Source: an optimization exercise on an open RTL-to-GDS flow (aim: small area). Production flows keep margins and buffers that such runs may drop. At most, simulation tests tie the RTL to the original design; equivalence was not proved. Not every run is shown, and edits may drop behaviour that the tests do not exercise. Function not checked in run 4: the RTL went through the layout flow alone.

==> flow/design.v <==
`timescale 1ns / 1ps
module clk_divider(
	input clk_in,
	input rst,
	output reg divided_clk,
	output tick
    );
parameter toggle_value = 1000000;
reg [24:0] cnt;
assign tick = (cnt==toggle_value) & ~divided_clk;
always@(posedge clk_in)
begin
	if (rst==0) begin
		cnt <= 0;
		divided_clk <= 0;
	end
	else begin
		if (cnt==toggle_value) begin
			cnt <= 0;
			divided_clk <= ~divided_clk;
		end
		else begin
			cnt <= cnt +1;
			divided_clk <= divided_clk;		
		end
	end
end
endmodule
`timescale 1ns / 1ps
module debouncer(
	input 		clk,
	input 		tick,  
	input 		rst,
	input 		noisy_in,  
	output reg 	clean_out  
    );
reg noisy_in_reg;
reg clean_out_tmp1;  
reg clean_out_tmp2;  
always@(posedge clk)
begin
	if (rst==1'b0) begin
		noisy_in_reg <= 0;
		clean_out_tmp1 <= 0;
		clean_out_tmp2 <= 0;
		clean_out <= 0;
	end
	else if (tick) begin
		noisy_in_reg <= noisy_in; 
		clean_out_tmp1 <= noisy_in_reg;
		clean_out_tmp2 <= clean_out_tmp1;
		clean_out <= ~clean_out_tmp2 & clean_out_tmp1;  
	end
end
endmodule
`timescale 1ns / 1ps
module ssd(clk,reset,a,b,c,d,e,f,g,p,
		a_out,b_out,c_out,d_out,e_out,f_out,g_out,p_out,
		an
          );
input clk, reset; 
input [7:0] a,b,c,d,e,f,g,p;
output reg a_out,b_out,c_out,d_out,e_out,f_out,g_out,p_out;
output reg [7:0] an;
reg [3:0] state; 
reg [19:0] counter; 
parameter scan_limit = 20'h186A0;
always @ (posedge clk) begin  
	if(reset==0) begin	 
		state <= 0;  
		counter <= 0;
	end 
	else begin  
		if(counter == scan_limit) begin	  
			if (state == 4'b1000) 
				state <= 1;
			else
				state <= state + 1;
			counter <= 0;
		end
		else
			counter <= counter + 1;  
	end
end
always@(posedge clk)
begin
	if(reset==0) 
	begin
		an[7:0] <= 8'b11111111;
		a_out <= 1;
		b_out  <= 1;
		c_out  <= 1;
		d_out  <= 1;
		e_out  <= 1;
		f_out  <= 1;
		g_out  <= 1;
		p_out  <= 1;
	end
	else if(state == 4'b0001) 
	begin
		an[7:0] <= 8'b11111110;
		a_out  <= a[0];
		b_out  <= b[0];
		c_out  <= c[0];
		d_out  <= d[0];
		e_out  <= e[0];
		f_out  <= f[0];
		g_out  <= g[0];
		p_out  <= p[0];
	end
	else if(state == 4'b0010) 
	begin
		an[7:0] <= 8'b11111101;
		a_out  <= a[1];
		b_out  <= b[1];
		c_out  <= c[1];
		d_out  <= d[1];
		e_out  <= e[1];
		f_out  <= f[1];
		g_out  <= g[1];
		p_out  <= p[1];
	end
	else if(state == 4'b0011) 
	begin
		an[7:0] <= 8'b11111011;
		a_out  <= a[2];
		b_out  <= b[2];
		c_out  <= c[2];
		d_out  <= d[2];
		e_out  <= e[2];
		f_out  <= f[2];
		g_out  <= g[2];
		p_out  <= p[2];
	end
	else if(state == 4'b0100)	
	begin
		an[7:0] <= 8'b11110111;
		a_out  <= a[3];
		b_out  <= b[3];
		c_out  <= c[3];
		d_out  <= d[3];
		e_out  <= e[3];
		f_out  <= f[3];
		g_out  <= g[3];
		p_out  <= p[3];
	end
	else if(state == 4'b0101)	
	begin
		an[7:0] <= 8'b11101111;
		a_out  <= a[4];
		b_out  <= b[4];
		c_out  <= c[4];
		d_out  <= d[4];
		e_out  <= e[4];
		f_out  <= f[4];
		g_out  <= g[4];
		p_out  <= p[4];
	end
	else if(state == 4'b0110)	
	begin
		an[7:0] <= 8'b11011111;
		a_out  <= a[5];
		b_out  <= b[5];
		c_out  <= c[5];
		d_out  <= d[5];
		e_out  <= e[5];
		f_out  <= f[5];
		g_out  <= g[5];
		p_out  <= p[5];
	end
	else if(state == 4'b0111)	
	begin
		an[7:0] <= 8'b10111111;
		a_out  <= a[6];
		b_out  <= b[6];
		c_out  <= c[6];
		d_out  <= d[6];
		e_out  <= e[6];
		f_out  <= f[6];
		g_out  <= g[6];
		p_out  <= p[6];
	end
	else if(state == 4'b1000)	
	begin
		an[7:0] <= 8'b01111111;
		a_out  <= a[7];
		b_out  <= b[7];
		c_out  <= c[7];
		d_out  <= d[7];
		e_out  <= e[7];
		f_out  <= f[7];
		g_out  <= g[7];
		p_out  <= p[7];
	end
	else  
	begin
		an[7:0] <= 8'b11111111;
		a_out  <= 1;
		b_out  <= 1;
		c_out  <= 1;
		d_out  <= 1;
		e_out  <= 1;
		f_out  <= 1;
		g_out  <= 1;
		p_out  <= 1;
	end
end
endmodule
`timescale 1ns / 1ps
module elevator(
input clk, tick, rst,
floor_0_p,
floor_1_p,
floor_2_p,
floor_3_p,
floor_4_p,
direction_1,
direction_2,
direction_3,
floor_0_d,
floor_1_d,
floor_2_d,
floor_3_d,
floor_4_d,
output reg led_inside_0,
led_inside_1,
led_inside_2,
led_inside_3,
led_inside_4,
led_outside_0,
led_outside_1,
led_outside_2,
led_outside_3,
led_outside_4,
led_busy,
output reg [7:0] a,b,c,d,e,f,g,p
);
parameter IDLE = 2'b00;
parameter UP = 2'b01;
parameter DOWN = 2'b10;
parameter limit = 8'b11111010;  
reg [7:0] timer;
reg [2:0] current_floor_info;
reg [1:0] STATE;
reg [1:0] NEXT_STATE;
reg [4:0] queue;
reg [2:0] wanted_floor_info;  
reg [7:0] timer_n;
reg [2:0] current_floor_info_n;
reg [1:0] NEXT_STATE_n;
reg [4:0] queue_n;
reg [2:0] wanted_floor_info_n;
reg led_busy_n;
reg led_inside_0_n, led_inside_1_n, led_inside_2_n, led_inside_3_n, led_inside_4_n;
reg led_outside_0_n, led_outside_1_n, led_outside_2_n, led_outside_3_n, led_outside_4_n;
always @(posedge clk)
begin
    if(rst==0) begin
        STATE<=IDLE;
    end
    else if(tick) begin
        STATE<=NEXT_STATE;
    end
end
always @(posedge clk)
begin
    if(rst==0) begin
        timer <= 0;
        current_floor_info <= 0;
        NEXT_STATE <= IDLE;
        queue <= 5'b00000;
        wanted_floor_info <= 3'b111;
        led_busy <= 0;
        {led_inside_0, led_inside_1, led_inside_2, led_inside_3, led_inside_4} <= 5'b0;
        {led_outside_0, led_outside_1, led_outside_2, led_outside_3, led_outside_4} <= 5'b0;
    end
    else if(tick) begin
        timer <= timer_n;
        current_floor_info <= current_floor_info_n;
        NEXT_STATE <= NEXT_STATE_n;
        queue <= queue_n;
        wanted_floor_info <= wanted_floor_info_n;
        led_busy <= led_busy_n;
        {led_inside_0, led_inside_1, led_inside_2, led_inside_3, led_inside_4} <=
            {led_inside_0_n, led_inside_1_n, led_inside_2_n, led_inside_3_n, led_inside_4_n};
        {led_outside_0, led_outside_1, led_outside_2, led_outside_3, led_outside_4} <=
            {led_outside_0_n, led_outside_1_n, led_outside_2_n, led_outside_3_n, led_outside_4_n};
    end
end
always @*
begin
    timer_n = timer;
    current_floor_info_n = current_floor_info;
    NEXT_STATE_n = NEXT_STATE;
    queue_n = queue;
    wanted_floor_info_n = wanted_floor_info;
    led_busy_n = led_busy;
    led_inside_0_n = led_inside_0; led_inside_1_n = led_inside_1; led_inside_2_n = led_inside_2;
    led_inside_3_n = led_inside_3; led_inside_4_n = led_inside_4;
    led_outside_0_n = led_outside_0; led_outside_1_n = led_outside_1; led_outside_2_n = led_outside_2;
    led_outside_3_n = led_outside_3; led_outside_4_n = led_outside_4;
    if(rst==0) begin
        timer_n=0;
        current_floor_info_n = 0;
    end
    else begin
        if(timer_n == limit) begin
            timer_n = 0;
            case(STATE)
                IDLE:
                begin
                end
                UP:
                begin
                    if(led_busy_n)
                    begin
                        if(current_floor_info_n == wanted_floor_info_n)
                        begin
                            NEXT_STATE_n = IDLE;
                            led_busy_n = 0;    
                            wanted_floor_info_n = 7;
                        end
                        else
                        begin
                            led_busy_n = 0;
                            queue_n[current_floor_info_n] = 0;
                        end
                    end
                    else 
                    begin
                        current_floor_info_n = current_floor_info_n + 1;
                        if(wanted_floor_info_n == current_floor_info_n)
                        begin
                            led_busy_n = 1;
                            if(current_floor_info_n == 1) begin
                                 led_outside_1_n = 0;
                                 led_inside_1_n = 0;
                            end
                            else if(current_floor_info_n == 2) begin
                                led_outside_2_n = 0;
                                led_inside_2_n = 0;
                            end
                            else if(current_floor_info_n == 3) begin
                                   led_outside_3_n = 0;
                                   led_inside_3_n = 0;
                            end
                            else if(current_floor_info_n == 0) begin
                                   led_outside_0_n = 0;
                                   led_inside_0_n = 0;
                            end    
                            else if(current_floor_info_n == 4) begin
                                   led_outside_4_n = 0;
                                   led_inside_4_n = 0;
                            end                                                  
                            else begin
                            end 
                        end
                        else
                        begin
                            if(queue_n[current_floor_info_n] == 1)
                            begin
                                led_busy_n = 1;
                                if(current_floor_info_n == 1) begin
                                     led_outside_1_n = 0;
                                     led_inside_1_n = 0;
                                end
                                else if(current_floor_info_n == 2) begin
                                    led_outside_2_n = 0;
                                    led_inside_2_n = 0;
                                end
                                else if(current_floor_info_n == 3) begin
                                       led_outside_3_n = 0;
                                       led_inside_3_n = 0;
                                end
                                else begin
                                end 
                            end
                            else
                            begin
                            end
                        end
                    end
                end
                DOWN:
                begin
                    if(led_busy_n)
                    begin
                        if(current_floor_info_n == wanted_floor_info_n)
                        begin
                            NEXT_STATE_n = IDLE;
                            led_busy_n = 0;    
                            wanted_floor_info_n = 7;                   
                        end
                        else
                        begin
                            led_busy_n = 0;
                            queue_n[current_floor_info_n] = 0;
                        end
                    end
                    else 
                    begin
                        current_floor_info_n = current_floor_info_n - 1;
                        if(wanted_floor_info_n == current_floor_info_n)
                        begin
                            led_busy_n = 1;
                            if(current_floor_info_n == 1) begin
                                 led_outside_1_n = 0;
                                 led_inside_1_n = 0;
                            end
                            else if(current_floor_info_n == 2) begin
                                led_outside_2_n = 0;
                                led_inside_2_n = 0;
                            end
                            else if(current_floor_info_n == 3) begin
                                   led_outside_3_n = 0;
                                   led_inside_3_n = 0;
                            end
                            else if(current_floor_info_n == 0) begin
                                   led_outside_0_n = 0;
                                   led_inside_0_n = 0;
                            end    
                            else if(current_floor_info_n == 4) begin
                                   led_outside_4_n = 0;
                                   led_inside_4_n = 0;
                            end                                                  
                            else begin
                            end 
                        end
                        else
                        begin
                            if(queue_n[current_floor_info_n] == 1)
                            begin
                                led_busy_n = 1;
                                if(current_floor_info_n == 1) begin
                                     led_outside_1_n = 0;
                                     led_inside_1_n = 0;
                                end
                                else if(current_floor_info_n == 2) begin
                                    led_outside_2_n = 0;
                                    led_inside_2_n = 0;
                                end
                                else if(current_floor_info_n == 3) begin
                                       led_outside_3_n = 0;
                                       led_inside_3_n = 0;
                                end
                                else begin
                                end 
                            end
                            else
                            begin
                            end
                        end
                    end
                end
                default:
                begin
                end
            endcase
        end
        else begin
             timer_n = timer_n + 1;
        end
    end
if (floor_0_p == 1) begin
    if(current_floor_info_n!=0)
    begin
        if(wanted_floor_info_n ==7)
        begin
            timer_n = 0;
            wanted_floor_info_n = 0;
            NEXT_STATE_n = DOWN;
            led_outside_0_n = 1;
        end
        else
        begin
        end
    end
    else
    begin
    end
end
else begin
end
if (floor_1_p == 1) begin
    if(wanted_floor_info_n == 7)
    begin
        if(current_floor_info_n!=1)
        begin
            timer_n = 0;
            wanted_floor_info_n = 1;
            led_outside_1_n = 1;
            if(current_floor_info_n>1)
            begin
                NEXT_STATE_n = DOWN;            
            end
            else
            begin
                NEXT_STATE_n = UP;
            end
        end
        else
        begin
        end
    end
    else 
    begin
        if(direction_1 == 1)
        begin
            if(wanted_floor_info_n>1 & current_floor_info_n<1)
            begin
                queue_n[1] = 1;
                led_outside_1_n = 1;
            end
            else
            begin
            end
       end
       else
       begin
            if(wanted_floor_info_n<1 & current_floor_info_n>1)
               begin
                   queue_n[1] = 1;
                   led_outside_1_n = 1;
               end
               else
               begin
               end           
       end
    end
end
else begin
end
    if (floor_2_p == 1) begin
        if(wanted_floor_info_n == 7)
        begin
            if(current_floor_info_n!=2)
                begin
                    timer_n = 0;
                    wanted_floor_info_n = 2;
                    led_outside_2_n = 1;
                    if(current_floor_info_n>2)
                    begin
                        NEXT_STATE_n = DOWN;            
                    end
                    else
                    begin
                        NEXT_STATE_n = UP;
                    end
                end
                else
                begin
                end           
        end
        else 
        begin
            if(direction_2 == 1)
            begin
                if(wanted_floor_info_n>2 & current_floor_info_n<2)
                begin
                    queue_n[2] = 1;
                    led_outside_2_n = 1;
                end
                else
                begin
                end
           end
           else
           begin
                if(wanted_floor_info_n<2 & current_floor_info_n>2)
                   begin
                       queue_n[2] = 1;
                       led_outside_2_n = 1;
                   end
                   else
                   begin
                   end           
           end
        end
    end
    else begin
    end
if (floor_3_p == 1) begin
    if(wanted_floor_info_n == 7)
    begin
        if(current_floor_info_n!=3)
            begin
                timer_n = 0;
                wanted_floor_info_n = 3;
                led_outside_3_n = 1;
                if(current_floor_info_n>3)
                begin
                    NEXT_STATE_n = DOWN;            
                end
                else
                begin
                    NEXT_STATE_n = UP;
                end
            end
            else
            begin
            end          
    end
    else 
    begin
        if(direction_3 == 1)
        begin
            if(wanted_floor_info_n>3 & current_floor_info_n<3)
            begin
                queue_n[3] = 1;
                led_outside_3_n = 1;
            end
            else
            begin
            end
       end
       else
       begin
            if(wanted_floor_info_n<3 & current_floor_info_n>3)
               begin
                   queue_n[3] = 1;
                   led_outside_3_n = 1;
               end
               else
               begin
               end           
       end
    end
end
else begin
end   
if (floor_4_p == 1) begin
    if(current_floor_info_n!=4)
    begin
        if(wanted_floor_info_n ==7)
        begin
            timer_n = 0;
            wanted_floor_info_n = 4;
            NEXT_STATE_n = UP;
            led_outside_4_n = 1;
        end
        else
        begin
        end
    end
    else
    begin
    end
end
else begin
end
if(floor_0_d == 1) 
begin
    if(current_floor_info_n!=0)
    begin
        if(wanted_floor_info_n == 7)  
        begin
            timer_n = 0;
            wanted_floor_info_n = 0;
            led_inside_0_n = 1;
            NEXT_STATE_n = DOWN;
        end
        else
        begin
        end
    end 
    else
    begin
    end
end
else
begin
end 
if(floor_1_d == 1)
begin
    if(wanted_floor_info_n == 7)
    begin
        if(current_floor_info_n!=1)
        begin
            timer_n = 0;
            led_inside_1_n = 1;
            wanted_floor_info_n = 1;
            if(current_floor_info_n<1)
            begin
                NEXT_STATE_n = UP;
            end
            else
            begin
                NEXT_STATE_n = DOWN;
            end
        end
        else
        begin
        end
    end
    else
    begin
        if(wanted_floor_info_n>current_floor_info_n)
        begin
            if(wanted_floor_info_n>1 & current_floor_info_n<1)
            begin
                queue_n[1] = 1;
                led_inside_1_n = 1;
            end
            else
            begin
            end
       end
       else
       begin
            if(wanted_floor_info_n<1 & current_floor_info_n>1)
            begin
               queue_n[1] = 1;
               led_inside_1_n = 1;
           end
           else
           begin
           end           
       end
    end     
end
else
begin
end
if(floor_2_d == 1)
begin
    if(wanted_floor_info_n == 7)
    begin
        if(current_floor_info_n!=2)
        begin
            timer_n = 0;
            wanted_floor_info_n = 2;
            led_inside_2_n = 1;
            if(current_floor_info_n<2)
            begin
                NEXT_STATE_n = UP;
            end
            else
            begin
                NEXT_STATE_n = DOWN;
            end
        end
        else
        begin
        end
    end
    else
    begin
        if(wanted_floor_info_n>current_floor_info_n)
        begin
            if(wanted_floor_info_n>2 & current_floor_info_n<2)
            begin
                queue_n[2] = 1;
                led_inside_2_n = 1;
            end
            else
            begin
            end
       end
       else
       begin
            if(wanted_floor_info_n<2 & current_floor_info_n>2)
            begin
               queue_n[2] = 1;
               led_inside_2_n = 1;
           end
           else
           begin
           end           
       end
    end     
end
else
begin
end 
if(floor_3_d == 1)
begin
    if(wanted_floor_info_n == 7)
    begin
        if(current_floor_info_n!=3)
        begin
            timer_n = 0;
            wanted_floor_info_n = 3;
            led_inside_3_n = 1;
            if(current_floor_info_n<3)
            begin
                NEXT_STATE_n = UP;
            end
            else
            begin
                NEXT_STATE_n = DOWN;
            end
        end
        else
        begin
        end
    end
    else
    begin
        if(wanted_floor_info_n>current_floor_info_n)
        begin
            if(wanted_floor_info_n>3 & current_floor_info_n<3)
            begin
                queue_n[3] = 1;
                led_inside_3_n = 1;
            end
            else
            begin
            end
       end
       else
       begin
            if(wanted_floor_info_n<3 & current_floor_info_n>3)
            begin
               queue_n[3] = 1;
               led_inside_3_n = 1;
           end
           else
           begin
           end           
       end
    end     
end
else
begin
end     
if(floor_4_d == 1) 
begin
   if(current_floor_info_n!=4)
   begin 
        if(wanted_floor_info_n == 7)  
        begin
            timer_n = 0;
            wanted_floor_info_n = 4;
            led_inside_4_n = 1;
            NEXT_STATE_n = UP;
        end
        else
        begin
        end
    end
    else
    begin
    end
end 
else
begin
end 
end
always @(posedge clk)
    if(rst==0) begin
        a <= 8'd1; b <= 8'd1; c <= 8'd1; d <= 8'd1;
        e <= 8'd1; f <= 8'd1; g <= 8'd1; p <= 8'd1;
    end
    else if(tick)
    case(STATE)
        IDLE:
            if(current_floor_info == 0) begin
                 a <= 8'b11110110;
                 b <= 8'b11001110;
                 c <= 8'b11001110;
                 d <= 8'b11101010;
                 e <= 8'b11100010;
                 f <= 8'b11110010;
                 g <= 8'b11100111;
                 p <= 8'b11111111;
            end
            else if(current_floor_info == 1) begin
                 a <= 8'b11110111;
                 b <= 8'b11001110;
                 c <= 8'b11001110;
                 d <= 8'b11101011;
                 e <= 8'b11100011;
                 f <= 8'b11110011;
                 g <= 8'b11100111;
                 p <= 8'b11111111;
            end 
            else if(current_floor_info == 2) begin
                 a <= 8'b11110110;
                 b <= 8'b11001110;
                 c <= 8'b11001111;
                 d <= 8'b11101010;
                 e <= 8'b11100010;
                 f <= 8'b11110011;
                 g <= 8'b11100110;
                 p <= 8'b11111111;
            end       
            else if(current_floor_info == 3) begin
                 a <= 8'b11110110;
                 b <= 8'b11001110;
                 c <= 8'b11001110;
                 d <= 8'b11101010;
                 e <= 8'b11100011;
                 f <= 8'b11110011;
                 g <= 8'b11100110;
                 p <= 8'b11111111;
            end  
            else if(current_floor_info == 4) begin
                 a <= 8'b11110111;
                 b <= 8'b11001110;
                 c <= 8'b11001110;
                 d <= 8'b11101011;
                 e <= 8'b11100011;
                 f <= 8'b11110010;
                 g <= 8'b11100110;
                 p <= 8'b11111111;
            end     
            else begin
                ;
            end
        UP:
            if(current_floor_info == 0) begin
                 a <= 8'b11100110;
                 b <= 8'b11001110;
                 c <= 8'b11011110;
                 d <= 8'b11011010;
                 e <= 8'b11010010;
                 f <= 8'b11000010;
                 g <= 8'b11100111;
                 p <= 8'b11111111;
            end
            else if(current_floor_info == 1) begin
                 a <= 8'b11100111;
                 b <= 8'b11001110;
                 c <= 8'b11011110;
                 d <= 8'b11011011;
                 e <= 8'b11010011;
                 f <= 8'b11000011;
                 g <= 8'b11100111;
                 p <= 8'b11111111;
            end 
            else if(current_floor_info == 2) begin
                 a <= 8'b11100110;
                 b <= 8'b11001110;
                 c <= 8'b11011111;
                 d <= 8'b11011010;
                 e <= 8'b11010010;
                 f <= 8'b11000011;
                 g <= 8'b11100110;
                 p <= 8'b11111111;
            end       
            else if(current_floor_info == 3) begin
                 a <= 8'b11100110;
                 b <= 8'b11001110;
                 c <= 8'b11011110;
                 d <= 8'b11011010;
                 e <= 8'b11010011;
                 f <= 8'b11000011;
                 g <= 8'b11100110;
                 p <= 8'b11111111;
            end  
            else if(current_floor_info == 4) begin
                 a <= 8'b11100111;
                 b <= 8'b11001110;
                 c <= 8'b11011110;
                 d <= 8'b11011011;
                 e <= 8'b11010011;
                 f <= 8'b11000010;
                 g <= 8'b11100110;
                 p <= 8'b11111111;
            end     
            else begin
                ;
            end            
        DOWN:
            if(current_floor_info == 0) begin
                 a <= 8'b11110110;
                 b <= 8'b11011110;
                 c <= 8'b11001110;
                 d <= 8'b11001010;
                 e <= 8'b11000010;
                 f <= 8'b11110010;
                 g <= 8'b11000111;
                 p <= 8'b11111111;
            end
            else if(current_floor_info == 1) begin
                 a <= 8'b11110111;
                 b <= 8'b11011110;
                 c <= 8'b11001110;
                 d <= 8'b11001011;
                 e <= 8'b11000011;
                 f <= 8'b11110011;
                 g <= 8'b11000111;
                 p <= 8'b11111111;
            end 
            else if(current_floor_info == 2) begin
                 a <= 8'b11110110;
                 b <= 8'b11011110;
                 c <= 8'b11001111;
                 d <= 8'b11001010;
                 e <= 8'b11000010;
                 f <= 8'b11110011;
                 g <= 8'b11000110;
                 p <= 8'b11111111;
            end       
            else if(current_floor_info == 3) begin
                 a <= 8'b11110110;
                 b <= 8'b11011110;
                 c <= 8'b11001110;
                 d <= 8'b11001010;
                 e <= 8'b11000011;
                 f <= 8'b11110011;
                 g <= 8'b11000110;
                 p <= 8'b11111111;
            end  
            else if(current_floor_info == 4) begin
                 a <= 8'b11110111;
                 b <= 8'b11011110;
                 c <= 8'b11001110;
                 d <= 8'b11001011;
                 e <= 8'b11000011;
                 f <= 8'b11110010;
                 g <= 8'b11000110;
                 p <= 8'b11111111;
            end     
            else begin
                ;
            end
        default:
            ;
    endcase 
endmodule
`timescale 1ns / 1ps
module top_module(
    input clk,
    rst,
    floor_0_p,
    floor_1_p,
    floor_2_p,
    floor_3_p,
    floor_4_p,
    direction_1,
    direction_2,
    direction_3,
    floor_0_d,
    floor_1_d,
    floor_2_d,
    floor_3_d,
    floor_4_d,
    output led_inside_0,
    led_inside_1,
    led_inside_2,
    led_inside_3,
    led_inside_4,
    led_outside_0,
    led_outside_1,
    led_outside_2,
    led_outside_3,
    led_outside_4,
    led_busy,
    a_out,b_out,c_out,d_out,e_out,f_out,g_out,p_out,
    output [7:0] an
);
    wire [7:0] a,b,c,d,e,f,g,p;
    wire clk50hz, tick;
    wire floor_0_p_clean, floor_1_p_clean, floor_2_p_clean, floor_3_p_clean, floor_4_p_clean;
    clk_divider #(.toggle_value(1)) divider(.clk_in(clk), .rst(rst), .divided_clk(clk50hz), .tick(tick));
    debouncer pb0(.clk(clk), .tick(tick), .rst(rst), .noisy_in(floor_0_p), .clean_out(floor_0_p_clean));
    debouncer pb1(.clk(clk), .tick(tick), .rst(rst), .noisy_in(floor_1_p), .clean_out(floor_1_p_clean));
    debouncer pb2(.clk(clk), .tick(tick), .rst(rst), .noisy_in(floor_2_p), .clean_out(floor_2_p_clean));
    debouncer pb3(.clk(clk), .tick(tick), .rst(rst), .noisy_in(floor_3_p), .clean_out(floor_3_p_clean));
    debouncer pb4(.clk(clk), .tick(tick), .rst(rst), .noisy_in(floor_4_p), .clean_out(floor_4_p_clean));
    ssd #(.scan_limit(20'd24)) seven_segment_display(clk,rst,a,b,c,d,e,f,g,p,
		a_out,b_out,c_out,d_out,e_out,f_out,g_out,p_out,
		an);
	elevator elev(
	clk,tick,rst,
	floor_0_p_clean,floor_1_p_clean,floor_2_p_clean,floor_3_p_clean,floor_4_p_clean,
	direction_1,direction_2,direction_3,
	floor_0_d,floor_1_d,floor_2_d,floor_3_d,floor_4_d,
	led_inside_0,led_inside_1,led_inside_2,led_inside_3,led_inside_4,
	led_outside_0,led_outside_1,led_outside_2,led_outside_3,led_outside_4, led_busy,
	a,b,c,d,e,f,g,p);
endmodule
==> flow/run.sh <==
#!/bin/bash
# synth_recipe.tcl (not shown) runs the flow's synth.tcl, then flattens the netlist and writes it again
# the make line also repeats each setting of config.mk as NAME=value (left out here)
make -C /OpenROAD-flow-scripts/flow DESIGN_CONFIG=/design/flow/config.mk WORK_HOME=/design/flow/orfs CLKGATE_MAP_FILE= SYNTH_SCRIPT=/design/flow/synth_recipe.tcl finish
==> flow/config.mk <==
export PLATFORM = sky130hd
export DESIGN_NAME = top_module
export DESIGN_NICKNAME = top_module
export VERILOG_FILES = /design/flow/design.v
export SDC_FILE = /design/flow/constraint.sdc
export NUM_CORES = 4
export LEC_CHECK = 0
export CAP_MARGIN = 20
export CORE_MARGIN = 2
export CORE_UTILIZATION = 40
export SLEW_MARGIN = 20
==> flow/constraint.sdc <==
create_clock -name core_clock -period 10.0 [get_ports {clk}]
set_input_delay 2.0000 -clock core_clock [delete_from_list [all_inputs] [get_ports {clk}]]
set_output_delay 2.0000 -clock core_clock [all_outputs]
set_load 0.01 [all_outputs]
==> run_1/met4.png <==
Bar = 50 µm.
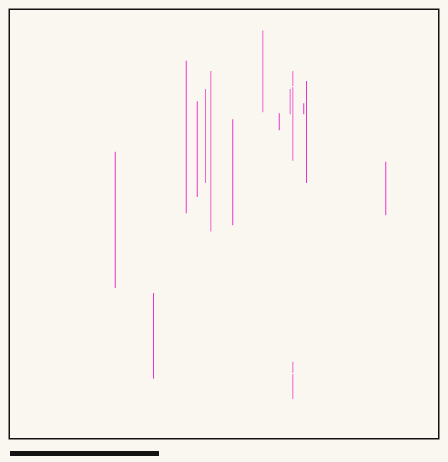
longest straight run: 53.7 µm
wire length on this layer: 414 µm
nets with wire on the layer: 15
Post-Route WL: 20600 µm
DR vias: 7301

==> run_1/final_worst_path.png <==
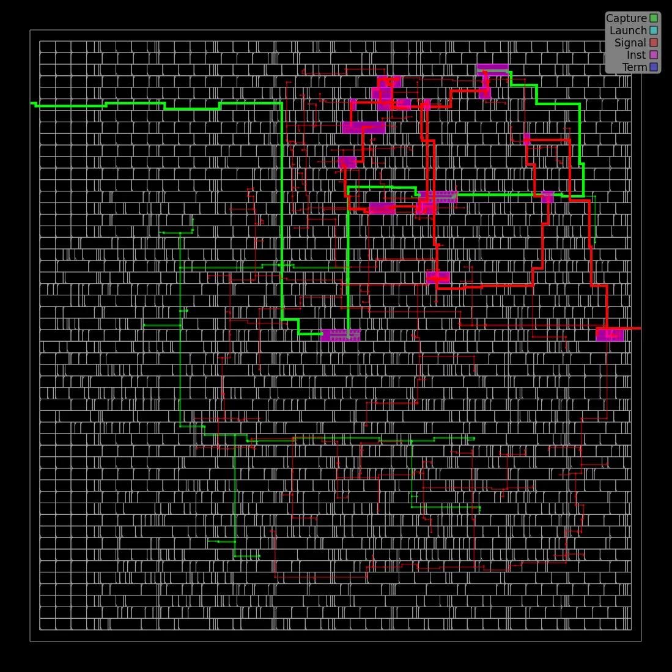
Finished Layout Cells: 1298
Fin Setup TNS: 0 ps
fin worst setup slack: 2710 ps
post-layout utilization of the core: 0.465

==> run_1/met3.png <==
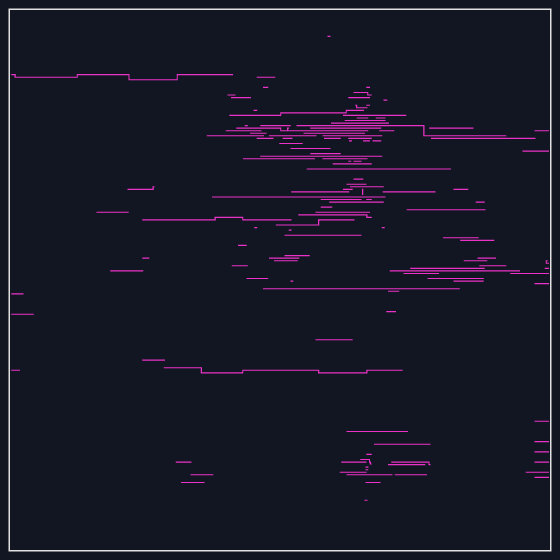
nets with wire on the layer: 93
main direction: horizontal

run 1: critical path, cell delays in order:
cell             delay [ps]
clkdlybuf4s50_1         390
buf_4                   280
inv_2                   170
buf_4                   480
a211oi_1                100
buf_4                   220
inv_1                   410
nand2_1                 200
a311oi_1                780
nor3_4                  150
and4_4                  250
o41ai_4                 490
inv_2                   110
ha_1                    310
a21oi_1                 130
a31oi_1                  70
or3b_2                  450
o311ai_1                410
a211oi_1                 90
nor2_1                  110
run 1: worst min path at each step:
stage / to / slack (ps) / startpoint / depth (start not counted)
after global placement: pb0.clean_out_tmp2 / 440 / pb0.clean_out_tmp2 / 2
after global routing: elev.queue[0] / 470 / elev.queue[0] / 2
after CTS: pb2.clean_out_tmp2 / 450 / pb2.clean_out_tmp2 / 2
after floorplan: seven_segment_display.p_out / 420 / elev.p[6] / 1
after detailed placement: pb2.clean_out_tmp2 / 440 / pb2.clean_out_tmp2 / 2
final: pb2.clean_out_tmp2 / 450 / pb2.clean_out_tmp2 / 2
run 1: routing by layer:
layer  global-route usage  vias up  share of wire
met5                    0        -              0
met4               0.0645        0          0.020
met3               0.0460       42          0.065
met2                0.310      234           0.44
met1                0.273     3386           0.47
li1                     -     3639              -
run 1: layout make-up:
cell class                 count  share of cell area
tap                          265              0.0369
clock buffer                  17              0.0473
timing repair buffer          50              0.0532
multi-input combinational    775               0.524
sequential                   137               0.305
clock inverter                15              0.0178
inverter                      39              0.0163
run 1: per-stage QoR:
step / hold WS (ps) / area (µm²)
floorplan: 418 / 7850
finish: 450 / 8990
global route: 470 / 8990
detailed placement: 443 / 8410
global placement: 438 / 8410
CTS: 452 / 8990
run 1: kinds of logic after synthesis:
family	count (synthesis)	share of synthesized area
muxes	10	0.0161
AOI/OAI and AO/OA	253	0.217
and+or+nand+nor	436	0.266
adders and majority gates	34	0.0539
buffers and inverters	88	0.0513
DFF	137	0.349
xor gates and xnor gates	42	0.0469
==> flow_summary.toml, run 1 <==
[synthesis]
synthesis.nets = 1048
syn_area_mm2 = 0.00785
synth.largest_area_cell = "dfxtp_1"
async_flop_share = 0
synth_edf_count = 0
yosysWarnings = 4
synthTopCellsByCount = "137 x dfxtp_1, 137 x nand2_1, 122 x nor2_1, 79 x a21oi_1, 56 x o21ai_0"

[cells_and_area]
fillers = 1929
largest_register_ffs = 25
layout-drive-gt1-share = 0.0745
diodes = 0
top_regs = "divider.cnt x25, seven_segment_display.counter x20"
regArea_mm2 = 0.00274
regMostFlops = "divider.cnt"

[sta]
setup_viol = 0
slew_headroom = 0.240
period_needed_ps = 7290
finalClockSkew_ps = 13.5
fin_crit_sh = 0.729
max_freq_ghz = 0.137
slew_viol_final = 0
grt_setup_unrepaired = "no"

[clock_tree]
path_clk_slew_ps = 60
cts_tree = "built"
htree_levels = 4
holdBufCountCts = 0
cts-root-buf = "clkbuf_16"
cts_setup_buffers = 0

[routing]
drtAntennaViolNets = 0
drcViolationCount = 0
dr.pass1.iters = 8
drt-initial-drc-count = 686
wl_per_cell_um = 15.8

[worst_setup_path]
worstRegToRegCells = 21
cp_max_fo = 52
endpoint = "elev.led_inside_2"
timing.rr.start = "elev.current_floor_info[0]"

[placed_design]
dp_slack_ps = 2350

[grt]
grt_pass1_vias = 6459
grt_start_max_net_pins = 53
antenna_found_initial = 0
grt_pass1_wl_um = 33100

[min_path]
hp-class = "flip-flop to flip-flop"

[job]
drv_cap = 0

[die]
die_h_um = 144
dieArea_mm2 = 0.0208
initial_core_util = 0.406
row_count = 51

[outcome]
status = "no timing/DRC/antenna violations"
--- run 2 (changed files replaced; the others as in run 1) ---
==> flow/design.v <==
`timescale 1ns / 1ps
module clk_divider(
	input clk_in,
	input rst,
	output tick
    );
reg q0, q1;
assign tick = q0 & ~q1;
always @(posedge clk_in)
begin
	if (rst == 1'b0) begin
		q0 <= 1'b0;
		q1 <= 1'b0;
	end
	else begin
		q0 <= ~q1;
		q1 <= q0;
	end
end
endmodule
`timescale 1ns / 1ps
module debouncer(
	input 		clk,
	input 		tick,
	input 		rst,
	input 		noisy_in,
	output reg 	clean_out
    );
reg s0, s1, s2;
always @(posedge clk)
begin
	if (rst == 1'b0) begin
		s0 <= 0;
		s1 <= 0;
		s2 <= 0;
		clean_out <= 0;
	end
	else if (tick) begin
		s0 <= noisy_in;
		s1 <= s0;
		s2 <= s1;
		clean_out <= ~s2 & s1;
	end
end
endmodule
`timescale 1ns / 1ps
module ssd(
	input clk, reset,
	input [1:0] sd,    
	input [2:0] fd,    
	output a_out, b_out, c_out, d_out, e_out, f_out, g_out, p_out,
	output [7:0] an
);
reg [4:0] counter;
reg blank;
reg [2:0] idx;
reg [1:0] xs;    
reg [2:0] xf;
always @(posedge clk) begin
	if (reset == 1'b0) begin
		counter <= 5'd31;
		blank <= 1'b1;
		idx <= 3'd7;
	end
	else if (counter == 5'd24) begin
		counter <= 5'd0;
		blank <= 1'b0;
		idx <= idx + 3'd1;
	end
	else
		counter <= counter + 5'd1;
end
always @(posedge clk) begin
	xs <= sd;
	xf <= fd;
end
assign an = blank ? 8'hFF : ~(8'd1 << idx);
reg [6:0] seg;  
wire up = xs[0], dn = xs[1];
always @* begin
	seg = 7'b1111111;
	if (!blank)
		case (idx)
			3'd0: case (xf)
				3'd0: seg = 7'b0000001;
				3'd1: seg = 7'b1001111;
				3'd2: seg = 7'b0010010;
				3'd3: seg = 7'b0000110;
				default: seg = 7'b1001100;
			endcase
			3'd2: seg = 7'b1110001;
			3'd3: seg = 7'b0111000;
			3'd4: seg = {~up, dn, up, up, up, ~up, 1'b0};
			3'd5: seg = {1'b1, 1'b0, 1'b0, ~up & ~dn, ~up & ~dn, ~up, ~dn};
			default: seg = 7'b1111111;
		endcase
end
assign {a_out, b_out, c_out, d_out, e_out, f_out, g_out} = seg;
assign p_out = 1'b1;
endmodule
`timescale 1ns / 1ps
module elevator(
	input clk, tick, rst,
	input floor_0_p, floor_1_p, floor_2_p, floor_3_p, floor_4_p,
	input direction_1, direction_2, direction_3,
	input floor_0_d, floor_1_d, floor_2_d, floor_3_d, floor_4_d,
	output reg [4:0] led_inside,
	output reg [4:0] led_outside,
	output reg led_busy,
	output reg [1:0] sd,
	output reg [2:0] fd
);
reg [7:0] timer;
reg [2:0] F;
reg [2:0] W;
reg dir;
reg [1:0] S;
reg [3:1] Q;
reg [7:0] Tn;
reg [2:0] Fn, Wn;
reg dirn, Bn;
reg [3:1] Qn;
reg [4:0] LIn, LOn;
reg stop;
wire [4:0] fp = {floor_4_p, floor_3_p, floor_2_p, floor_1_p, floor_0_p};
wire [4:0] fdn = {floor_4_d, floor_3_d, floor_2_d, floor_1_d, floor_0_d};
wire [3:1] dirs = {direction_3, direction_2, direction_1};
integer k;
always @* begin
	Tn = timer; Fn = F; Wn = W; dirn = dir; Bn = led_busy; Qn = Q;
	LIn = led_inside; LOn = led_outside;
	stop = 1'b0;
	if (timer == 8'd250) begin
		Tn = 8'd0;
		if (W != 3'd7) begin
			if (led_busy) begin
				Bn = 1'b0;
				if (F == W)
					Wn = 3'd7;
				else
					Qn[F] = 1'b0;
			end
			else begin
				Fn = dir ? F + 3'd1 : F - 3'd1;
				if (W == Fn)
					stop = 1'b1;
				else if (Fn >= 3'd1 && Fn <= 3'd3 && Q[Fn])
					stop = 1'b1;
				if (stop) begin
					Bn = 1'b1;
					LOn[Fn] = 1'b0;
					LIn[Fn] = 1'b0;
				end
			end
		end
	end
	else
		Tn = timer + 8'd1;
	for (k = 0; k < 5; k = k + 1)
		if (fp[k]) begin
			if (Wn == 3'd7) begin
				if (Fn != k) begin
					Tn = 8'd0; Wn = k; LOn[k] = 1'b1;
					dirn = (Fn < k);
				end
			end
			else if (k >= 1 && k <= 3) begin
				if (dirs[k] ? (Wn > k && Fn < k) : (Wn < k && Fn > k)) begin
					Qn[k] = 1'b1; LOn[k] = 1'b1;
				end
			end
		end
	for (k = 0; k < 5; k = k + 1)
		if (fdn[k]) begin
			if (Wn == 3'd7) begin
				if (Fn != k) begin
					Tn = 8'd0; Wn = k; LIn[k] = 1'b1;
					dirn = (Fn < k);
				end
			end
			else if (k >= 1 && k <= 3) begin
				if ((Wn > Fn) ? (Wn > k && Fn < k) : (Wn < k && Fn > k)) begin
					Qn[k] = 1'b1; LIn[k] = 1'b1;
				end
			end
		end
end
always @(posedge clk) begin
	if (rst == 1'b0) begin
		timer <= 8'd0;
		F <= 3'd0;
		W <= 3'd7;
		dir <= 1'b0;
		S <= 2'b00;
		Q <= 3'b000;
		led_busy <= 1'b0;
		led_inside <= 5'b0;
		led_outside <= 5'b0;
	end
	else if (tick) begin
		timer <= Tn;
		F <= Fn;
		W <= Wn;
		dir <= dirn;
		S <= (W == 3'd7) ? 2'b00 : (dir ? 2'b01 : 2'b10);
		Q <= Qn;
		led_busy <= Bn;
		led_inside <= LIn;
		led_outside <= LOn;
	end
end
always @(posedge clk)
	if (tick) begin
		sd <= S;
		fd <= F;
	end
endmodule
`timescale 1ns / 1ps
module top_module(
    input clk,
    rst,
    floor_0_p,
    floor_1_p,
    floor_2_p,
    floor_3_p,
    floor_4_p,
    direction_1,
    direction_2,
    direction_3,
    floor_0_d,
    floor_1_d,
    floor_2_d,
    floor_3_d,
    floor_4_d,
    output led_inside_0,
    led_inside_1,
    led_inside_2,
    led_inside_3,
    led_inside_4,
    led_outside_0,
    led_outside_1,
    led_outside_2,
    led_outside_3,
    led_outside_4,
    led_busy,
    a_out,b_out,c_out,d_out,e_out,f_out,g_out,p_out,
    output [7:0] an
);
    wire tick;
    wire p0, p1, p2, p3, p4;
    wire [4:0] li, lo;
    wire [1:0] sd;
    wire [2:0] fd;
    clk_divider divider(.clk_in(clk), .rst(rst), .tick(tick));
    debouncer pb0(.clk(clk), .tick(tick), .rst(rst), .noisy_in(floor_0_p), .clean_out(p0));
    debouncer pb1(.clk(clk), .tick(tick), .rst(rst), .noisy_in(floor_1_p), .clean_out(p1));
    debouncer pb2(.clk(clk), .tick(tick), .rst(rst), .noisy_in(floor_2_p), .clean_out(p2));
    debouncer pb3(.clk(clk), .tick(tick), .rst(rst), .noisy_in(floor_3_p), .clean_out(p3));
    debouncer pb4(.clk(clk), .tick(tick), .rst(rst), .noisy_in(floor_4_p), .clean_out(p4));
    elevator elev(
        .clk(clk), .tick(tick), .rst(rst),
        .floor_0_p(p0), .floor_1_p(p1), .floor_2_p(p2), .floor_3_p(p3), .floor_4_p(p4),
        .direction_1(direction_1), .direction_2(direction_2), .direction_3(direction_3),
        .floor_0_d(floor_0_d), .floor_1_d(floor_1_d), .floor_2_d(floor_2_d),
        .floor_3_d(floor_3_d), .floor_4_d(floor_4_d),
        .led_inside(li), .led_outside(lo), .led_busy(led_busy),
        .sd(sd), .fd(fd));
    assign {led_inside_4, led_inside_3, led_inside_2, led_inside_1, led_inside_0} = li;
    assign {led_outside_4, led_outside_3, led_outside_2, led_outside_1, led_outside_0} = lo;
    ssd seven_segment_display(.clk(clk), .reset(rst), .sd(sd), .fd(fd),
        .a_out(a_out), .b_out(b_out), .c_out(c_out), .d_out(d_out), .e_out(e_out),
        .f_out(f_out), .g_out(g_out), .p_out(p_out), .an(an));
endmodule
==> run 2 against run 1 <==
Maximum frequency is 37% higher. Still clean on timing, DRC and antenna. First-iteration DRC count fell by 49%. Clock-buffer cell count fell by 7. Flip-flop and latch count down 65. Area after synthesis down 35%. Non-clock buffer count is 4 lower. Cell count down 36%.
==> flow_summary.toml, run 2 <==
[sta]
grt_setup_unrepaired = "no"
finalClockSkew_ps = 6.99
hold_ws_ps = 344
slew_viol_final = 0
tns_ps = 0
slew_headroom = 0.362
setup_viol = 0
fin_crit_sh = 0.533

[die]
dieArea_mm2 = 0.0136
die_h_um = 117
row_count = 41
initial_core_util = 0.406

[grt]
grt_start_max_net_pins = 59
antenna_found_initial = 0
grt_pass1_vias = 4368
grt_pass1_wl_um = 23400

[synthesis]
synth_edf_count = 5
synthAdderAreaFrac = 0.0877
synthesis.nets = 682
synth_top_family_by_area = "simple AND/OR/NAND/NOR gates"
synth.area.mux_share = 0.0163
synth_compound_area_frac = 0.250
synth-simple-area-share = 0.266
synthTopCellsByCount = "100 x nand2_1, 67 x dfxtp_1, 34 x ha_1, 33 x inv_1, 31 x o21ai_0"
yosysWarnings = 4
syn_area_mm2 = 0.00508
synth-xor-area-share = 0.0286
async_flop_share = 0
synth.largest_area_cell = "dfxtp_1"

[clock_tree]
htree_levels = 3
cts-root-buf = "clkbuf_16"
holdBufCountCts = 0
cts_setup_buffers = 0
cts_tree = "built"

[job]
drv_cap = 0

[routing]
drt-total-wl_um = 14700
vias = 4780
dr.pass1.iters = 6
drtAntennaViolNets = 0
wl_met2_um = 6650
wl_per_cell_um = 17.7
met3_length_um = 1080
drt-initial-drc-count = 352
drcViolationCount = 0
top_layer_used = "met4"

[outcome]
status = "no timing/DRC/antenna violations"

[min_path]
hp-class = "flip-flop to flip-flop"

[placed_design]
dpl-instance-area_mm2 = 0.00557
dp_slack_ps = 4630

[cells_and_area]
largest_register_ffs = 8
diodes = 0
regMostFlops = "elev.timer"
layout-drive-gt1-share = 0.0653

[worst_setup_path]
cp_max_fo = 20
[run 2: critical path, cell delays in order, from the launching register on]
cell	delay, ps
dfxtp_1	760
fa_1	670
or3_1	420
mux2i_1	500
o32a_1	360
nand3_1	290
or4_4	630
nand2_1	140
ha_1	240
a31oi_1	300
and2_1	180
nand4_1	130
o41ai_1	360
o21ai_0	120
a21oi_1	140
[run 2: logic make-up after synthesis]
logic type      count (synthesis)
compound gates                174
xor+xnor                       15
fa+ha+maj                      35
buf+inv                        69
flops                          72
mux                             8
other cells                     1
simple gates                  258
[run 2: per-stage QoR]
step	cells	utilization
6_report	831	0.467
3_5_place_dp	815	0.445
2_1_floorplan	632	-
5_1_grt	831	0.467
4_1_cts	831	0.467
3_3_place_gp	815	0.445
[run 2: final timing paths]
check / start / endpoint / slack (ps) / cells past startpoint
worst max-delay path: elev.F[0] / elev.led_inside[3] / 4670 / 14
worst min-delay path: elev.fd[1] / seven_segment_display.xf[1] / 340 / 0
worst max register to register: elev.F[0] / elev.led_inside[3] / 4670 / 14
worst min register to register: elev.fd[1] / seven_segment_display.xf[1] / 340 / 0
[run 2: cell type report]
class / instances / area [µm²]
Fill cell: 1282 / 6680
Clock buffer: 10 / 229
Sequential cell: 72 / 1490
Tap cell: 172 / 215
Inverter: 34 / 128
Clock inverter: 6 / 43.8
Multi-Input combinational cell: 491 / 3290
Timing Repair Buffer: 46 / 440
[run 2: routing by layer]
metal  global-route usage  vias up
met3               0.0394       37
met2                0.358      191
li1                     -     2340
met1                0.299     2212
met5                    0        -
met4               0.0839        0
==> run_2/final_worst_path.png <==
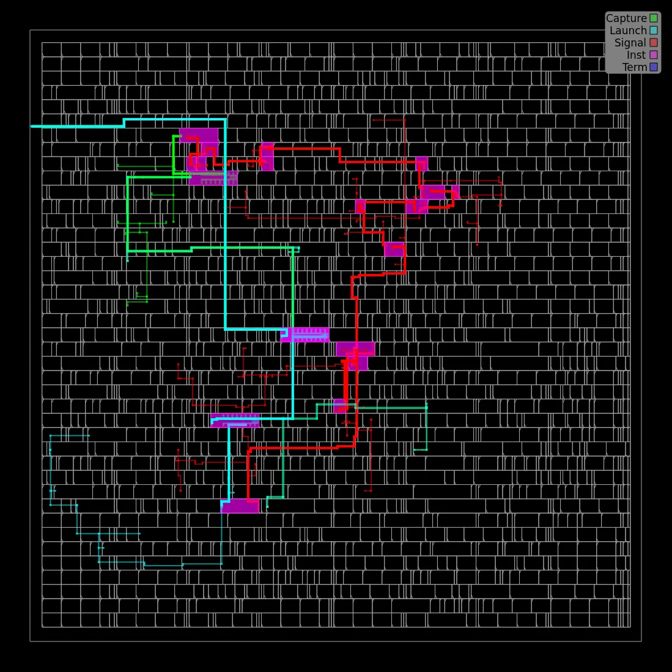
fin worst setup slack: 4670 ps
minimum clock period: 5330 ps

==> run_2/met3.png <==
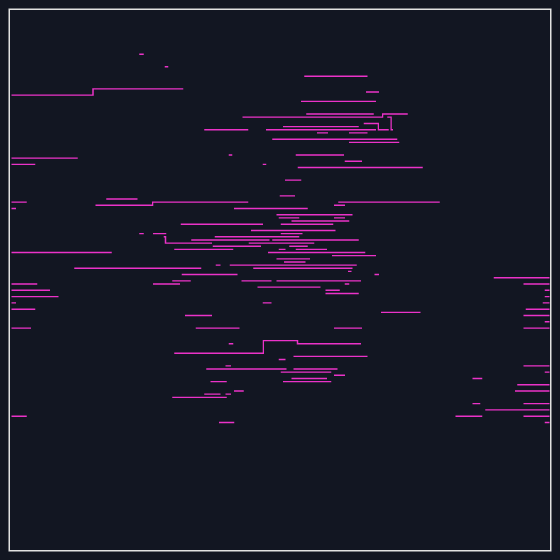
longest straight run: 30.1 µm
wire length on this layer: 1080 µm
share of all routed wire: 7.3%
nets with wire on the layer: 90
main direction: horizontal

==> run 3: a larger rewrite; changed files in full <==
==> flow/design.v <==
`timescale 1ns / 1ps
module clk_divider(
	input clk_in,
	input rst,
	output tick
    );
reg q0, q1;
assign tick = q0 & ~q1;
always @(posedge clk_in)
begin
	if (rst == 1'b0) begin
		q0 <= 1'b0;
		q1 <= 1'b0;
	end
	else begin
		q0 <= ~q1;
		q1 <= q0;
	end
end
endmodule
`timescale 1ns / 1ps
module debouncer(
	input 		clk,
	input 		tick,
	input 		rst,
	input 		noisy_in,
	output reg 	clean_out
    );
reg s0, s1, s2;
always @(posedge clk)
begin
	if (rst == 1'b0) begin
		s0 <= 0;
		s1 <= 0;
		s2 <= 0;
		clean_out <= 0;
	end
	else if (tick) begin
		s0 <= noisy_in;
		s1 <= s0;
		s2 <= s1;
		clean_out <= ~s2 & s1;
	end
end
endmodule
`timescale 1ns / 1ps
module ssd(
	input clk, reset,
	input [1:0] sd,    
	input [2:0] fd,    
	output a_out, b_out, c_out, d_out, e_out, f_out, g_out, p_out,
	output [7:0] an
);
parameter SCAN = 5'd24;
reg [4:0] counter;
reg blank;
reg [2:0] idx;
reg [1:0] xs;    
reg [2:0] xf;
always @(posedge clk) begin
	if (reset == 1'b0) begin
		counter <= 5'd31;
		blank <= 1'b1;
		idx <= 3'd7;
	end
	else if (counter == SCAN) begin
		counter <= 5'd0;
		blank <= 1'b0;
		idx <= idx + 3'd1;
	end
	else
		counter <= counter + 5'd1;
end
always @(posedge clk) begin
	xs <= sd;
	xf <= fd;
end
assign an = blank ? 8'hFF : ~(8'd1 << idx);
reg [6:0] seg;  
wire up = xs[0], dn = xs[1];
always @* begin
	seg = 7'b1111111;
	if (!blank)
		case (idx)
			3'd0: case (xf)
				3'd0: seg = 7'b0000001;
				3'd1: seg = 7'b1001111;
				3'd2: seg = 7'b0010010;
				3'd3: seg = 7'b0000110;
				default: seg = 7'b1001100;
			endcase
			3'd2: seg = 7'b1110001;
			3'd3: seg = 7'b0111000;
			3'd4: seg = {~up, dn, up, up, up, ~up, 1'b0};
			3'd5: seg = {1'b1, 1'b0, 1'b0, ~up & ~dn, ~up & ~dn, ~up, ~dn};
			default: seg = 7'b1111111;
		endcase
end
assign {a_out, b_out, c_out, d_out, e_out, f_out, g_out} = seg;
assign p_out = 1'b1;
endmodule
`timescale 1ns / 1ps
module elevator(
	input clk, tick, rst,
	input floor_0_p, floor_1_p, floor_2_p, floor_3_p, floor_4_p,
	input direction_1, direction_2, direction_3,
	input floor_0_d, floor_1_d, floor_2_d, floor_3_d, floor_4_d,
	output reg [4:0] led_inside,
	output reg [4:0] led_outside,
	output reg led_busy,
	output reg [1:0] sd,
	output reg [2:0] fd
);
parameter LIMIT = 8'd250;
reg [7:0] timer;
reg [2:0] F;
reg [2:0] W;
reg dir;
reg [1:0] S;
reg [3:1] Q;
wire [4:0] fp = {floor_4_p, floor_3_p, floor_2_p, floor_1_p, floor_0_p};
wire [4:0] fc = {floor_4_d, floor_3_d, floor_2_d, floor_1_d, floor_0_d};
wire [3:1] dirs = {direction_3, direction_2, direction_1};
wire expire = (timer == LIMIT);
wire moving = (W != 3'd7);
wire arrive_done = expire & moving & led_busy & (F == W);    
wire leave_stop  = expire & moving & led_busy & (F != W);    
wire step        = expire & moving & ~led_busy;              
wire [2:0] F1 = step ? (dir ? F + 3'd1 : F - 3'd1) : F;
wire [2:0] W1 = arrive_done ? 3'd7 : W;
wire [4:0] F1hot = 5'b1 << F1;
wire stop = step & ((F1 == W) | (|(F1hot[3:1] & Q)));
wire idle = (W1 == 3'd7);
wire [4:0] pv = fp & ~F1hot;
wire [4:0] cv = fc & ~F1hot;
wire anyp = |pv;
wire anyc = |cv;
wire [4:0] pfirst = pv & ~{pv[3:0], 1'b0} & ~{pv[2:0], 2'b0} & ~{pv[1:0], 3'b0} & ~{pv[0], 4'b0};
wire [4:0] cfirst = cv & ~{cv[3:0], 1'b0} & ~{cv[2:0], 2'b0} & ~{cv[1:0], 3'b0} & ~{cv[0], 4'b0};
wire [4:0] thot = anyp ? pfirst : cfirst;
wire [2:0] tgt = thot[1] ? 3'd1 : thot[2] ? 3'd2 : thot[3] ? 3'd3 : thot[4] ? 3'd4 : 3'd0;
wire newt = idle & (anyp | anyc);
wire [2:0] W2 = newt ? tgt : W1;
reg [3:1] qp, qc;
integer k;
always @* begin
	for (k = 1; k <= 3; k = k + 1) begin
		qc[k] = (W2 != 3'd7) & ((F1 < k && W2 > k) || (F1 > k && W2 < k));
		qp[k] = (W2 != 3'd7) & (dirs[k] ? (F1 < k && W2 > k) : (F1 > k && W2 < k));
	end
end
wire [3:1] setqp = fp[3:1] & qp;
wire [3:1] setqc = fc[3:1] & qc;
wire [4:0] clr = stop ? F1hot : 5'b0;
wire [4:0] setlo = (newt & anyp ? pfirst : 5'b0) | {1'b0, setqp, 1'b0};
wire [4:0] setli = (newt & ~anyp ? cfirst : 5'b0) | {1'b0, setqc, 1'b0};
always @(posedge clk) begin
	if (rst == 1'b0) begin
		timer <= 8'd0;
		F <= 3'd0;
		W <= 3'd7;
		dir <= 1'b0;
		S <= 2'b00;
		Q <= 3'b000;
		led_busy <= 1'b0;
		led_inside <= 5'b0;
		led_outside <= 5'b0;
	end
	else if (tick) begin
		timer <= (expire | newt) ? 8'd0 : timer + 8'd1;
		F <= F1;
		W <= W2;
		if (newt) dir <= (F1 < tgt);
		S <= moving ? (dir ? 2'b01 : 2'b10) : 2'b00;
		Q <= (Q & ~(leave_stop ? F1hot[3:1] : 3'b0)) | setqp | setqc;
		led_busy <= stop | (led_busy & ~(expire & moving));
		led_inside <= (led_inside & ~clr) | setli;
		led_outside <= (led_outside & ~clr) | setlo;
	end
end
always @(posedge clk)
	if (tick) begin
		sd <= S;
		fd <= F;
	end
endmodule
`timescale 1ns / 1ps
module top_module(
    input clk,
    rst,
    floor_0_p,
    floor_1_p,
    floor_2_p,
    floor_3_p,
    floor_4_p,
    direction_1,
    direction_2,
    direction_3,
    floor_0_d,
    floor_1_d,
    floor_2_d,
    floor_3_d,
    floor_4_d,
    output led_inside_0,
    led_inside_1,
    led_inside_2,
    led_inside_3,
    led_inside_4,
    led_outside_0,
    led_outside_1,
    led_outside_2,
    led_outside_3,
    led_outside_4,
    led_busy,
    a_out,b_out,c_out,d_out,e_out,f_out,g_out,p_out,
    output [7:0] an
);
    wire tick;
    wire p0, p1, p2, p3, p4;
    wire [4:0] li, lo;
    wire [1:0] sd;
    wire [2:0] fd;
    clk_divider divider(.clk_in(clk), .rst(rst), .tick(tick));
    debouncer pb0(.clk(clk), .tick(tick), .rst(rst), .noisy_in(floor_0_p), .clean_out(p0));
    debouncer pb1(.clk(clk), .tick(tick), .rst(rst), .noisy_in(floor_1_p), .clean_out(p1));
    debouncer pb2(.clk(clk), .tick(tick), .rst(rst), .noisy_in(floor_2_p), .clean_out(p2));
    debouncer pb3(.clk(clk), .tick(tick), .rst(rst), .noisy_in(floor_3_p), .clean_out(p3));
    debouncer pb4(.clk(clk), .tick(tick), .rst(rst), .noisy_in(floor_4_p), .clean_out(p4));
    elevator elev(
        .clk(clk), .tick(tick), .rst(rst),
        .floor_0_p(p0), .floor_1_p(p1), .floor_2_p(p2), .floor_3_p(p3), .floor_4_p(p4),
        .direction_1(direction_1), .direction_2(direction_2), .direction_3(direction_3),
        .floor_0_d(floor_0_d), .floor_1_d(floor_1_d), .floor_2_d(floor_2_d),
        .floor_3_d(floor_3_d), .floor_4_d(floor_4_d),
        .led_inside(li), .led_outside(lo), .led_busy(led_busy),
        .sd(sd), .fd(fd));
    assign {led_inside_4, led_inside_3, led_inside_2, led_inside_1, led_inside_0} = li;
    assign {led_outside_4, led_outside_3, led_outside_2, led_outside_1, led_outside_0} = lo;
    ssd seven_segment_display(.clk(clk), .reset(rst), .sd(sd), .fd(fd),
        .a_out(a_out), .b_out(b_out), .c_out(c_out), .d_out(d_out), .e_out(e_out),
        .f_out(f_out), .g_out(g_out), .p_out(p_out), .an(an));
endmodule
==> run 3 against run 2 <==
Sequential share of layout area rose by 5.0 points. Wire length is 25% lower. Worst hold slack about the same. Non-clock buffer count is 3 lower.
==> flow_summary.toml, run 3 <==
[sta]
grt_setup_unrepaired = "no"
fin_crit_sh = 0.466
slew_viol_final = 0
max_freq_ghz = 0.215

[min_path]
hp-class = "flip-flop to flip-flop"

[worst_setup_path]
cp_max_fo = 12
critical-path-slowest-cell = "clkdlybuf4s50_1"
slowest_delay_ps = 550

[grt]
grt_pass1_wl_um = 18000
grt_start_max_net_pins = 45

[clock_tree]
holdBufCountCts = 0
htree_levels = 3
cts_tree = "built"
cts-root-buf = "clkbuf_8"
path_clk_slew_ps = 80
cts_setup_buffers = 0

[die]
row_count = 37
initial_core_util = 0.411

[routing]
vias = 3829
drtAntennaViolNets = 0
drt-initial-drc-count = 295
dr.pass1.iters = 7

[cells_and_area]
regMostFlops = "elev.timer"
largest_register_ffs = 8
layout-drive-gt1-share = 0.0768
diodes = 0

[placed_design]
dp_cells = 667

[synthesis]
async_flop_share = 0
synthTopCellsByCount = "77 x nand2_1, 67 x dfxtp_1, 46 x a21oi_1, 44 x nor2_1, 22 x o21ai_0"

[outcome]
status = "no timing/DRC/antenna violations"

[job]
drv_cap = 0
run 3: changes by cell type after synthesis, moves of 11 or more:
cell,delta
a21oi_1,+28
a21boi_0,-25
ha_1,-23
nand2_1,-23
nor2_1,+16
inv_1,-13
nand3_1,-12
nor2b_1,-11
run 3: logic make-up after synthesis:
group | synth area share
AND/OR/NAND/NOR | 0.246
adder cells (fa/ha/maj) | 0.0371
buffers and inverters | 0.0537
AO/OA/AOI/OAI | 0.240
flip-flops | 0.351
multiplexers | 0.0224
other | 0.000884
XOR/XNOR | 0.0481
run 3: layer usage:
layer,wire length [µm],track usage,vias up
met5,0,0,-
met4,211,0.0733,0
met3,551,0.0298,17
met2,5200,0.331,120
met1,5100,0.260,1787
li1,-,-,1905
run 3: layout make-up:
class | instances | area, µm²
Clock inverter | 5 | 36.3
Multi-Input combinational cell | 395 | 2520
Timing Repair Buffer | 43 | 423
Tap cell | 136 | 170
Clock buffer | 11 | 153
Sequential cell | 72 | 1490
Fill cell | 1044 | 5450
Inverter | 21 | 78.8
run 3: per-stage QoR:
step / setup slack, ps / area (µm²) / hold slack, ps / util
after CTS: 5340 / 4880 / 346 / 0.472
final: 5340 / 4880 / 344 / 0.472
after detailed placement: 5400 / 4690 / 329 / 0.454
after floorplan: 6080 / 4240 / 323 / -
after global routing: 5130 / 4880 / 355 / 0.472
after global placement: 5410 / 4690 / 325 / 0.454
run 3: worst max-delay path, delay by kind of cell (launching register included):
family / cells / cell delay (ps)
compound gates: 2 / 260
buf+inv: 2 / 700
flops: 1 / 540
simple gates: 2 / 530
fa+ha+maj: 1 / 270
run 3: path summary, 6_finish.rpt:
check | startpoint | to | slack (ps) | depth (start not counted)
setup / recovery | seven_segment_display.idx[2] | e_out | 5340 | 7
hold / removal | elev.fd[2] | seven_segment_display.xf[2] | 340 | 0
setup reg to reg | elev.F[0] | elev.led_inside[1] | 5460 | 13
hold reg to reg | elev.fd[2] | seven_segment_display.xf[2] | 340 | 0
==> run_3/final_worst_path.png <==
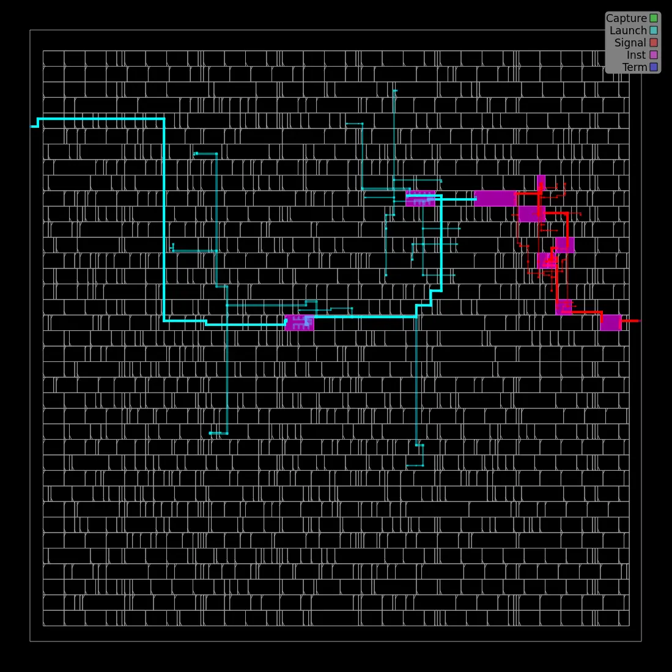
Finished Layout Cells: 683
fin worst setup slack: 5340 ps

==> run_3/final_clocks.png <==
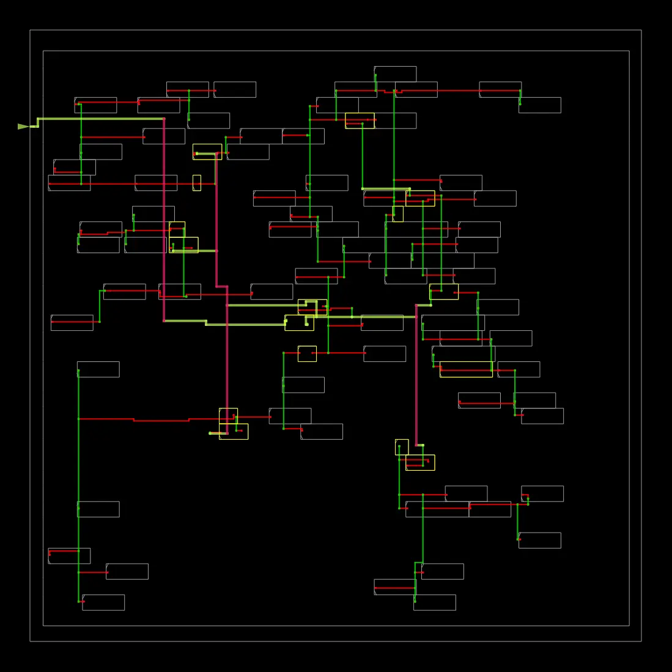
CTS sink cnt: 72
clock skew: 10.8 ps
worst skew pair latency: 360 ps
Seq cells: 72

==> run 4: a larger rewrite; changed files in full <==
removed: flow/run.sh
==> flow/design.v <==
`timescale 1ns / 1ps
module clk_divider(
	input clk_in,
	input rst,
	output tick
    );
reg q0, q1;
assign tick = q0 & ~q1;
always @(posedge clk_in)
begin
	if (rst == 1'b0) begin
		q0 <= 1'b0;
		q1 <= 1'b0;
	end
	else begin
		q0 <= ~q1;
		q1 <= q0;
	end
end
endmodule
`timescale 1ns / 1ps
module debouncer(
	input 		clk,
	input 		load,
	input 		hold,
	input 		noisy_in,
	output reg 	clean_out
    );
reg s0, s1, s2;
always @(posedge clk)
begin
	s0 <= (load & noisy_in) | (hold & s0);
	s1 <= (load & s0) | (hold & s1);
	s2 <= (load & s1) | (hold & s2);
	clean_out <= (load & s1 & ~s2) | (hold & clean_out);
end
endmodule
`timescale 1ns / 1ps
module ssd(
	input clk, reset,
	input [1:0] sd,    
	input [2:0] fd,    
	output a_out, b_out, c_out, d_out, e_out, f_out, g_out, p_out,
	output [7:0] an
);
reg [4:0] counter;
parameter SCAN = 24;    
reg [4:0] bcount;       
wire wrap = (SCAN == 24) ? (~counter[4] & counter[3] & ~counter[2] & counter[0]) : (bcount == SCAN);
reg blank;
reg [2:0] idx;
reg [1:0] xs;    
reg [2:0] xf;
always @(posedge clk) begin
	if (reset == 1'b0) begin
		counter <= 5'b11001;
		bcount <= 5'd31;
		blank <= 1'b1;
		idx <= 3'd7;
	end
	else begin
		counter <= {counter[3:0], counter[4] ^ counter[2] ^ wrap};
		bcount <= wrap ? 5'd0 : bcount + 5'd1;
		if (wrap) begin
			blank <= 1'b0;
			idx <= idx + 3'd1;
		end
	end
end
always @(posedge clk) begin
	xs <= sd;
	xf <= fd;
end
wire [7:0] dsel;    
assign dsel[0] = ~idx[2] & ~idx[1] & ~idx[0];
assign dsel[1] = ~idx[2] & ~idx[1] &  idx[0];
assign dsel[2] = ~idx[2] &  idx[1] & ~idx[0];
assign dsel[3] = ~idx[2] &  idx[1] &  idx[0];
assign dsel[4] =  idx[2] & ~idx[1] & ~idx[0];
assign dsel[5] =  idx[2] & ~idx[1] &  idx[0];
assign dsel[6] =  idx[2] &  idx[1] & ~idx[0];
assign dsel[7] =  idx[2] &  idx[1] &  idx[0];
assign an = ~(dsel & {8{~blank}});
reg [6:0] seg;  
wire up = xs[0], dn = xs[1];
always @* begin
	seg = 7'b1111111;
	if (!blank)
		case (idx)
			3'd0: case (xf)
				3'd0: seg = 7'b0000001;
				3'd1: seg = 7'b1001111;
				3'd2: seg = 7'b0010010;
				3'd3: seg = 7'b0000110;
				default: seg = 7'b1001100;
			endcase
			3'd2: seg = 7'b1110001;
			3'd3: seg = 7'b0111000;
			3'd4: seg = {~up, dn, up, up, up, ~up, 1'b0};
			3'd5: seg = {1'b1, 1'b0, 1'b0, ~up & ~dn, ~up & ~dn, ~up, ~dn};
			default: seg = 7'b1111111;
		endcase
end
assign {a_out, b_out, c_out, d_out, e_out, f_out, g_out} = seg;
assign p_out = 1'b1;
endmodule
`timescale 1ns / 1ps
module elevator(
	input clk, tick, rst, load, hold,
	input floor_0_p, floor_1_p, floor_2_p, floor_3_p, floor_4_p,
	input direction_1, direction_2, direction_3,
	input floor_0_d, floor_1_d, floor_2_d, floor_3_d, floor_4_d,
	output [4:0] led_inside,
	output [4:0] led_outside,
	output reg led_busy,
	output reg [1:0] sd,
	output reg [2:0] fd
);
reg [7:0] timer;
wire [7:0] timer_step = {timer[6:0], ~(timer[7] ^ timer[6] ^ timer[5] ^ timer[0])};
reg [2:0] F;
reg [2:0] W;
reg dir;
reg pt;              
reg [1:0] S;
reg [3:1] LI, LO;    
wire [4:0] fp = {floor_4_p, floor_3_p, floor_2_p, floor_1_p, floor_0_p};
wire [4:0] fc = {floor_4_d, floor_3_d, floor_2_d, floor_1_d, floor_0_d};
wire [3:1] dirs = {direction_3, direction_2, direction_1};
parameter LIMIT = 250;    
function [7:0] lfsr_after;
	input integer n;
	integer i;
	begin
		lfsr_after = 8'd0;
		for (i = 0; i < n; i = i + 1)
			lfsr_after = {lfsr_after[6:0], ~(lfsr_after[7] ^ lfsr_after[6] ^ lfsr_after[5] ^ lfsr_after[0])};
	end
endfunction
localparam [7:0] TEXP = lfsr_after(LIMIT);
wire expire = (LIMIT == 250) ? (~timer[7] & timer[6] & ~timer[5] & ~timer[4] & ~timer[2] & ~timer[1] & ~timer[0])
                             : (timer == TEXP);
wire moving = (W != 3'd7);
wire at_target = (F == W);
wire arrive_done = expire & moving & led_busy & at_target;    
wire step        = expire & moving & ~led_busy;               
wire [2:0] F1 = step ? (dir ? F + 3'd1 : F - 3'd1) : F;
wire [2:0] W1 = arrive_done ? 3'd7 : W;
wire [4:0] F1hot = 5'b1 << F1;
wire [4:0] lit = {1'b0, LO | LI, 1'b0};
wire stop = step & ((F1 == W) | (|(F1hot & lit)));
wire idle = (W == 3'd7) | arrive_done;
wire [4:0] Fhot = 5'b1 << F;
wire [4:0] pv = fp & ~Fhot;
wire [4:0] cv = fc & ~Fhot;
wire anyp = |pv;
wire anyc = |cv;
wire [4:0] pfirst = pv & ~{pv[3:0], 1'b0} & ~{pv[2:0], 2'b0} & ~{pv[1:0], 3'b0} & ~{pv[0], 4'b0};
wire [4:0] cfirst = cv & ~{cv[3:0], 1'b0} & ~{cv[2:0], 2'b0} & ~{cv[1:0], 3'b0} & ~{cv[0], 4'b0};
wire [4:0] thot = anyp ? pfirst : cfirst;
wire [2:0] tgt = {thot[4], thot[3] | thot[2], thot[3] | thot[1]};
wire newt = idle & (anyp | anyc);
wire [2:0] W2 = newt ? tgt : W1;
wire up = newt ? (tgt > F) : dir;
wire [2:0] Fq = newt ? F : F1;
reg [3:1] qp, qc;
integer k;
always @* begin
	for (k = 1; k <= 3; k = k + 1) begin
		qc[k] = ~idle | newt ? (up ? (Fq < k && W2 > k) : (Fq > k && W2 < k)) : 1'b0;
		qp[k] = ~idle | newt ? (up == dirs[k]) & (up ? (Fq < k && W2 > k) : (Fq > k && W2 < k)) : 1'b0;
	end
end
wire [3:1] clr = stop ? F1hot[3:1] : 3'b0;
wire [3:1] setlo = (newt & anyp ? pfirst[3:1] : 3'b0) | (fp[3:1] & qp);
wire [3:1] setli = (newt & ~anyp ? cfirst[3:1] : 3'b0) | (fc[3:1] & qc);
wire [7:0] timer_n = (expire | newt) ? 8'd0 : timer_step;
wire [1:0] S_n = moving ? (dir ? 2'b01 : 2'b10) : 2'b00;
wire B_n = stop | (led_busy & ~(expire & moving));
always @(posedge clk) begin
	timer <= ({8{load}} & timer_n) | ({8{hold}} & timer);
	F <= ({3{load}} & F1) | ({3{hold}} & F);
	W <= {3{~rst}} | ({3{load}} & W2) | ({3{hold}} & W);
	dir <= (load & (newt ? up : dir)) | (hold & dir);
	pt <= (load & (newt ? anyp : pt)) | (hold & pt);
	S <= ({2{load}} & S_n) | ({2{hold}} & S);
	led_busy <= (load & B_n) | (hold & led_busy);
	LI <= ({3{load}} & ((LI & ~clr) | setli)) | ({3{hold}} & LI);
	LO <= ({3{load}} & ((LO & ~clr) | setlo)) | ({3{hold}} & LO);
end
wire t0 = (W == 3'd0) & (F != 3'd0);
wire t4 = (W == 3'd4) & (F != 3'd4);
assign led_outside = {t4 & pt, LO, t0 & pt};
assign led_inside = {t4 & ~pt, LI, t0 & ~pt};
always @(posedge clk)
	if (tick) begin
		sd <= S;
		fd <= F;
	end
endmodule
`timescale 1ns / 1ps
module top_module(
    input clk,
    rst,
    floor_0_p,
    floor_1_p,
    floor_2_p,
    floor_3_p,
    floor_4_p,
    direction_1,
    direction_2,
    direction_3,
    floor_0_d,
    floor_1_d,
    floor_2_d,
    floor_3_d,
    floor_4_d,
    output led_inside_0,
    led_inside_1,
    led_inside_2,
    led_inside_3,
    led_inside_4,
    led_outside_0,
    led_outside_1,
    led_outside_2,
    led_outside_3,
    led_outside_4,
    led_busy,
    a_out,b_out,c_out,d_out,e_out,f_out,g_out,p_out,
    output [7:0] an
);
    wire tick;
    wire load = rst & tick;
    wire hold = rst & ~tick;
    wire p0, p1, p2, p3, p4;
    wire [4:0] li, lo;
    wire [1:0] sd;
    wire [2:0] fd;
    clk_divider divider(.clk_in(clk), .rst(rst), .tick(tick));
    debouncer pb0(.clk(clk), .load(load), .hold(hold), .noisy_in(floor_0_p), .clean_out(p0));
    debouncer pb1(.clk(clk), .load(load), .hold(hold), .noisy_in(floor_1_p), .clean_out(p1));
    debouncer pb2(.clk(clk), .load(load), .hold(hold), .noisy_in(floor_2_p), .clean_out(p2));
    debouncer pb3(.clk(clk), .load(load), .hold(hold), .noisy_in(floor_3_p), .clean_out(p3));
    debouncer pb4(.clk(clk), .load(load), .hold(hold), .noisy_in(floor_4_p), .clean_out(p4));
    elevator elev(
        .clk(clk), .tick(tick), .rst(rst), .load(load), .hold(hold),
        .floor_0_p(p0), .floor_1_p(p1), .floor_2_p(p2), .floor_3_p(p3), .floor_4_p(p4),
        .direction_1(direction_1), .direction_2(direction_2), .direction_3(direction_3),
        .floor_0_d(floor_0_d), .floor_1_d(floor_1_d), .floor_2_d(floor_2_d),
        .floor_3_d(floor_3_d), .floor_4_d(floor_4_d),
        .led_inside(li), .led_outside(lo), .led_busy(led_busy),
        .sd(sd), .fd(fd));
    assign {led_inside_4, led_inside_3, led_inside_2, led_inside_1, led_inside_0} = li;
    assign {led_outside_4, led_outside_3, led_outside_2, led_outside_1, led_outside_0} = lo;
    ssd seven_segment_display(.clk(clk), .reset(rst), .sd(sd), .fd(fd),
        .a_out(a_out), .b_out(b_out), .c_out(c_out), .d_out(d_out), .e_out(e_out),
        .f_out(f_out), .g_out(g_out), .p_out(p_out), .an(an));
endmodule
==> flow/flow/run.sh <==
#!/bin/bash
# Standard layout, with the port buffers made from the smallest buffer cell.
set -euo pipefail
export BUFFER_PORTS_ARGS="-buffer_cell sky130_fd_sc_hd__buf_1"
export RECOVER_POWER=100
bash standard.sh > standard.log 2>&1
==> flow/standard.sh <==
#!/bin/bash
# synth_recipe.tcl (not shown) runs the flow's synth.tcl, then flattens the netlist and writes it again
# the make line also repeats each setting of config.mk as NAME=value (left out here)
make -C /OpenROAD-flow-scripts/flow DESIGN_CONFIG=/design/flow/config.mk WORK_HOME=/design/flow/orfs CLKGATE_MAP_FILE= SYNTH_SCRIPT=/design/flow/synth_recipe.tcl "${@:-finish}"
==> flow/config.mk <==
export PLATFORM = sky130hd
export DESIGN_NAME = top_module
export DESIGN_NICKNAME = top_module
export VERILOG_FILES = /design/flow/design.v
export SDC_FILE = /design/flow/constraint.sdc
export NUM_CORES = 4
export LEC_CHECK = 0
export ABC_AREA = 1
export CAP_MARGIN = 20
export CORE_MARGIN = 2
export CORE_UTILIZATION = 60
export CTS_BUF_LIST = sky130_fd_sc_hd__clkbuf_4
export SLEW_MARGIN = 20
==> run 4 against run 3 <==
Worst hold slack improved by 13 ps. Wire length fell by 26%. Clock skew rose by 10 ps. Flip-flop and latch count fell by 6. Critical path depth fell by 1. Design area fell by 21%. Clock-buffer cell count fell by 1. Synthesized cell count fell by 7.3%. Setup slack improved by 220 ps. First-iteration DRC count fell by 30%. Critical path type is now input pin to flip-flop. Largest cell class unchanged.
==> flow_summary.toml, run 4 <==
[grt]
met3_usage = 0.0506
grt_use_met1 = 0.387
grt_pass1_vias = 3091
grt_start_max_net_pins = 25
antenna_found_initial = 0
grt_pass1_wl_um = 14000
met2_usage = 0.440

[worst_setup_path]
rr_endpoint = "elev.LI[1]"
slowest_delay_ps = 840
worstPathCellList = "clkbuf_1 > inv_1 > nor2_1 > clkbuf_1 > clkinv_1 > o32ai_1"
cp_max_fo = 22
critical-path-slowest-cell = "clkbuf_1"
timing.critical_path.mode_cell = "clkbuf_1"

[cells_and_area]
layout-drive-gt1-share = 0.0830
multiInputGateArea_mm2 = 0.00182
diodes = 0
fin_cells = 602
largest_register_ffs = 8
regArea_mm2 = 0.00137
fillers = 486

[synthesis]
async_flop_share = 0
synth.largest_area_cell = "dfxtp_1"
yosysWarnings = 4
synth_edf_count = 5
synthTopCellsByCount = "141 x nand2_1, 61 x dfxtp_1, 50 x inv_1, 40 x nand3_1, 40 x nor2_1"
synthesis.nets = 511

[clock_tree]
holdBufCountCts = 0
htree_levels = 3
cts_setup_buffers = 0
cts_tree = "built"
insertion_delay_ps = 410

[sta]
slew_viol_final = 0
period_needed_ps = 4440
max_freq_ghz = 0.225
tns_ps = 0

[die]
row_count = 27
dieArea_mm2 = 0.00641

[routing]
drcViolationCount = 0

[min_path]
hp-class = "flip-flop to flip-flop"
min_from = "elev.sd[0]"

[outcome]
status = "no timing/DRC/antenna violations"
run 4: cell count changes in the layout (fill, tap and decap cells not counted), sizes merged, moves of 10 or more:
cell and delta:
nand2 +75, clkdlybuf4s50 -40, buf +37, a21oi -32
inv +32, nand3 +31, a31oi -10, nand2b -10
run 4: final cells by class:
| type | count | area share |
|---|---|---|
| clock buffers | 10 | 0.0195 |
| repair buffers | 42 | 0.0420 |
| clock inverters | 6 | 0.0293 |
| multi-input cells | 350 | 0.474 |
| flip-flops and latches | 66 | 0.357 |
| well taps | 72 | 0.0234 |
| inverters | 56 | 0.0547 |
run 4: kinds of logic (layout without fill, tap and decap cells):
family | after synthesis | count (layout) | share of synthesized area
xor gates and xnor gates | 8 | 8 | 0.0202
buffers and inverters | 65 | 114 | 0.0717
other | 1 | 1 | 0.00108
and+or+nand+nor | 263 | 263 | 0.343
AOI/OAI and AO/OA | 63 | 63 | 0.113
adders and majority gates | 15 | 15 | 0.0562
DFF | 66 | 66 | 0.395
run 4: per-stage QoR:
stage          setup WS [ps]  hold WS (ps)   util  instance area (µm²)
2_1_floorplan           6160           323      -                 3470
3_3_place_gp            5930           327  0.666                 3690
3_5_place_dp            5810           333  0.666                 3690
4_1_cts                 5920           344  0.700                 3880
5_1_grt                 5260           355  0.694                 3840
6_report                5560           357  0.694                 3840
run 4: worst max path at each step:
stage	slack, ps	cells past startpoint	from	endpoint
2_1_floorplan	6160	17	floor_2_d	elev.LI[1]
3_3_place_gp	5930	18	floor_1_d	elev.LO[1]
3_5_place_dp	5810	18	floor_1_d	elev.LI[1]
4_1_cts	5920	8	seven_segment_display.idx[1]	a_out
5_1_grt	5260	6	rst	elev.timer[5]
6_report	5560	6	rst	elev.timer[6]
run 4: per-layer routing:
| layer | up-vias | wire length, µm | part of all wire |
|---|---|---|---|
| li1 | 1665 | - | - |
| met1 | 1459 | 3870 | 0.47 |
| met2 | 118 | 3650 | 0.44 |
| met3 | 21 | 516 | 0.063 |
| met4 | 0 | 171 | 0.021 |
| met5 | - | 0 | 0 |
==> run_4/met4.png <==
Bar = 20 µm.
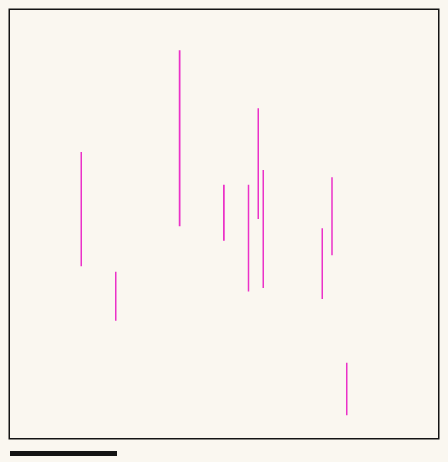
longest straight run: 32.6 µm
share of all routed wire: 2.1%
nets with wire on the layer: 7
wire length on this layer: 171 µm
DR vias: 3263
Post-Route WL: 8210 µm

==> run_4/pins.png <==
Pins as bars across the die edge, other pins in grey.
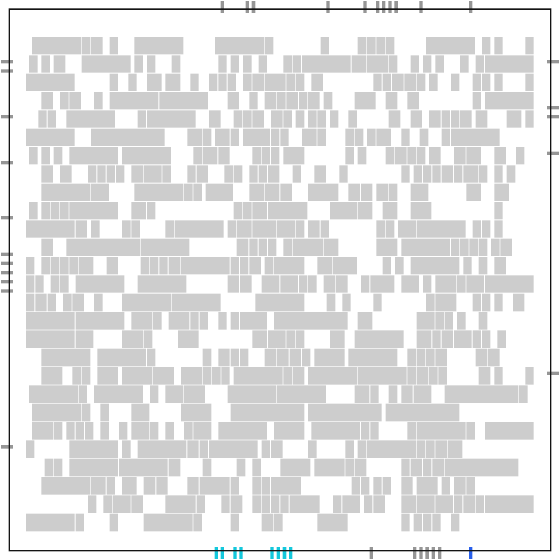
legend:
  an:
    colour: cyan
    pins: 8
    direction: output
    edge: bottom
  g_out:
    colour: blue
    pins: 1
    direction: output
    edge: bottom
all pins by edge: 15 bottom, 11 left, 11 top, 5 right
width of the chip: 80.1 µm
overall die height: 80.1 µm
I/O Buffers: 40

--- run 5 (diff from run 4) ---
--- a/flow/design.v
+++ b/flow/design.v
@@ -82,24 +82,13 @@
 assign dsel[7] =  idx[2] &  idx[1] &  idx[0];
 assign an = ~(dsel & {8{~blank}});
-reg [6:0] seg;  
 wire up = xs[0], dn = xs[1];
-always @* begin
-	seg = 7'b1111111;
-	if (!blank)
-		case (idx)
-			3'd0: case (xf)
-				3'd0: seg = 7'b0000001;
-				3'd1: seg = 7'b1001111;
-				3'd2: seg = 7'b0010010;
-				3'd3: seg = 7'b0000110;
-				default: seg = 7'b1001100;
-			endcase
-			3'd2: seg = 7'b1110001;
-			3'd3: seg = 7'b0111000;
-			3'd4: seg = {~up, dn, up, up, up, ~up, 1'b0};
-			3'd5: seg = {1'b1, 1'b0, 1'b0, ~up & ~dn, ~up & ~dn, ~up, ~dn};
-			default: seg = 7'b1111111;
-		endcase
-end
+wire [6:0] seg_f = (xf == 3'd0) ? 7'b0000001 :
+                   (xf == 3'd1) ? 7'b1001111 :
+                   (xf == 3'd2) ? 7'b0010010 :
+                   (xf == 3'd3) ? 7'b0000110 : 7'b1001100;
+wire [6:0] seg_4 = {~up, dn, up, up, up, ~up, 1'b0};
+wire [6:0] seg_5 = {1'b1, 1'b0, 1'b0, ~up & ~dn, ~up & ~dn, ~up, ~dn};
+wire [6:0] seg = ~(({7{dsel[0]}} & ~seg_f) | ({7{dsel[2]}} & 7'b0001110) | ({7{dsel[3]}} & 7'b1000111) |
+                   ({7{dsel[4]}} & ~seg_4) | ({7{dsel[5]}} & ~seg_5)) | {7{blank}};
 assign {a_out, b_out, c_out, d_out, e_out, f_out, g_out} = seg;
 assign p_out = 1'b1;
==> flow/flow/run.sh (replaced) <==
#!/bin/bash
# The standard layout (bash standard.sh), with two changes that only save
# cell area: the port buffers are the smallest buffer cell, and the clock
# tree gets no dummy load cells at its leaves.
set -euo pipefail
export BUFFER_PORTS_ARGS="-buffer_cell sky130_fd_sc_hd__buf_1"
export CTS_ARGS="-sink_clustering_enable -repair_clock_nets -dont_use_dummy_load -buf_list sky130_fd_sc_hd__clkbuf_4"
bash standard.sh > standard.log 2>&1
==> run 5 against run 4 <==
Die area down 1.3%. Design area down 3.9%. Area after synthesis down 1.4%. Highest routed layer unchanged. Via count down 1.5%. Setup slack better by 480 ps. Clock skew up 8.8 ps. Non-clock buffer count unchanged. Critical path depth unchanged. Critical endpoint is now a_out.
==> flow_summary.toml, run 5 <==
[outcome]
status = "no timing/DRC/antenna violations"

[cells_and_area]
largest_register_ffs = 8
top_regs = "elev.timer x8, seven_segment_display.counter x5"
finalInstanceArea_mm2 = 0.00369
layout-drive-gt1-share = 0.0838
regMostFlops = "elev.timer"
diodes = 0

[placed_design]
dp_cells = 588
dpl-instance-area_mm2 = 0.00363

[clock_tree]
cts-root-buf = "clkbuf_4"
cts.sinks = 66

[synthesis]
synth-simple-area-share = 0.339
async_flop_share = 0
yosysWarnings = 4
synth.largest_area_cell = "dfxtp_1"
synthTopCellsByCount = "132 x nand2_1, 63 x inv_1, 61 x dfxtp_1, 43 x nor2_1, 34 x nand3_1"
synth-xor-area-share = 0.0205
synthesis.nets = 506

[sta]
max_freq_ghz = 0.253
slew_headroom = 0.496
grt_setup_unrepaired = "no"
setup_viol = 0

[die]
dieArea_mm2 = 0.00633
row_count = 27
die_h_um = 79.6
fp.dieW_um = 79.6

[routing]
met3_length_um = 516
drcViolationCount = 0
wl_met2_um = 3560
drtAntennaViolNets = 0
drt-initial-drc-count = 271

[grt]
grt_pass1_wl_um = 13200

[min_path]
min_from = "elev.fd[1]"
holdPathStages = 0
min_to = "seven_segment_display.xf[1]"

[worst_setup_path]
worstRegToRegCells = 21
timing.rr.start = "elev.F[1]"
run 5: changes by cell type after synthesis, sizes merged, moves of 2 or more:
cell | before | now
inv | 55 | 68
o22ai | 8 | 10
o41ai | 0 | 2
ha | 14 | 5
o21ai | 24 | 26
nor2 | 46 | 48
o21a | 0 | 2
nand3 | 44 | 37
nand2 | 152 | 146
run 5: routing by layer:
layer,up-vias,track usage
li1,1653,-
met1,1435,0.364
met2,114,0.424
met3,12,0.0611
met4,0,0.0931
met5,-,0
run 5: area by class of cell:
type                       count  area (µm²)
inverter                      69         259
fill                         508        1810
timing repair buffer          42         165
tap                           72        90.1
clock buffer                   9        67.6
sequential                    66        1370
multi-input combinational    339        1740
run 5: logic make-up (layout without fill, tap and decap cells):
family / Yosys count / in the layout
AO/OA/AOI/OAI: 69 / 69
buffers and inverters: 80 / 120
AND/OR/NAND/NOR: 255 / 255
other: 1 / 1
flip-flops: 66 / 66
XOR/XNOR: 8 / 8
adder cells (fa/ha/maj): 6 / 6
run 5: critical path: stages (launching register included):
cell,delay [ps]
dfxtp_1,380
inv_1,220
nand2_1,190
a211oi_1,370
a21oi_1,90
o21a_1,180
buf_1,120
run 5: metrics by stage:
stage          setup WS (ps)  utilization  hold slack [ps]
2_1_floorplan           6140            -              323
3_3_place_gp            5860        0.659              326
3_5_place_dp            5800        0.659              327
4_1_cts                 6020        0.671              347
5_1_grt                 5870        0.671              360
6_report                6050        0.671              347
run 5: worst max path at each step:
stage | startpoint | to | cells past startpoint
finish | seven_segment_display.idx[0] | a_out | 6
CTS | seven_segment_display.idx[0] | a_out | 6
global route | seven_segment_display.idx[0] | a_out | 6
detailed placement | floor_1_d | elev.LO[2] | 20
global placement | floor_1_d | elev.LO[3] | 19
floorplan | floor_1_d | elev.LI[1] | 18
==> run_5/final_worst_path.png <==
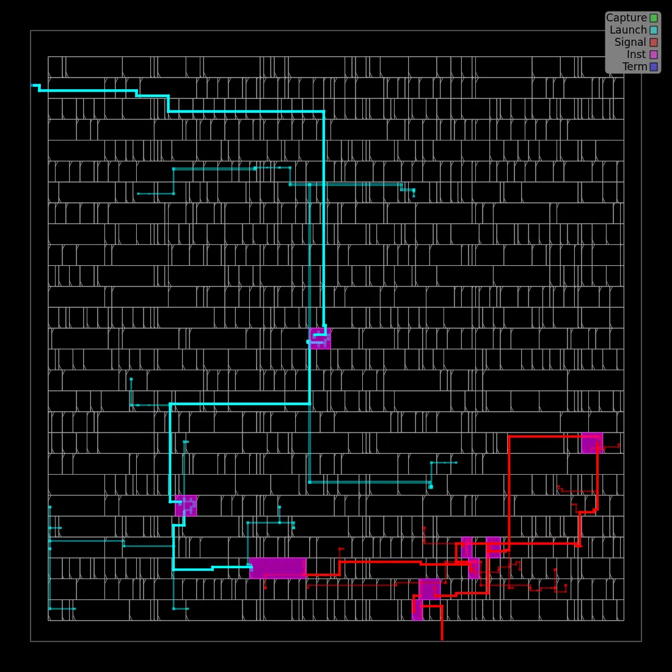
Finished Layout Cells: 597
minimum clock period: 3950 ps
fin worst setup slack: 6050 ps
post-layout utilization of the core: 0.671

==> run_5/met3.png <==
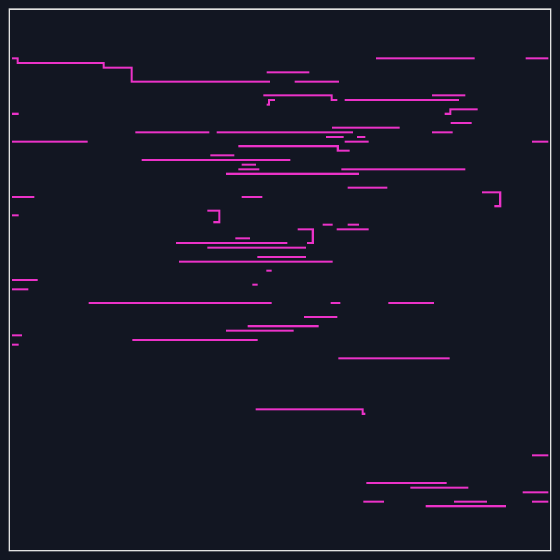
longest straight run: 26.7 µm
main direction: horizontal
wire length on this layer: 517 µm
Post-Route WL: 8040 µm
DR vias: 3214
GRT met3 Usage: 0.0611

--- run 6 (diff from run 5) ---
==> flow/flow/run.sh (replaced) <==
#!/bin/bash
# The standard layout (bash standard.sh) with three changes that only save
# cell area:
#  - synthesis is the standard flow's own (synth_recipe.tcl, unchanged), except that
#    ABC maps the logic with an area-oriented script (flow/area.abc)
#    instead of ORFS's, which buffers and upsizes for a 10 ps clock;
#  - the port buffers are the smallest buffer cell;
#  - the clock tree gets no dummy load cells at its leaves.
set -euo pipefail
here=$(pwd)
export AREA_ABC_SCRIPT="$here/flow/area.abc"
# synth_recipe.tcl with an abc wrapper after its first line (the synth wrapper)
{
  head -n 1 synth_recipe.tcl
  cat <<'TCL'
proc abc {args} {
  set i [lsearch -exact $args -script]
  if {$i >= 0 && [regexp {abc_(area|speed)\.script$} [lindex $args [expr {$i + 1}]]]} {
    set args [lreplace $args $i [expr {$i + 1}] -script $::env(AREA_ABC_SCRIPT)]
    puts "area ABC script: $::env(AREA_ABC_SCRIPT)"
  }
  yosys abc {*}$args
}
TCL
  tail -n +2 synth_recipe.tcl
} > area_synth.tcl
export BUFFER_PORTS_ARGS="-buffer_cell sky130_fd_sc_hd__buf_1"
export CTS_ARGS="-sink_clustering_enable -repair_clock_nets -dont_use_dummy_load -buf_list sky130_fd_sc_hd__clkbuf_4"
bash standard.sh SYNTH_SCRIPT="$here/area_synth.tcl" finish > standard.log 2>&1
==> flow/flow/area.abc (new file) <==
strash
dch
map -a
topo
dnsize
==> run 6 against run 5 <==
Still clean on timing, DRC and antenna. Synthesized cell count fell by 17%. Clock-buffer cell count did not move. Worst hold slack got worse by 14 ps. Critical path type is now flip-flop to flip-flop. Largest cell class unchanged.
==> flow_summary.toml, run 6 <==
[grt]
grt_pass1_vias = 2544
met2_usage = 0.429
antenna_found_initial = 0
grt_use_met1 = 0.357

[clock_tree]
cts_setup_buffers = 0
insertion_delay_ps = 390
path_clk_slew_ps = 100
cts_tree = "built"
cts-root-buf = "clkbuf_4"
htree_levels = 3
holdBufCountCts = 0

[sta]
max_freq_ghz = 0.198
setup_viol = 0
slew_headroom = 0.273
grt_setup_unrepaired = "no"
slew_viol_final = 0
tns_ps = 0

[die]
dieArea_mm2 = 0.00564
fp.dieW_um = 75.1
die_h_um = 75.1
initial_core_util = 0.634

[cells_and_area]
largest_register_ffs = 8
finalInstanceArea_mm2 = 0.00333
layout-drive-gt1-share = 0.0244
top_regs = "elev.timer x8, seven_segment_display.counter x5"
fillers = 437
regMostFlops = "elev.timer"
diodes = 0

[synthesis]
yosysWarnings = 4
synthTopCellsByCount = "75 x clkinv_1, 69 x nand2_1, 61 x dfxtp_1, 39 x nor2_1, 34 x o21ai_0"
synth_edf_count = 5
syn_area_mm2 = 0.00303

[routing]
drcViolationCount = 0
drt-initial-drc-count = 249
drtAntennaViolNets = 0
wl_per_cell_um = 13.7

[min_path]
hp-class = "flip-flop to flip-flop"

[worst_setup_path]
cp_max_fo = 10

[job]
drv_cap = 0

[outcome]
status = "no timing/DRC/antenna violations"

[placed_design]
numPortBuffers = 40
[run 6: cell types whose count changed after synthesis, moves of 9 or more]
| cell | before | now |
|---|---|---|
| nand3_1 | 34 | 11 |
| o21ai_0 | 25 | 34 |
| inv_1 | 63 | 0 |
| clkinv_1 | 1 | 75 |
| o22ai_1 | 10 | 21 |
| nor3_1 | 5 | 15 |
| nand2_1 | 132 | 69 |
| nand2_2 | 11 | 0 |
[run 6: layout make-up]
class	count	area (µm²)	area share
clock buffer	9	67.6	0.0203
inverter	75	282	0.0844
sequential	66	1370	0.411
multi-input combinational	259	1370	0.412
timing repair buffer	41	158	0.0473
tap	67	83.8	0.0251
[run 6: metal layers]
| metal | routed length (µm) | vias up |
|---|---|---|
| met4 | 161 | 0 |
| met3 | 466 | 17 |
| met5 | 0 | - |
| met1 | 3220 | 1358 |
| li1 | - | 1470 |
| met2 | 3240 | 99 |
[run 6: worst paths after layout]
| path | startpoint | slack, ps | cells past startpoint | to |
|---|---|---|---|---|
| hold / removal | elev.fd[0] | 330 | 0 | seven_segment_display.xf[0] |
| setup reg to reg | elev.F[0] | 4940 | 17 | elev.LO[1] |
| setup / recovery | elev.F[0] | 4940 | 17 | elev.LO[1] |
| hold reg to reg | elev.fd[0] | 330 | 0 | seven_segment_display.xf[0] |
[run 6: cell families (layout without fill, tap and decap cells)]
group	after synthesis	count (layout)	share of synthesized area
compound gates	100	100	0.203
other cells	1	1	0.00124
buf+inv	76	125	0.0953
flops	66	66	0.452
simple gates	144	144	0.198
fa+ha+maj	6	6	0.0272
xor+xnor	8	8	0.0231
[run 6: stage by stage]
stage          hold WS (ps)  instances
4_1_cts                 317        517
6_report                333        517
3_5_place_dp            329        508
2_1_floorplan           323        401
3_3_place_gp            325        508
5_1_grt                 318        517
[run 6: critical path: stages (launching register included)]
cell	delay, ps
dfxtp_1	570
clkinv_1	290
nor3_1	370
nor2_1	90
a21oi_1	250
nand2_1	140
a21oi_1	190
clkinv_1	200
o311ai_0	610
ha_1	360
nand3b_1	100
a32oi_1	60
o21ai_0	840
clkinv_1	270
a21oi_1	180
a21oi_1	70
a41oi_1	170
o22ai_1	90
==> run_6/met3.png <==
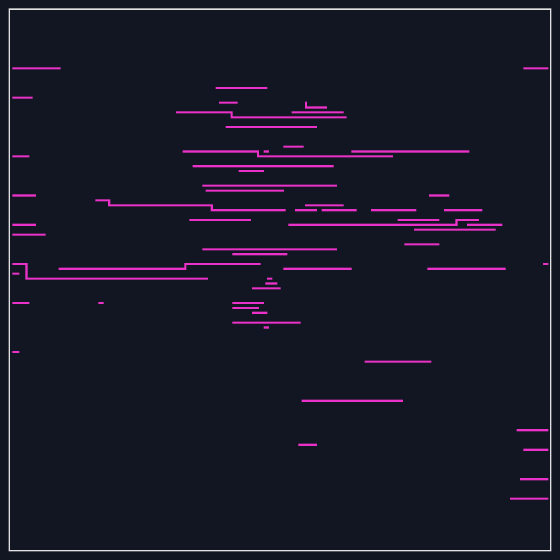
main direction: horizontal
share of all routed wire: 6.6%
nets with wire on the layer: 48
wire length on this layer: 467 µm
DR vias: 2944
Post-Route WL: 7090 µm
GRT met3 Usage: 0.0643

==> run_6/final_worst_path.png <==
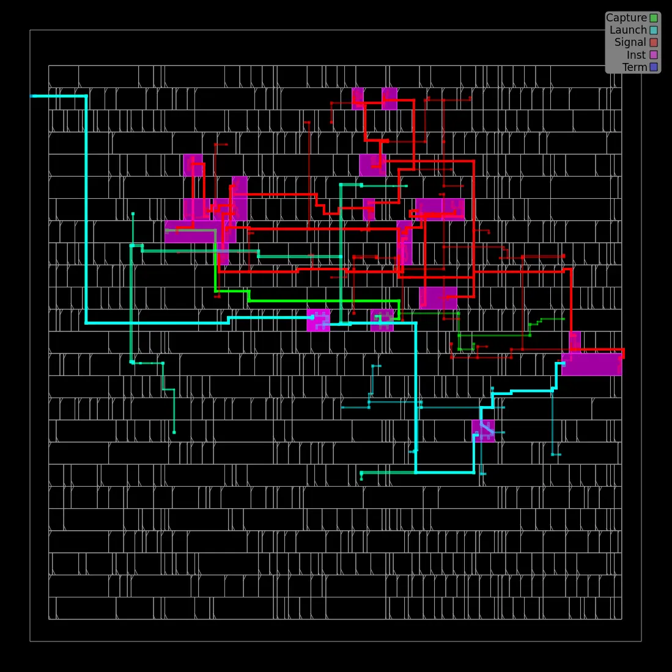
Finished Layout Cells: 517
post-layout utilization of the core: 0.697
fin worst setup slack: 4940 ps
minimum clock period: 5060 ps

--- run 7 (diff from run 6) ---
--- a/flow/design.v
+++ b/flow/design.v
@@ -3,8 +3,10 @@
 	input clk_in,
 	input rst,
-	output tick
+	output tick,
+	output after_tick    
     );
 reg q0, q1;
 assign tick = q0 & ~q1;
+assign after_tick = q0 & q1;
 always @(posedge clk_in)
 begin
@@ -40,5 +42,5 @@
 	input clk, reset,
 	input [1:0] sd,    
-	input [2:0] fd,    
+	input [2:0] xf,    
 	output a_out, b_out, c_out, d_out, e_out, f_out, g_out, p_out,
 	output [7:0] an
@@ -51,5 +53,4 @@
 reg [2:0] idx;
 reg [1:0] xs;    
-reg [2:0] xf;
 always @(posedge clk) begin
 	if (reset == 1'b0) begin
@@ -70,5 +71,4 @@
 always @(posedge clk) begin
 	xs <= sd;
-	xf <= fd;
 end
 wire [7:0] dsel;    
@@ -96,5 +96,5 @@
 `timescale 1ns / 1ps
 module elevator(
-	input clk, tick, rst, load, hold,
+	input clk, tick, after_tick, rst, load, hold,
 	input floor_0_p, floor_1_p, floor_2_p, floor_3_p, floor_4_p,
 	input direction_1, direction_2, direction_3,
@@ -104,5 +104,5 @@
 	output reg led_busy,
 	output reg [1:0] sd,
-	output reg [2:0] fd
+	output [2:0] dfloor
 );
 reg [7:0] timer;
@@ -111,5 +111,6 @@
 reg [2:0] W;
 reg dir;
-reg pt;              
+reg pt;
+reg stepped;              
 reg [1:0] S;
 reg [3:1] LI, LO;    
@@ -151,14 +152,15 @@
 wire newt = idle & (anyp | anyc);
 wire [2:0] W2 = newt ? tgt : W1;
-wire up = newt ? (tgt > F) : dir;
-wire [2:0] Fq = newt ? F : F1;
-reg [3:1] qp, qc;
+wire up = tgt > F;
+reg [3:1] bup, bdn;
 integer k;
 always @* begin
 	for (k = 1; k <= 3; k = k + 1) begin
-		qc[k] = ~idle | newt ? (up ? (Fq < k && W2 > k) : (Fq > k && W2 < k)) : 1'b0;
-		qp[k] = ~idle | newt ? (up == dirs[k]) & (up ? (Fq < k && W2 > k) : (Fq > k && W2 < k)) : 1'b0;
-	end
-end
+		bup[k] = (W2 != 3'd7) && F1 < k && W2 > k;
+		bdn[k] = F1 > k && W2 < k;
+	end
+end
+wire [3:1] qc = bup | bdn;
+wire [3:1] qp = (dirs & bup) | (~dirs & bdn);
 wire [3:1] clr = stop ? F1hot[3:1] : 3'b0;
 wire [3:1] setlo = (newt & anyp ? pfirst[3:1] : 3'b0) | (fp[3:1] & qp);
@@ -173,4 +175,5 @@
 	dir <= (load & (newt ? up : dir)) | (hold & dir);
 	pt <= (load & (newt ? anyp : pt)) | (hold & pt);
+	stepped <= (load & ((expire | newt) ? step : stepped)) | (hold & stepped);
 	S <= ({2{load}} & S_n) | ({2{hold}} & S);
 	led_busy <= (load & B_n) | (hold & led_busy);
@@ -183,8 +186,8 @@
 assign led_inside = {t4 & ~pt, LI, t0 & ~pt};
 always @(posedge clk)
-	if (tick) begin
+	if (tick)
 		sd <= S;
-		fd <= F;
-	end
+wire moved = stepped & ~|timer[7:1] & (~timer[0] | after_tick);    
+assign dfloor = moved ? (dir ? F - 3'd1 : F + 3'd1) : F;
 endmodule
 `timescale 1ns / 1ps
@@ -225,6 +228,7 @@
     wire [4:0] li, lo;
     wire [1:0] sd;
-    wire [2:0] fd;
-    clk_divider divider(.clk_in(clk), .rst(rst), .tick(tick));
+    wire [2:0] dfloor;
+    wire after_tick;
+    clk_divider divider(.clk_in(clk), .rst(rst), .tick(tick), .after_tick(after_tick));
     debouncer pb0(.clk(clk), .load(load), .hold(hold), .noisy_in(floor_0_p), .clean_out(p0));
     debouncer pb1(.clk(clk), .load(load), .hold(hold), .noisy_in(floor_1_p), .clean_out(p1));
@@ -233,5 +237,5 @@
     debouncer pb4(.clk(clk), .load(load), .hold(hold), .noisy_in(floor_4_p), .clean_out(p4));
     elevator elev(
-        .clk(clk), .tick(tick), .rst(rst), .load(load), .hold(hold),
+        .clk(clk), .tick(tick), .after_tick(after_tick), .rst(rst), .load(load), .hold(hold),
         .floor_0_p(p0), .floor_1_p(p1), .floor_2_p(p2), .floor_3_p(p3), .floor_4_p(p4),
         .direction_1(direction_1), .direction_2(direction_2), .direction_3(direction_3),
@@ -239,8 +243,8 @@
         .floor_3_d(floor_3_d), .floor_4_d(floor_4_d),
         .led_inside(li), .led_outside(lo), .led_busy(led_busy),
-        .sd(sd), .fd(fd));
+        .sd(sd), .dfloor(dfloor));
     assign {led_inside_4, led_inside_3, led_inside_2, led_inside_1, led_inside_0} = li;
     assign {led_outside_4, led_outside_3, led_outside_2, led_outside_1, led_outside_0} = lo;
-    ssd seven_segment_display(.clk(clk), .reset(rst), .sd(sd), .fd(fd),
+    ssd seven_segment_display(.clk(clk), .reset(rst), .sd(sd), .xf(dfloor),
         .a_out(a_out), .b_out(b_out), .c_out(c_out), .d_out(d_out), .e_out(e_out),
         .f_out(f_out), .g_out(g_out), .p_out(p_out), .an(an));
==> flow/flow/area.abc (replaced) <==
strash
&get -n
&st
&dch -f
&nf -a -R 1000
&put
strash
&get -n
&st
&dch -f
&nf -a -R 1000
&put
strash
&get -n
&st
&dch -f
&nf -a -R 1000
&put
strash
&get -n
&st
&dch -f
&nf -a -R 1000
&put
topo
dnsize
==> run 7 against run 6 <==
Utilization is 1.5 points lower. Worst hold slack improved by 18 ps. Synthesized cell count down 11%. Critical path type is now flip-flop to output port. Non-clock buffer count unchanged. Sequential share of layout area fell by 2.3 points. Design area down 4.1%. Clock skew down 4.5 ps. Maximum frequency increased by 8.0%.
==> flow_summary.toml, run 7 <==
[min_path]
holdPathStages = 0
min_from = "elev.sd[0]"
min_to = "seven_segment_display.xs[0]"

[routing]
drt-initial-drc-count = 215
drt-total-wl_um = 6630

[die]
initial_core_util = 0.620

[grt]
grt_use_met1 = 0.385
met2_usage = 0.369
grt_pass1_wl_um = 10800
grt_start_max_net_pins = 31
met3_usage = 0.0521

[worst_setup_path]
ff2ff_setup_slack_ps = 6090
cp_max_fo = 7
rr_endpoint = "elev.LI[1]"
worstRegToRegCells = 13

[placed_design]
dp_slack_ps = 5720
dpl-instance-area_mm2 = 0.00313

[cells_and_area]
fin_cells = 458
finalInstanceArea_mm2 = 0.00320
fillers = 408
top_regs = "elev.timer x8, seven_segment_display.counter x5"

[synthesis]
synth.largest_area_cell = "dfxtp_1"
syn_area_mm2 = 0.00291
synthTopCellsByCount = "72 x nand2_1, 59 x dfxtp_1, 30 x o21ai_0, 28 x nor2_1, 18 x a21oi_1"

[outcome]
status = "no timing/DRC/antenna violations"

[sta]
slew_viol_final = 0

[clock_tree]
cts.sinks = 61
cts_tree = "built"
## run 7: changes by cell type after synthesis, sizes merged, moves of 7 or more
| cell | before | now |
|---|---|---|
| clkinv | 75 | 13 |
| a22o | 0 | 17 |
| o22ai | 21 | 5 |
| nor2 | 39 | 28 |
| nor2b | 0 | 8 |
| o32ai | 8 | 1 |
| xnor2 | 2 | 9 |
## run 7: cell families after synthesis
group	Yosys count	synth area share
and+or+nand+nor	156	0.240
AOI/OAI and AO/OA	100	0.229
DFF	61	0.426
buffers and inverters	14	0.0193
adders and majority gates	11	0.0473
xor gates and xnor gates	11	0.0331
other	1	0.00129
muxes	1	0.00344
## run 7: layer usage
| layer | share of wire | wire length, µm |
|---|---|---|
| met1 | 0.49 | 3240 |
| met2 | 0.43 | 2850 |
| met4 | 0.023 | 150 |
| met3 | 0.058 | 385 |
| met5 | 0 | 0 |
## run 7: area by class of cell
| class | count | share of cell area |
|---|---|---|
| multi-input combinational | 280 | 0.505 |
| sequential | 61 | 0.388 |
| inverter | 13 | 0.0153 |
| clock buffer | 9 | 0.0211 |
| timing repair buffer | 41 | 0.0493 |
| tap | 54 | 0.0211 |
## run 7: worst max-delay path by stage
stage	start	endpoint	slack [ps]
4_1_cts	elev.F[0]	d_out	5280
2_1_floorplan	elev.F[0]	d_out	6120
6_report	elev.F[0]	d_out	5310
3_5_place_dp	elev.F[0]	d_out	5720
3_3_place_gp	elev.F[0]	d_out	5750
5_1_grt	elev.F[0]	d_out	4980
## run 7: worst max-delay path, cell delays in order, from the launching register on
cell      delay, ps
dfxtp_1         540
clkinv_1        220
ha_1            350
xor2_1          190
nor2_1           60
a21oi_1         260
clkinv_1        110
a211oi_1        340
a211oi_1         90
buf_1           140
==> run_7/met4.png <==
Bar = 20 µm.
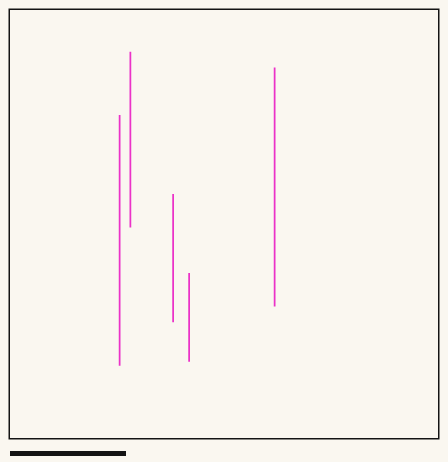
main direction: vertical
share of all routed wire: 2.3%
longest straight run: 42.8 µm
nets with wire on the layer: 4
wire length on this layer: 150 µm

==> run_7/final_clocks.png <==
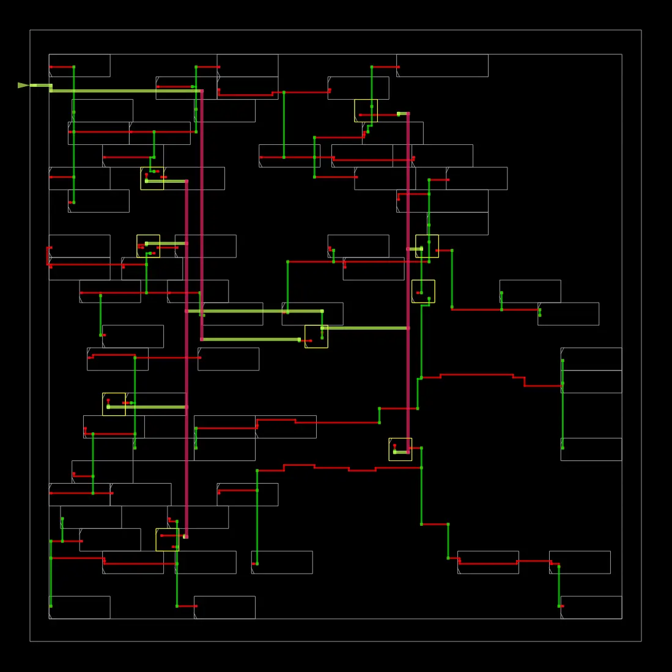
CTS Buf Count: 9
Seq cells: 61
CLK BUF: 9
clock skew: 21.1 ps

--- run 8 (diff from run 7) ---
--- a/flow/flow/run.sh
+++ b/flow/flow/run.sh
@@ -27,3 +27,3 @@
 export BUFFER_PORTS_ARGS="-buffer_cell sky130_fd_sc_hd__buf_1"
 export CTS_ARGS="-sink_clustering_enable -repair_clock_nets -dont_use_dummy_load -buf_list sky130_fd_sc_hd__clkbuf_4"
-bash standard.sh SYNTH_SCRIPT="$here/area_synth.tcl" finish > standard.log 2>&1
+bash standard.sh SYNTH_SCRIPT="$here/area_synth.tcl" ADDER_MAP_FILE= finish > standard.log 2>&1
==> run 8 against run 7 <==
Critical endpoint is now f_out. Area after synthesis decreased by 3.6%. Critical path depth up 1. Largest cell class unchanged. Setup slack worse by 66 ps. Wire length is 2.4% higher. Design area down 3.2%. Still clean on timing, DRC and antenna.
==> flow_summary.toml, run 8 <==
[clock_tree]
holdBufCountCts = 0
cts_setup_buffers = 0
htree_levels = 3

[synthesis]
synth_edf_count = 2
synth-simple-area-share = 0.252
synth_top_family_by_area = "simple AND/OR/NAND/NOR gates"
async_flop_share = 0
synthesis.nets = 368
synth-xor-area-share = 0.0468
syn_area_mm2 = 0.00281
synthTopCellsByCount = "83 x nand2_1, 59 x dfxtp_1, 31 x nor2_1, 31 x o21ai_0, 18 x a22o_1"

[worst_setup_path]
slowest_delay_ps = 510
critical-path-slowest-cell = "dfxtp_1"
timing.rr.start = "elev.timer[4]"

[sta]
max_freq_ghz = 0.210
setup_ws_ps = 5250
grt_setup_unrepaired = "no"
tns_ps = 0
slew_viol_final = 0
period_needed_ps = 4750
slew_headroom = 0.421

[die]
dieArea_mm2 = 0.00524

[routing]
wl_per_cell_um = 14.9
drtAntennaViolNets = 0
drt-total-wl_um = 6790

[cells_and_area]
finalInstanceArea_mm2 = 0.00310
fin_cells = 455

[min_path]
holdPathStages = 0
min_to = "seven_segment_display.xs[1]"

[outcome]
status = "no timing/DRC/antenna violations"

[placed_design]
dp_slack_ps = 5550

[grt]
grt_pass1_vias = 2304
## run 8: how the worst max path moves through the flow
stage | to | cells after the start | start
2_1_floorplan | elev.LI[2] | 12 | floor_1_d
4_1_cts | f_out | 10 | elev.F[2]
6_report | f_out | 10 | elev.F[2]
3_5_place_dp | elev.LI[2] | 13 | floor_1_d
3_3_place_gp | elev.LI[2] | 13 | floor_1_d
5_1_grt | f_out | 10 | elev.F[2]
## run 8: cell type report
cell class	count	area, µm²
sequential	61	1240
fill	383	1320
tap	52	65.1
clock buffer	9	67.6
multi-input combinational	278	1510
timing repair buffer	42	165
inverter	13	48.8
## run 8: metal layers
metal | track usage | share of wire
met5 | 0 | 0
met4 | 0.0823 | 0.012
met3 | 0.0556 | 0.088
met2 | 0.416 | 0.43
met1 | 0.410 | 0.47
## run 8: through the flow
stage | hold slack, ps | util
after floorplan | 323 | -
after global placement | 325 | 0.686
after detailed placement | 329 | 0.686
after CTS | 354 | 0.701
after global routing | 370 | 0.701
final | 351 | 0.701
## run 8: cell families (layout without fill, tap and decap cells)
| kind of cell | after synthesis | after routing |
|---|---|---|
| other | 1 | 1 |
| adders and majority gates | 1 | 1 |
| AOI/OAI and AO/OA | 98 | 98 |
| xor gates and xnor gates | 15 | 15 |
| and+or+nand+nor | 162 | 162 |
| muxes | 1 | 1 |
| buffers and inverters | 14 | 64 |
| DFF | 61 | 61 |
## run 8: critical path: cells and delay by family (launching register included)
kind / cells / cell delay [ps]
AOI/OAI and AO/OA: 4 / 850
and+or+nand+nor: 5 / 870
buffers and inverters: 1 / 150
DFF: 1 / 510
==> run_8/final_clocks.png <==
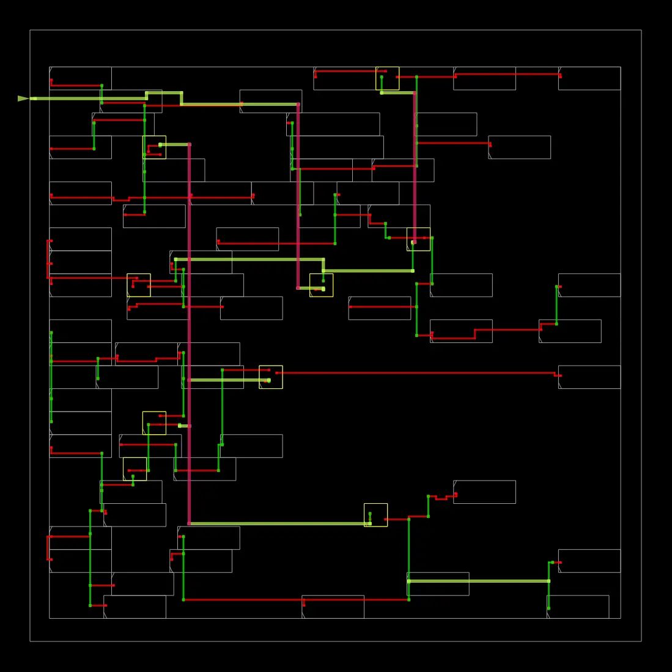
clock skew: 28.0 ps

==> run_8/pins.png <==
Pins as bars across the die edge, other pins in grey.
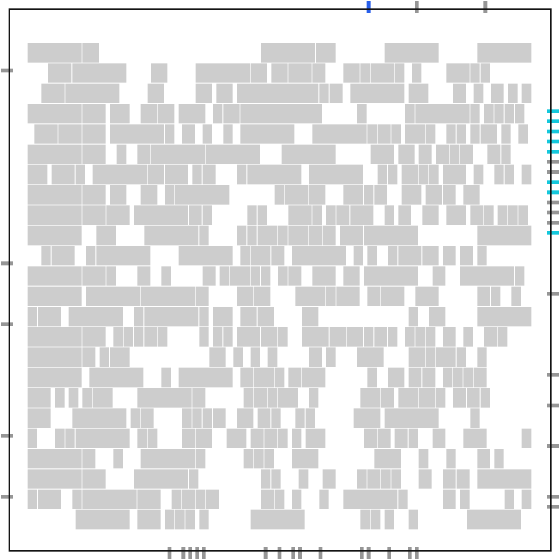
legend:
  g_out:
    colour: blue
    pins: 1
    direction: output
    edge: top
  an:
    colour: cyan
    pins: 8
    direction: output
    edge: right
all pins by edge: 19 right, 15 bottom, 5 left, 3 top

--- run 9 (diff from run 8) ---
--- a/flow/flow/run.sh
+++ b/flow/flow/run.sh
@@ -1,8 +1,10 @@
 #!/bin/bash
-# The standard layout (bash standard.sh) with three changes that only save
-# cell area:
-#  - synthesis is the standard flow's own (synth_recipe.tcl, unchanged), except that
-#    ABC maps the logic with an area-oriented script (flow/area.abc)
-#    instead of ORFS's, which buffers and upsizes for a 10 ps clock;
+# The standard layout (bash standard.sh) with changes that only save cell
+# area:
+#  - synthesis is the standard flow's own (synth_recipe.tcl, unchanged), except that ABC
+#    maps the logic with an area-oriented script (flow/area.abc) instead of
+#    ORFS's, which buffers and upsizes for a 10 ps clock, and that no half
+#    or full adder cells are extracted before ABC (ADDER_MAP_FILE empty), so
+#    ABC maps that logic too;
 #  - the port buffers are the smallest buffer cell;
 #  - the clock tree gets no dummy load cells at its leaves.
@@ -26,4 +28,4 @@
 } > area_synth.tcl
 export BUFFER_PORTS_ARGS="-buffer_cell sky130_fd_sc_hd__buf_1"
-export CTS_ARGS="-sink_clustering_enable -repair_clock_nets -dont_use_dummy_load -buf_list sky130_fd_sc_hd__clkbuf_4"
+export CTS_ARGS="-sink_clustering_enable -repair_clock_nets -dont_use_dummy_load -sink_clustering_size 20 -sink_clustering_max_diameter 200 -buf_list sky130_fd_sc_hd__clkbuf_8"
 bash standard.sh SYNTH_SCRIPT="$here/area_synth.tcl" ADDER_MAP_FILE= finish > standard.log 2>&1
==> run 9 against run 8 <==
Area after synthesis is the same. Synthesized cell count is the same. Clock skew shrank 8.3 ps. Flip-flop and latch count is the same. Critical path depth is the same. Critical path type unchanged.
==> flow_summary.toml, run 9 <==
[sta]
fin_crit_sh = 0.471
period_needed_ps = 4710

[worst_setup_path]
critical-path-slowest-cell = "dfxtp_1"
worst-path-stages = 10
slowest_delay_ps = 500
cp_num_buf_inv = 1

[synthesis]
synth.largest_area_cell = "dfxtp_1"
async_flop_share = 0
yosysWarnings = 4
synthTopCellsByCount = "83 x nand2_1, 59 x dfxtp_1, 31 x nor2_1, 31 x o21ai_0, 18 x a22o_1"

[grt]
grt_start_max_net_pins = 30
antenna_found_initial = 0

[cells_and_area]
diodes = 0
finalInstanceArea_mm2 = 0.00315

[placed_design]
dpl-instance-area_mm2 = 0.00303

[clock_tree]
holdBufCountCts = 0

[outcome]
status = "no timing/DRC/antenna violations"

[min_path]
min_to = "seven_segment_display.xs[1]"
hp-class = "flip-flop to flip-flop"

[routing]
drt-initial-drc-count = 341
wl_per_cell_um = 15.0
drcViolationCount = 0

[die]
fp.dieW_um = 72.4
run 9: cell types whose count changed in the layout (fill, tap and decap cells not counted):
cell | before | now
clkbuf_4 | 9 | 0
clkbuf_8 | 0 | 9
run 9: stage by stage:
stage	hold slack, ps	setup WS, ps	util
CTS	345	5310	0.714
global route	360	4930	0.714
floorplan	323	5630	-
finish	352	5290	0.714
global placement	325	5610	0.686
detailed placement	329	5550	0.686
run 9: kinds of logic after synthesis:
group,after synthesis,synth area share
flops,61,0.442
compound gates,98,0.230
fa+ha+maj,1,0.00357
mux,1,0.00401
other cells,1,0.00134
buf+inv,14,0.0201
simple gates,162,0.252
xor+xnor,15,0.0468
run 9: final cells by class:
cell class	count	area (µm²)	share of cell area
multi-input cells	278	1510	0.478
flip-flops and latches	61	1240	0.394
repair buffers	42	165	0.0524
clock buffers	9	124	0.0393
well taps	52	65.1	0.0206
inverters	13	48.8	0.0155
run 9: how the worst max path moves through the flow:
stage	from	end	slack [ps]
after global placement	floor_1_d	elev.LI[2]	5610
after global routing	elev.F[2]	f_out	4930
after CTS	elev.F[2]	f_out	5310
after floorplan	floor_1_d	elev.LI[2]	5630
after detailed placement	floor_1_d	elev.LI[2]	5550
final	elev.F[2]	f_out	5290
run 9: layer usage:
layer,global-route usage,up-vias,part of all wire,routed length (µm)
li1,-,1362,-,-
met1,0.411,1221,0.45,3100
met2,0.428,130,0.45,3050
met3,0.0722,4,0.091,621
met4,0.0720,0,0.0069,47
met5,0,-,0,0
==> run_9/registers.png <==
Bar = 20 µm. Other sequential cells in the stronger grey, the rest of the logic in the fainter grey.
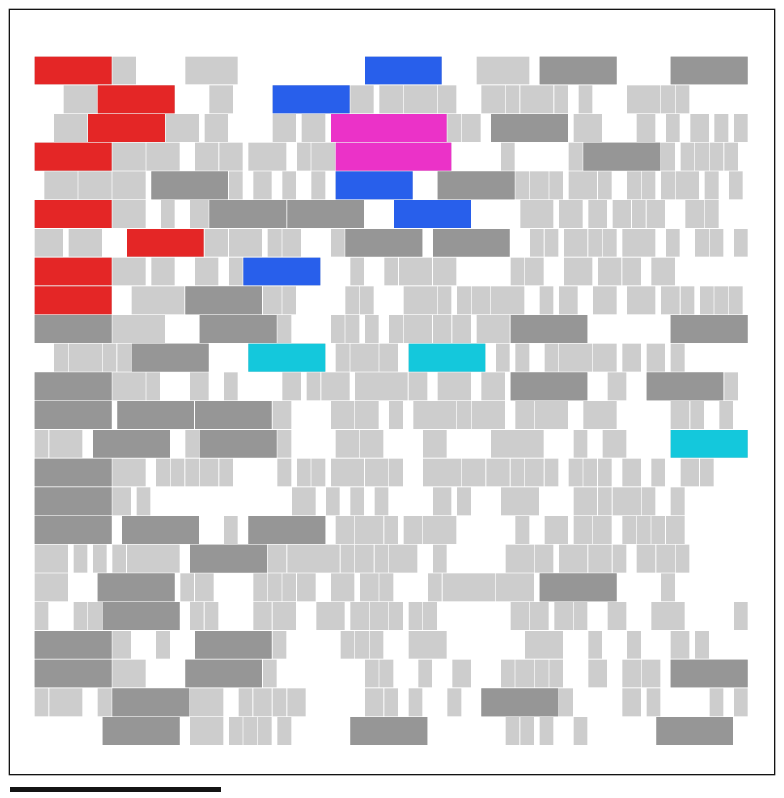
legend:
  elev.sd:
    colour: magenta
    sequential_cells: 2
  seven_segment_display.counter:
    colour: blue
    sequential_cells: 5
    where: top middle
  elev.timer:
    colour: red
    sequential_cells: 8
    where: top left
  elev.F:
    colour: cyan
    sequential_cells: 3

==> run_9/final_clocks.png <==
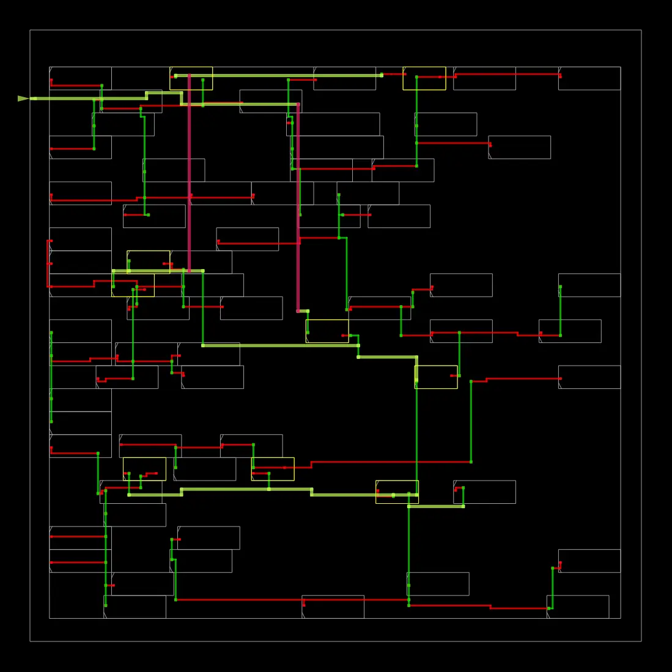
CTS sink cnt: 61
clock skew: 19.7 ps
worst skew pair latency: 340 ps

--- run 10 (diff from run 9) ---
--- a/flow/flow/run.sh
+++ b/flow/flow/run.sh
@@ -28,4 +28,4 @@
 } > area_synth.tcl
 export BUFFER_PORTS_ARGS="-buffer_cell sky130_fd_sc_hd__buf_1"
-export CTS_ARGS="-sink_clustering_enable -repair_clock_nets -dont_use_dummy_load -sink_clustering_size 20 -sink_clustering_max_diameter 200 -buf_list sky130_fd_sc_hd__clkbuf_8"
+export CTS_ARGS="-sink_clustering_enable -repair_clock_nets -dont_use_dummy_load -sink_clustering_size 12 -sink_clustering_max_diameter 60 -buf_list sky130_fd_sc_hd__clkbuf_4"
 bash standard.sh SYNTH_SCRIPT="$here/area_synth.tcl" ADDER_MAP_FILE= finish > standard.log 2>&1
==> run 10 against run 9 <==
Setup slack lost 39 ps. Design area decreased by 1.8%. Register-to-register slack about the same. Clock skew is 8.3 ps higher. Worst hold slack is essentially flat. Synthesized cell count stayed put. Critical path type unchanged. Critical endpoint unchanged.
==> flow_summary.toml, run 10 <==
[worst_setup_path]
slowest_delay_ps = 510
rr_endpoint = "elev.LI[2]"
timing.critical_path.mode_cell = "or2_0"
ff2ff_setup_slack_ps = 5700
worstPathCellList = "nand2b_1 > or2_0 > nand2_1 > nor2_1 > a211oi_1 > a21oi_1 > o21ai_0 > a221oi_1 > or2_0 > buf_1"
cp_max_fo = 11
cp_top_family = "simple AND/OR/NAND/NOR gates"

[synthesis]
yosysWarnings = 4
synth.largest_area_cell = "dfxtp_1"

[grt]
grt_pass1_vias = 2304

[min_path]
min_to = "seven_segment_display.xs[1]"
holdPathStages = 0

[sta]
setup_viol = 0
fin_crit_sh = 0.475
slew_viol_final = 0

[routing]
vias = 2710

[clock_tree]
cts.sinks = 61
holdBufCountCts = 0
path_clk_slew_ps = 100

[outcome]
status = "no timing/DRC/antenna violations"

[die]
fp.dieW_um = 72.4
dieArea_mm2 = 0.00524

[cells_and_area]
fillers = 383
diodes = 0

[placed_design]
dp_slack_ps = 5550

[job]
drv_cap = 0
run 10: per-stage QoR:
stage	hold WS, ps	std cells	cell area (µm²)
floorplan	323	353	2810
global placement	325	446	3030
detailed placement	329	446	3030
CTS	354	455	3100
global route	370	455	3100
finish	351	455	3100
run 10: cells by family (layout without fill, tap and decap cells):
family,Yosys count,after routing,share of synthesized area
xor+xnor,15,15,0.0468
fa+ha+maj,1,1,0.00357
mux,1,1,0.00401
buf+inv,14,64,0.0201
other cells,1,1,0.00134
simple gates,162,162,0.252
flops,61,61,0.442
compound gates,98,98,0.230
run 10: how the worst max path moves through the flow:
stage / end / cells past startpoint / slack (ps) / startpoint
after floorplan: elev.LI[2] / 12 / 5630 / floor_1_d
after global placement: elev.LI[2] / 13 / 5610 / floor_1_d
after detailed placement: elev.LI[2] / 13 / 5550 / floor_1_d
after CTS: f_out / 10 / 5280 / elev.F[2]
after global routing: f_out / 10 / 4900 / elev.F[2]
final: f_out / 10 / 5250 / elev.F[2]
run 10: area by class of cell:
class / count / area, µm² / share of cell area
clock buffers: 9 / 67.6 / 0.0218
inverters: 13 / 48.8 / 0.0158
multi-input cells: 278 / 1510 / 0.487
flip-flops and latches: 61 / 1240 / 0.401
well taps: 52 / 65.1 / 0.0210
repair buffers: 42 / 165 / 0.0534
run 10: worst reg2reg max path: cells and delay by family, from the launching register on:
kind	cells	cell delay, ps
flops	1	340
compound gates	6	1400
buf+inv	2	330
simple gates	6	2110
run 10: layer usage:
metal | vias to the layer above | GRT usage | share of wire | wire length [µm]
met4 | 0 | 0.0823 | 0.012 | 84
met2 | 123 | 0.416 | 0.43 | 2940
met3 | 9 | 0.0556 | 0.088 | 599
met5 | - | 0 | 0 | 0
li1 | 1367 | - | - | -
met1 | 1211 | 0.410 | 0.47 | 3160
==> run_10/final_worst_path.png <==
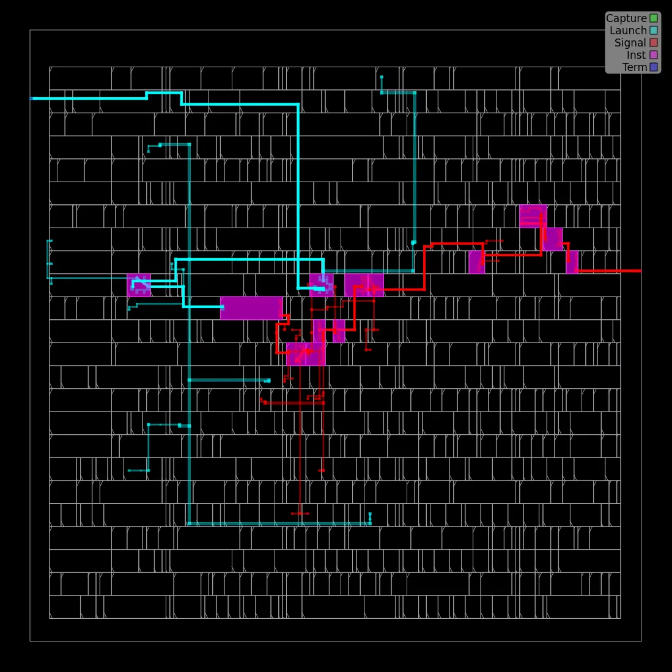
fin worst setup slack: 5250 ps
post-layout utilization of the core: 0.701
minimum clock period: 4750 ps

==> run_10/met3.png <==
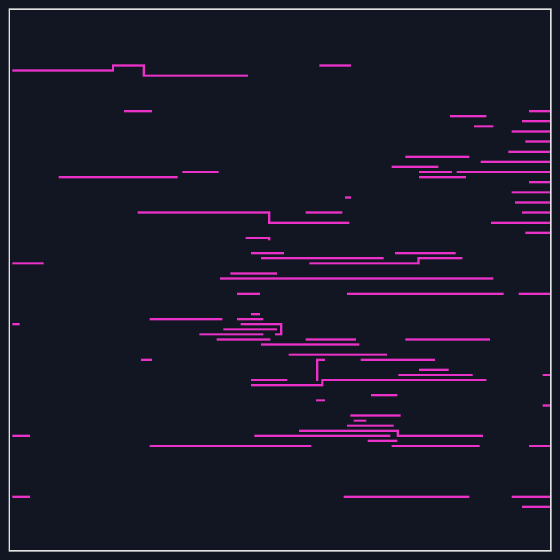
longest straight run: 36.3 µm
wire length on this layer: 600 µm
main direction: horizontal

re-timing with driven ports:
In the flow no input, the clock included, has a driving cell. The finished layouts below were timed again as built, in two steps.
Step 1 (the two cells are an assumption about what drives the block):
set clk [get_ports {clk}]
set_driving_cell -lib_cell sky130_fd_sc_hd__clkbuf_16 $clk
set_driving_cell -lib_cell sky130_fd_sc_hd__buf_2 [delete_from_list [all_inputs] $clk]
Step 2 moves the port delays by t, midway between the first and last clock arrival at a register: inputs arrive t later, outputs are due t later. That takes back most of the time a late clock gives input paths.
Slacks: no drivers / after step 1 / after step 2; pairs: no drivers / after step 1.
run | t, ns | setup slack, ns | hold WS [ns] | worst register clock-pin slew, ns | cell pins on the clock port's net
run 1 | 0.464 | 2.715 / 2.732 / 2.268 | 0.450 / 0.450 / 0.450 | 0.08 / 0.08 | 1
run 2 | 0.367 | 4.671 / 4.671 / 4.589 | 0.344 / 0.344 / 0.344 | 0.06 / 0.06 | 1
run 3 | 0.389 | 5.345 / 5.313 / 5.349 | 0.344 / 0.344 / 0.344 | 0.08 / 0.08 | 1
run 4 | 0.432 | 5.564 / 5.573 / 5.140 | 0.357 / 0.357 / 0.357 | 0.12 / 0.12 | 1
run 5 | 0.413 | 6.047 / 6.019 / 5.727 | 0.347 / 0.347 / 0.347 | 0.11 / 0.11 | 1
run 6 | 0.404 | 4.938 / 4.938 / 4.541 | 0.333 / 0.333 / 0.333 | 0.10 / 0.10 | 1
run 7 | 0.411 | 5.315 / 5.289 / 5.701 | 0.351 / 0.351 / 0.351 | 0.10 / 0.10 | 1
run 8 | 0.415 | 5.249 / 5.223 / 5.473 | 0.351 / 0.351 / 0.351 | 0.10 / 0.10 | 1
run 9 | 0.356 | 5.288 / 5.259 / 5.466 | 0.352 / 0.352 / 0.352 | 0.07 / 0.07 | 1
run 10 | 0.415 | 5.249 / 5.223 / 5.473 | 0.351 / 0.351 / 0.351 | 0.10 / 0.10 | 1
After both steps setup and hold are still met in every run listed. The setup slack of run 1, which loses most, moves by +0.017 ns with the drivers and by -0.447 ns with both steps.
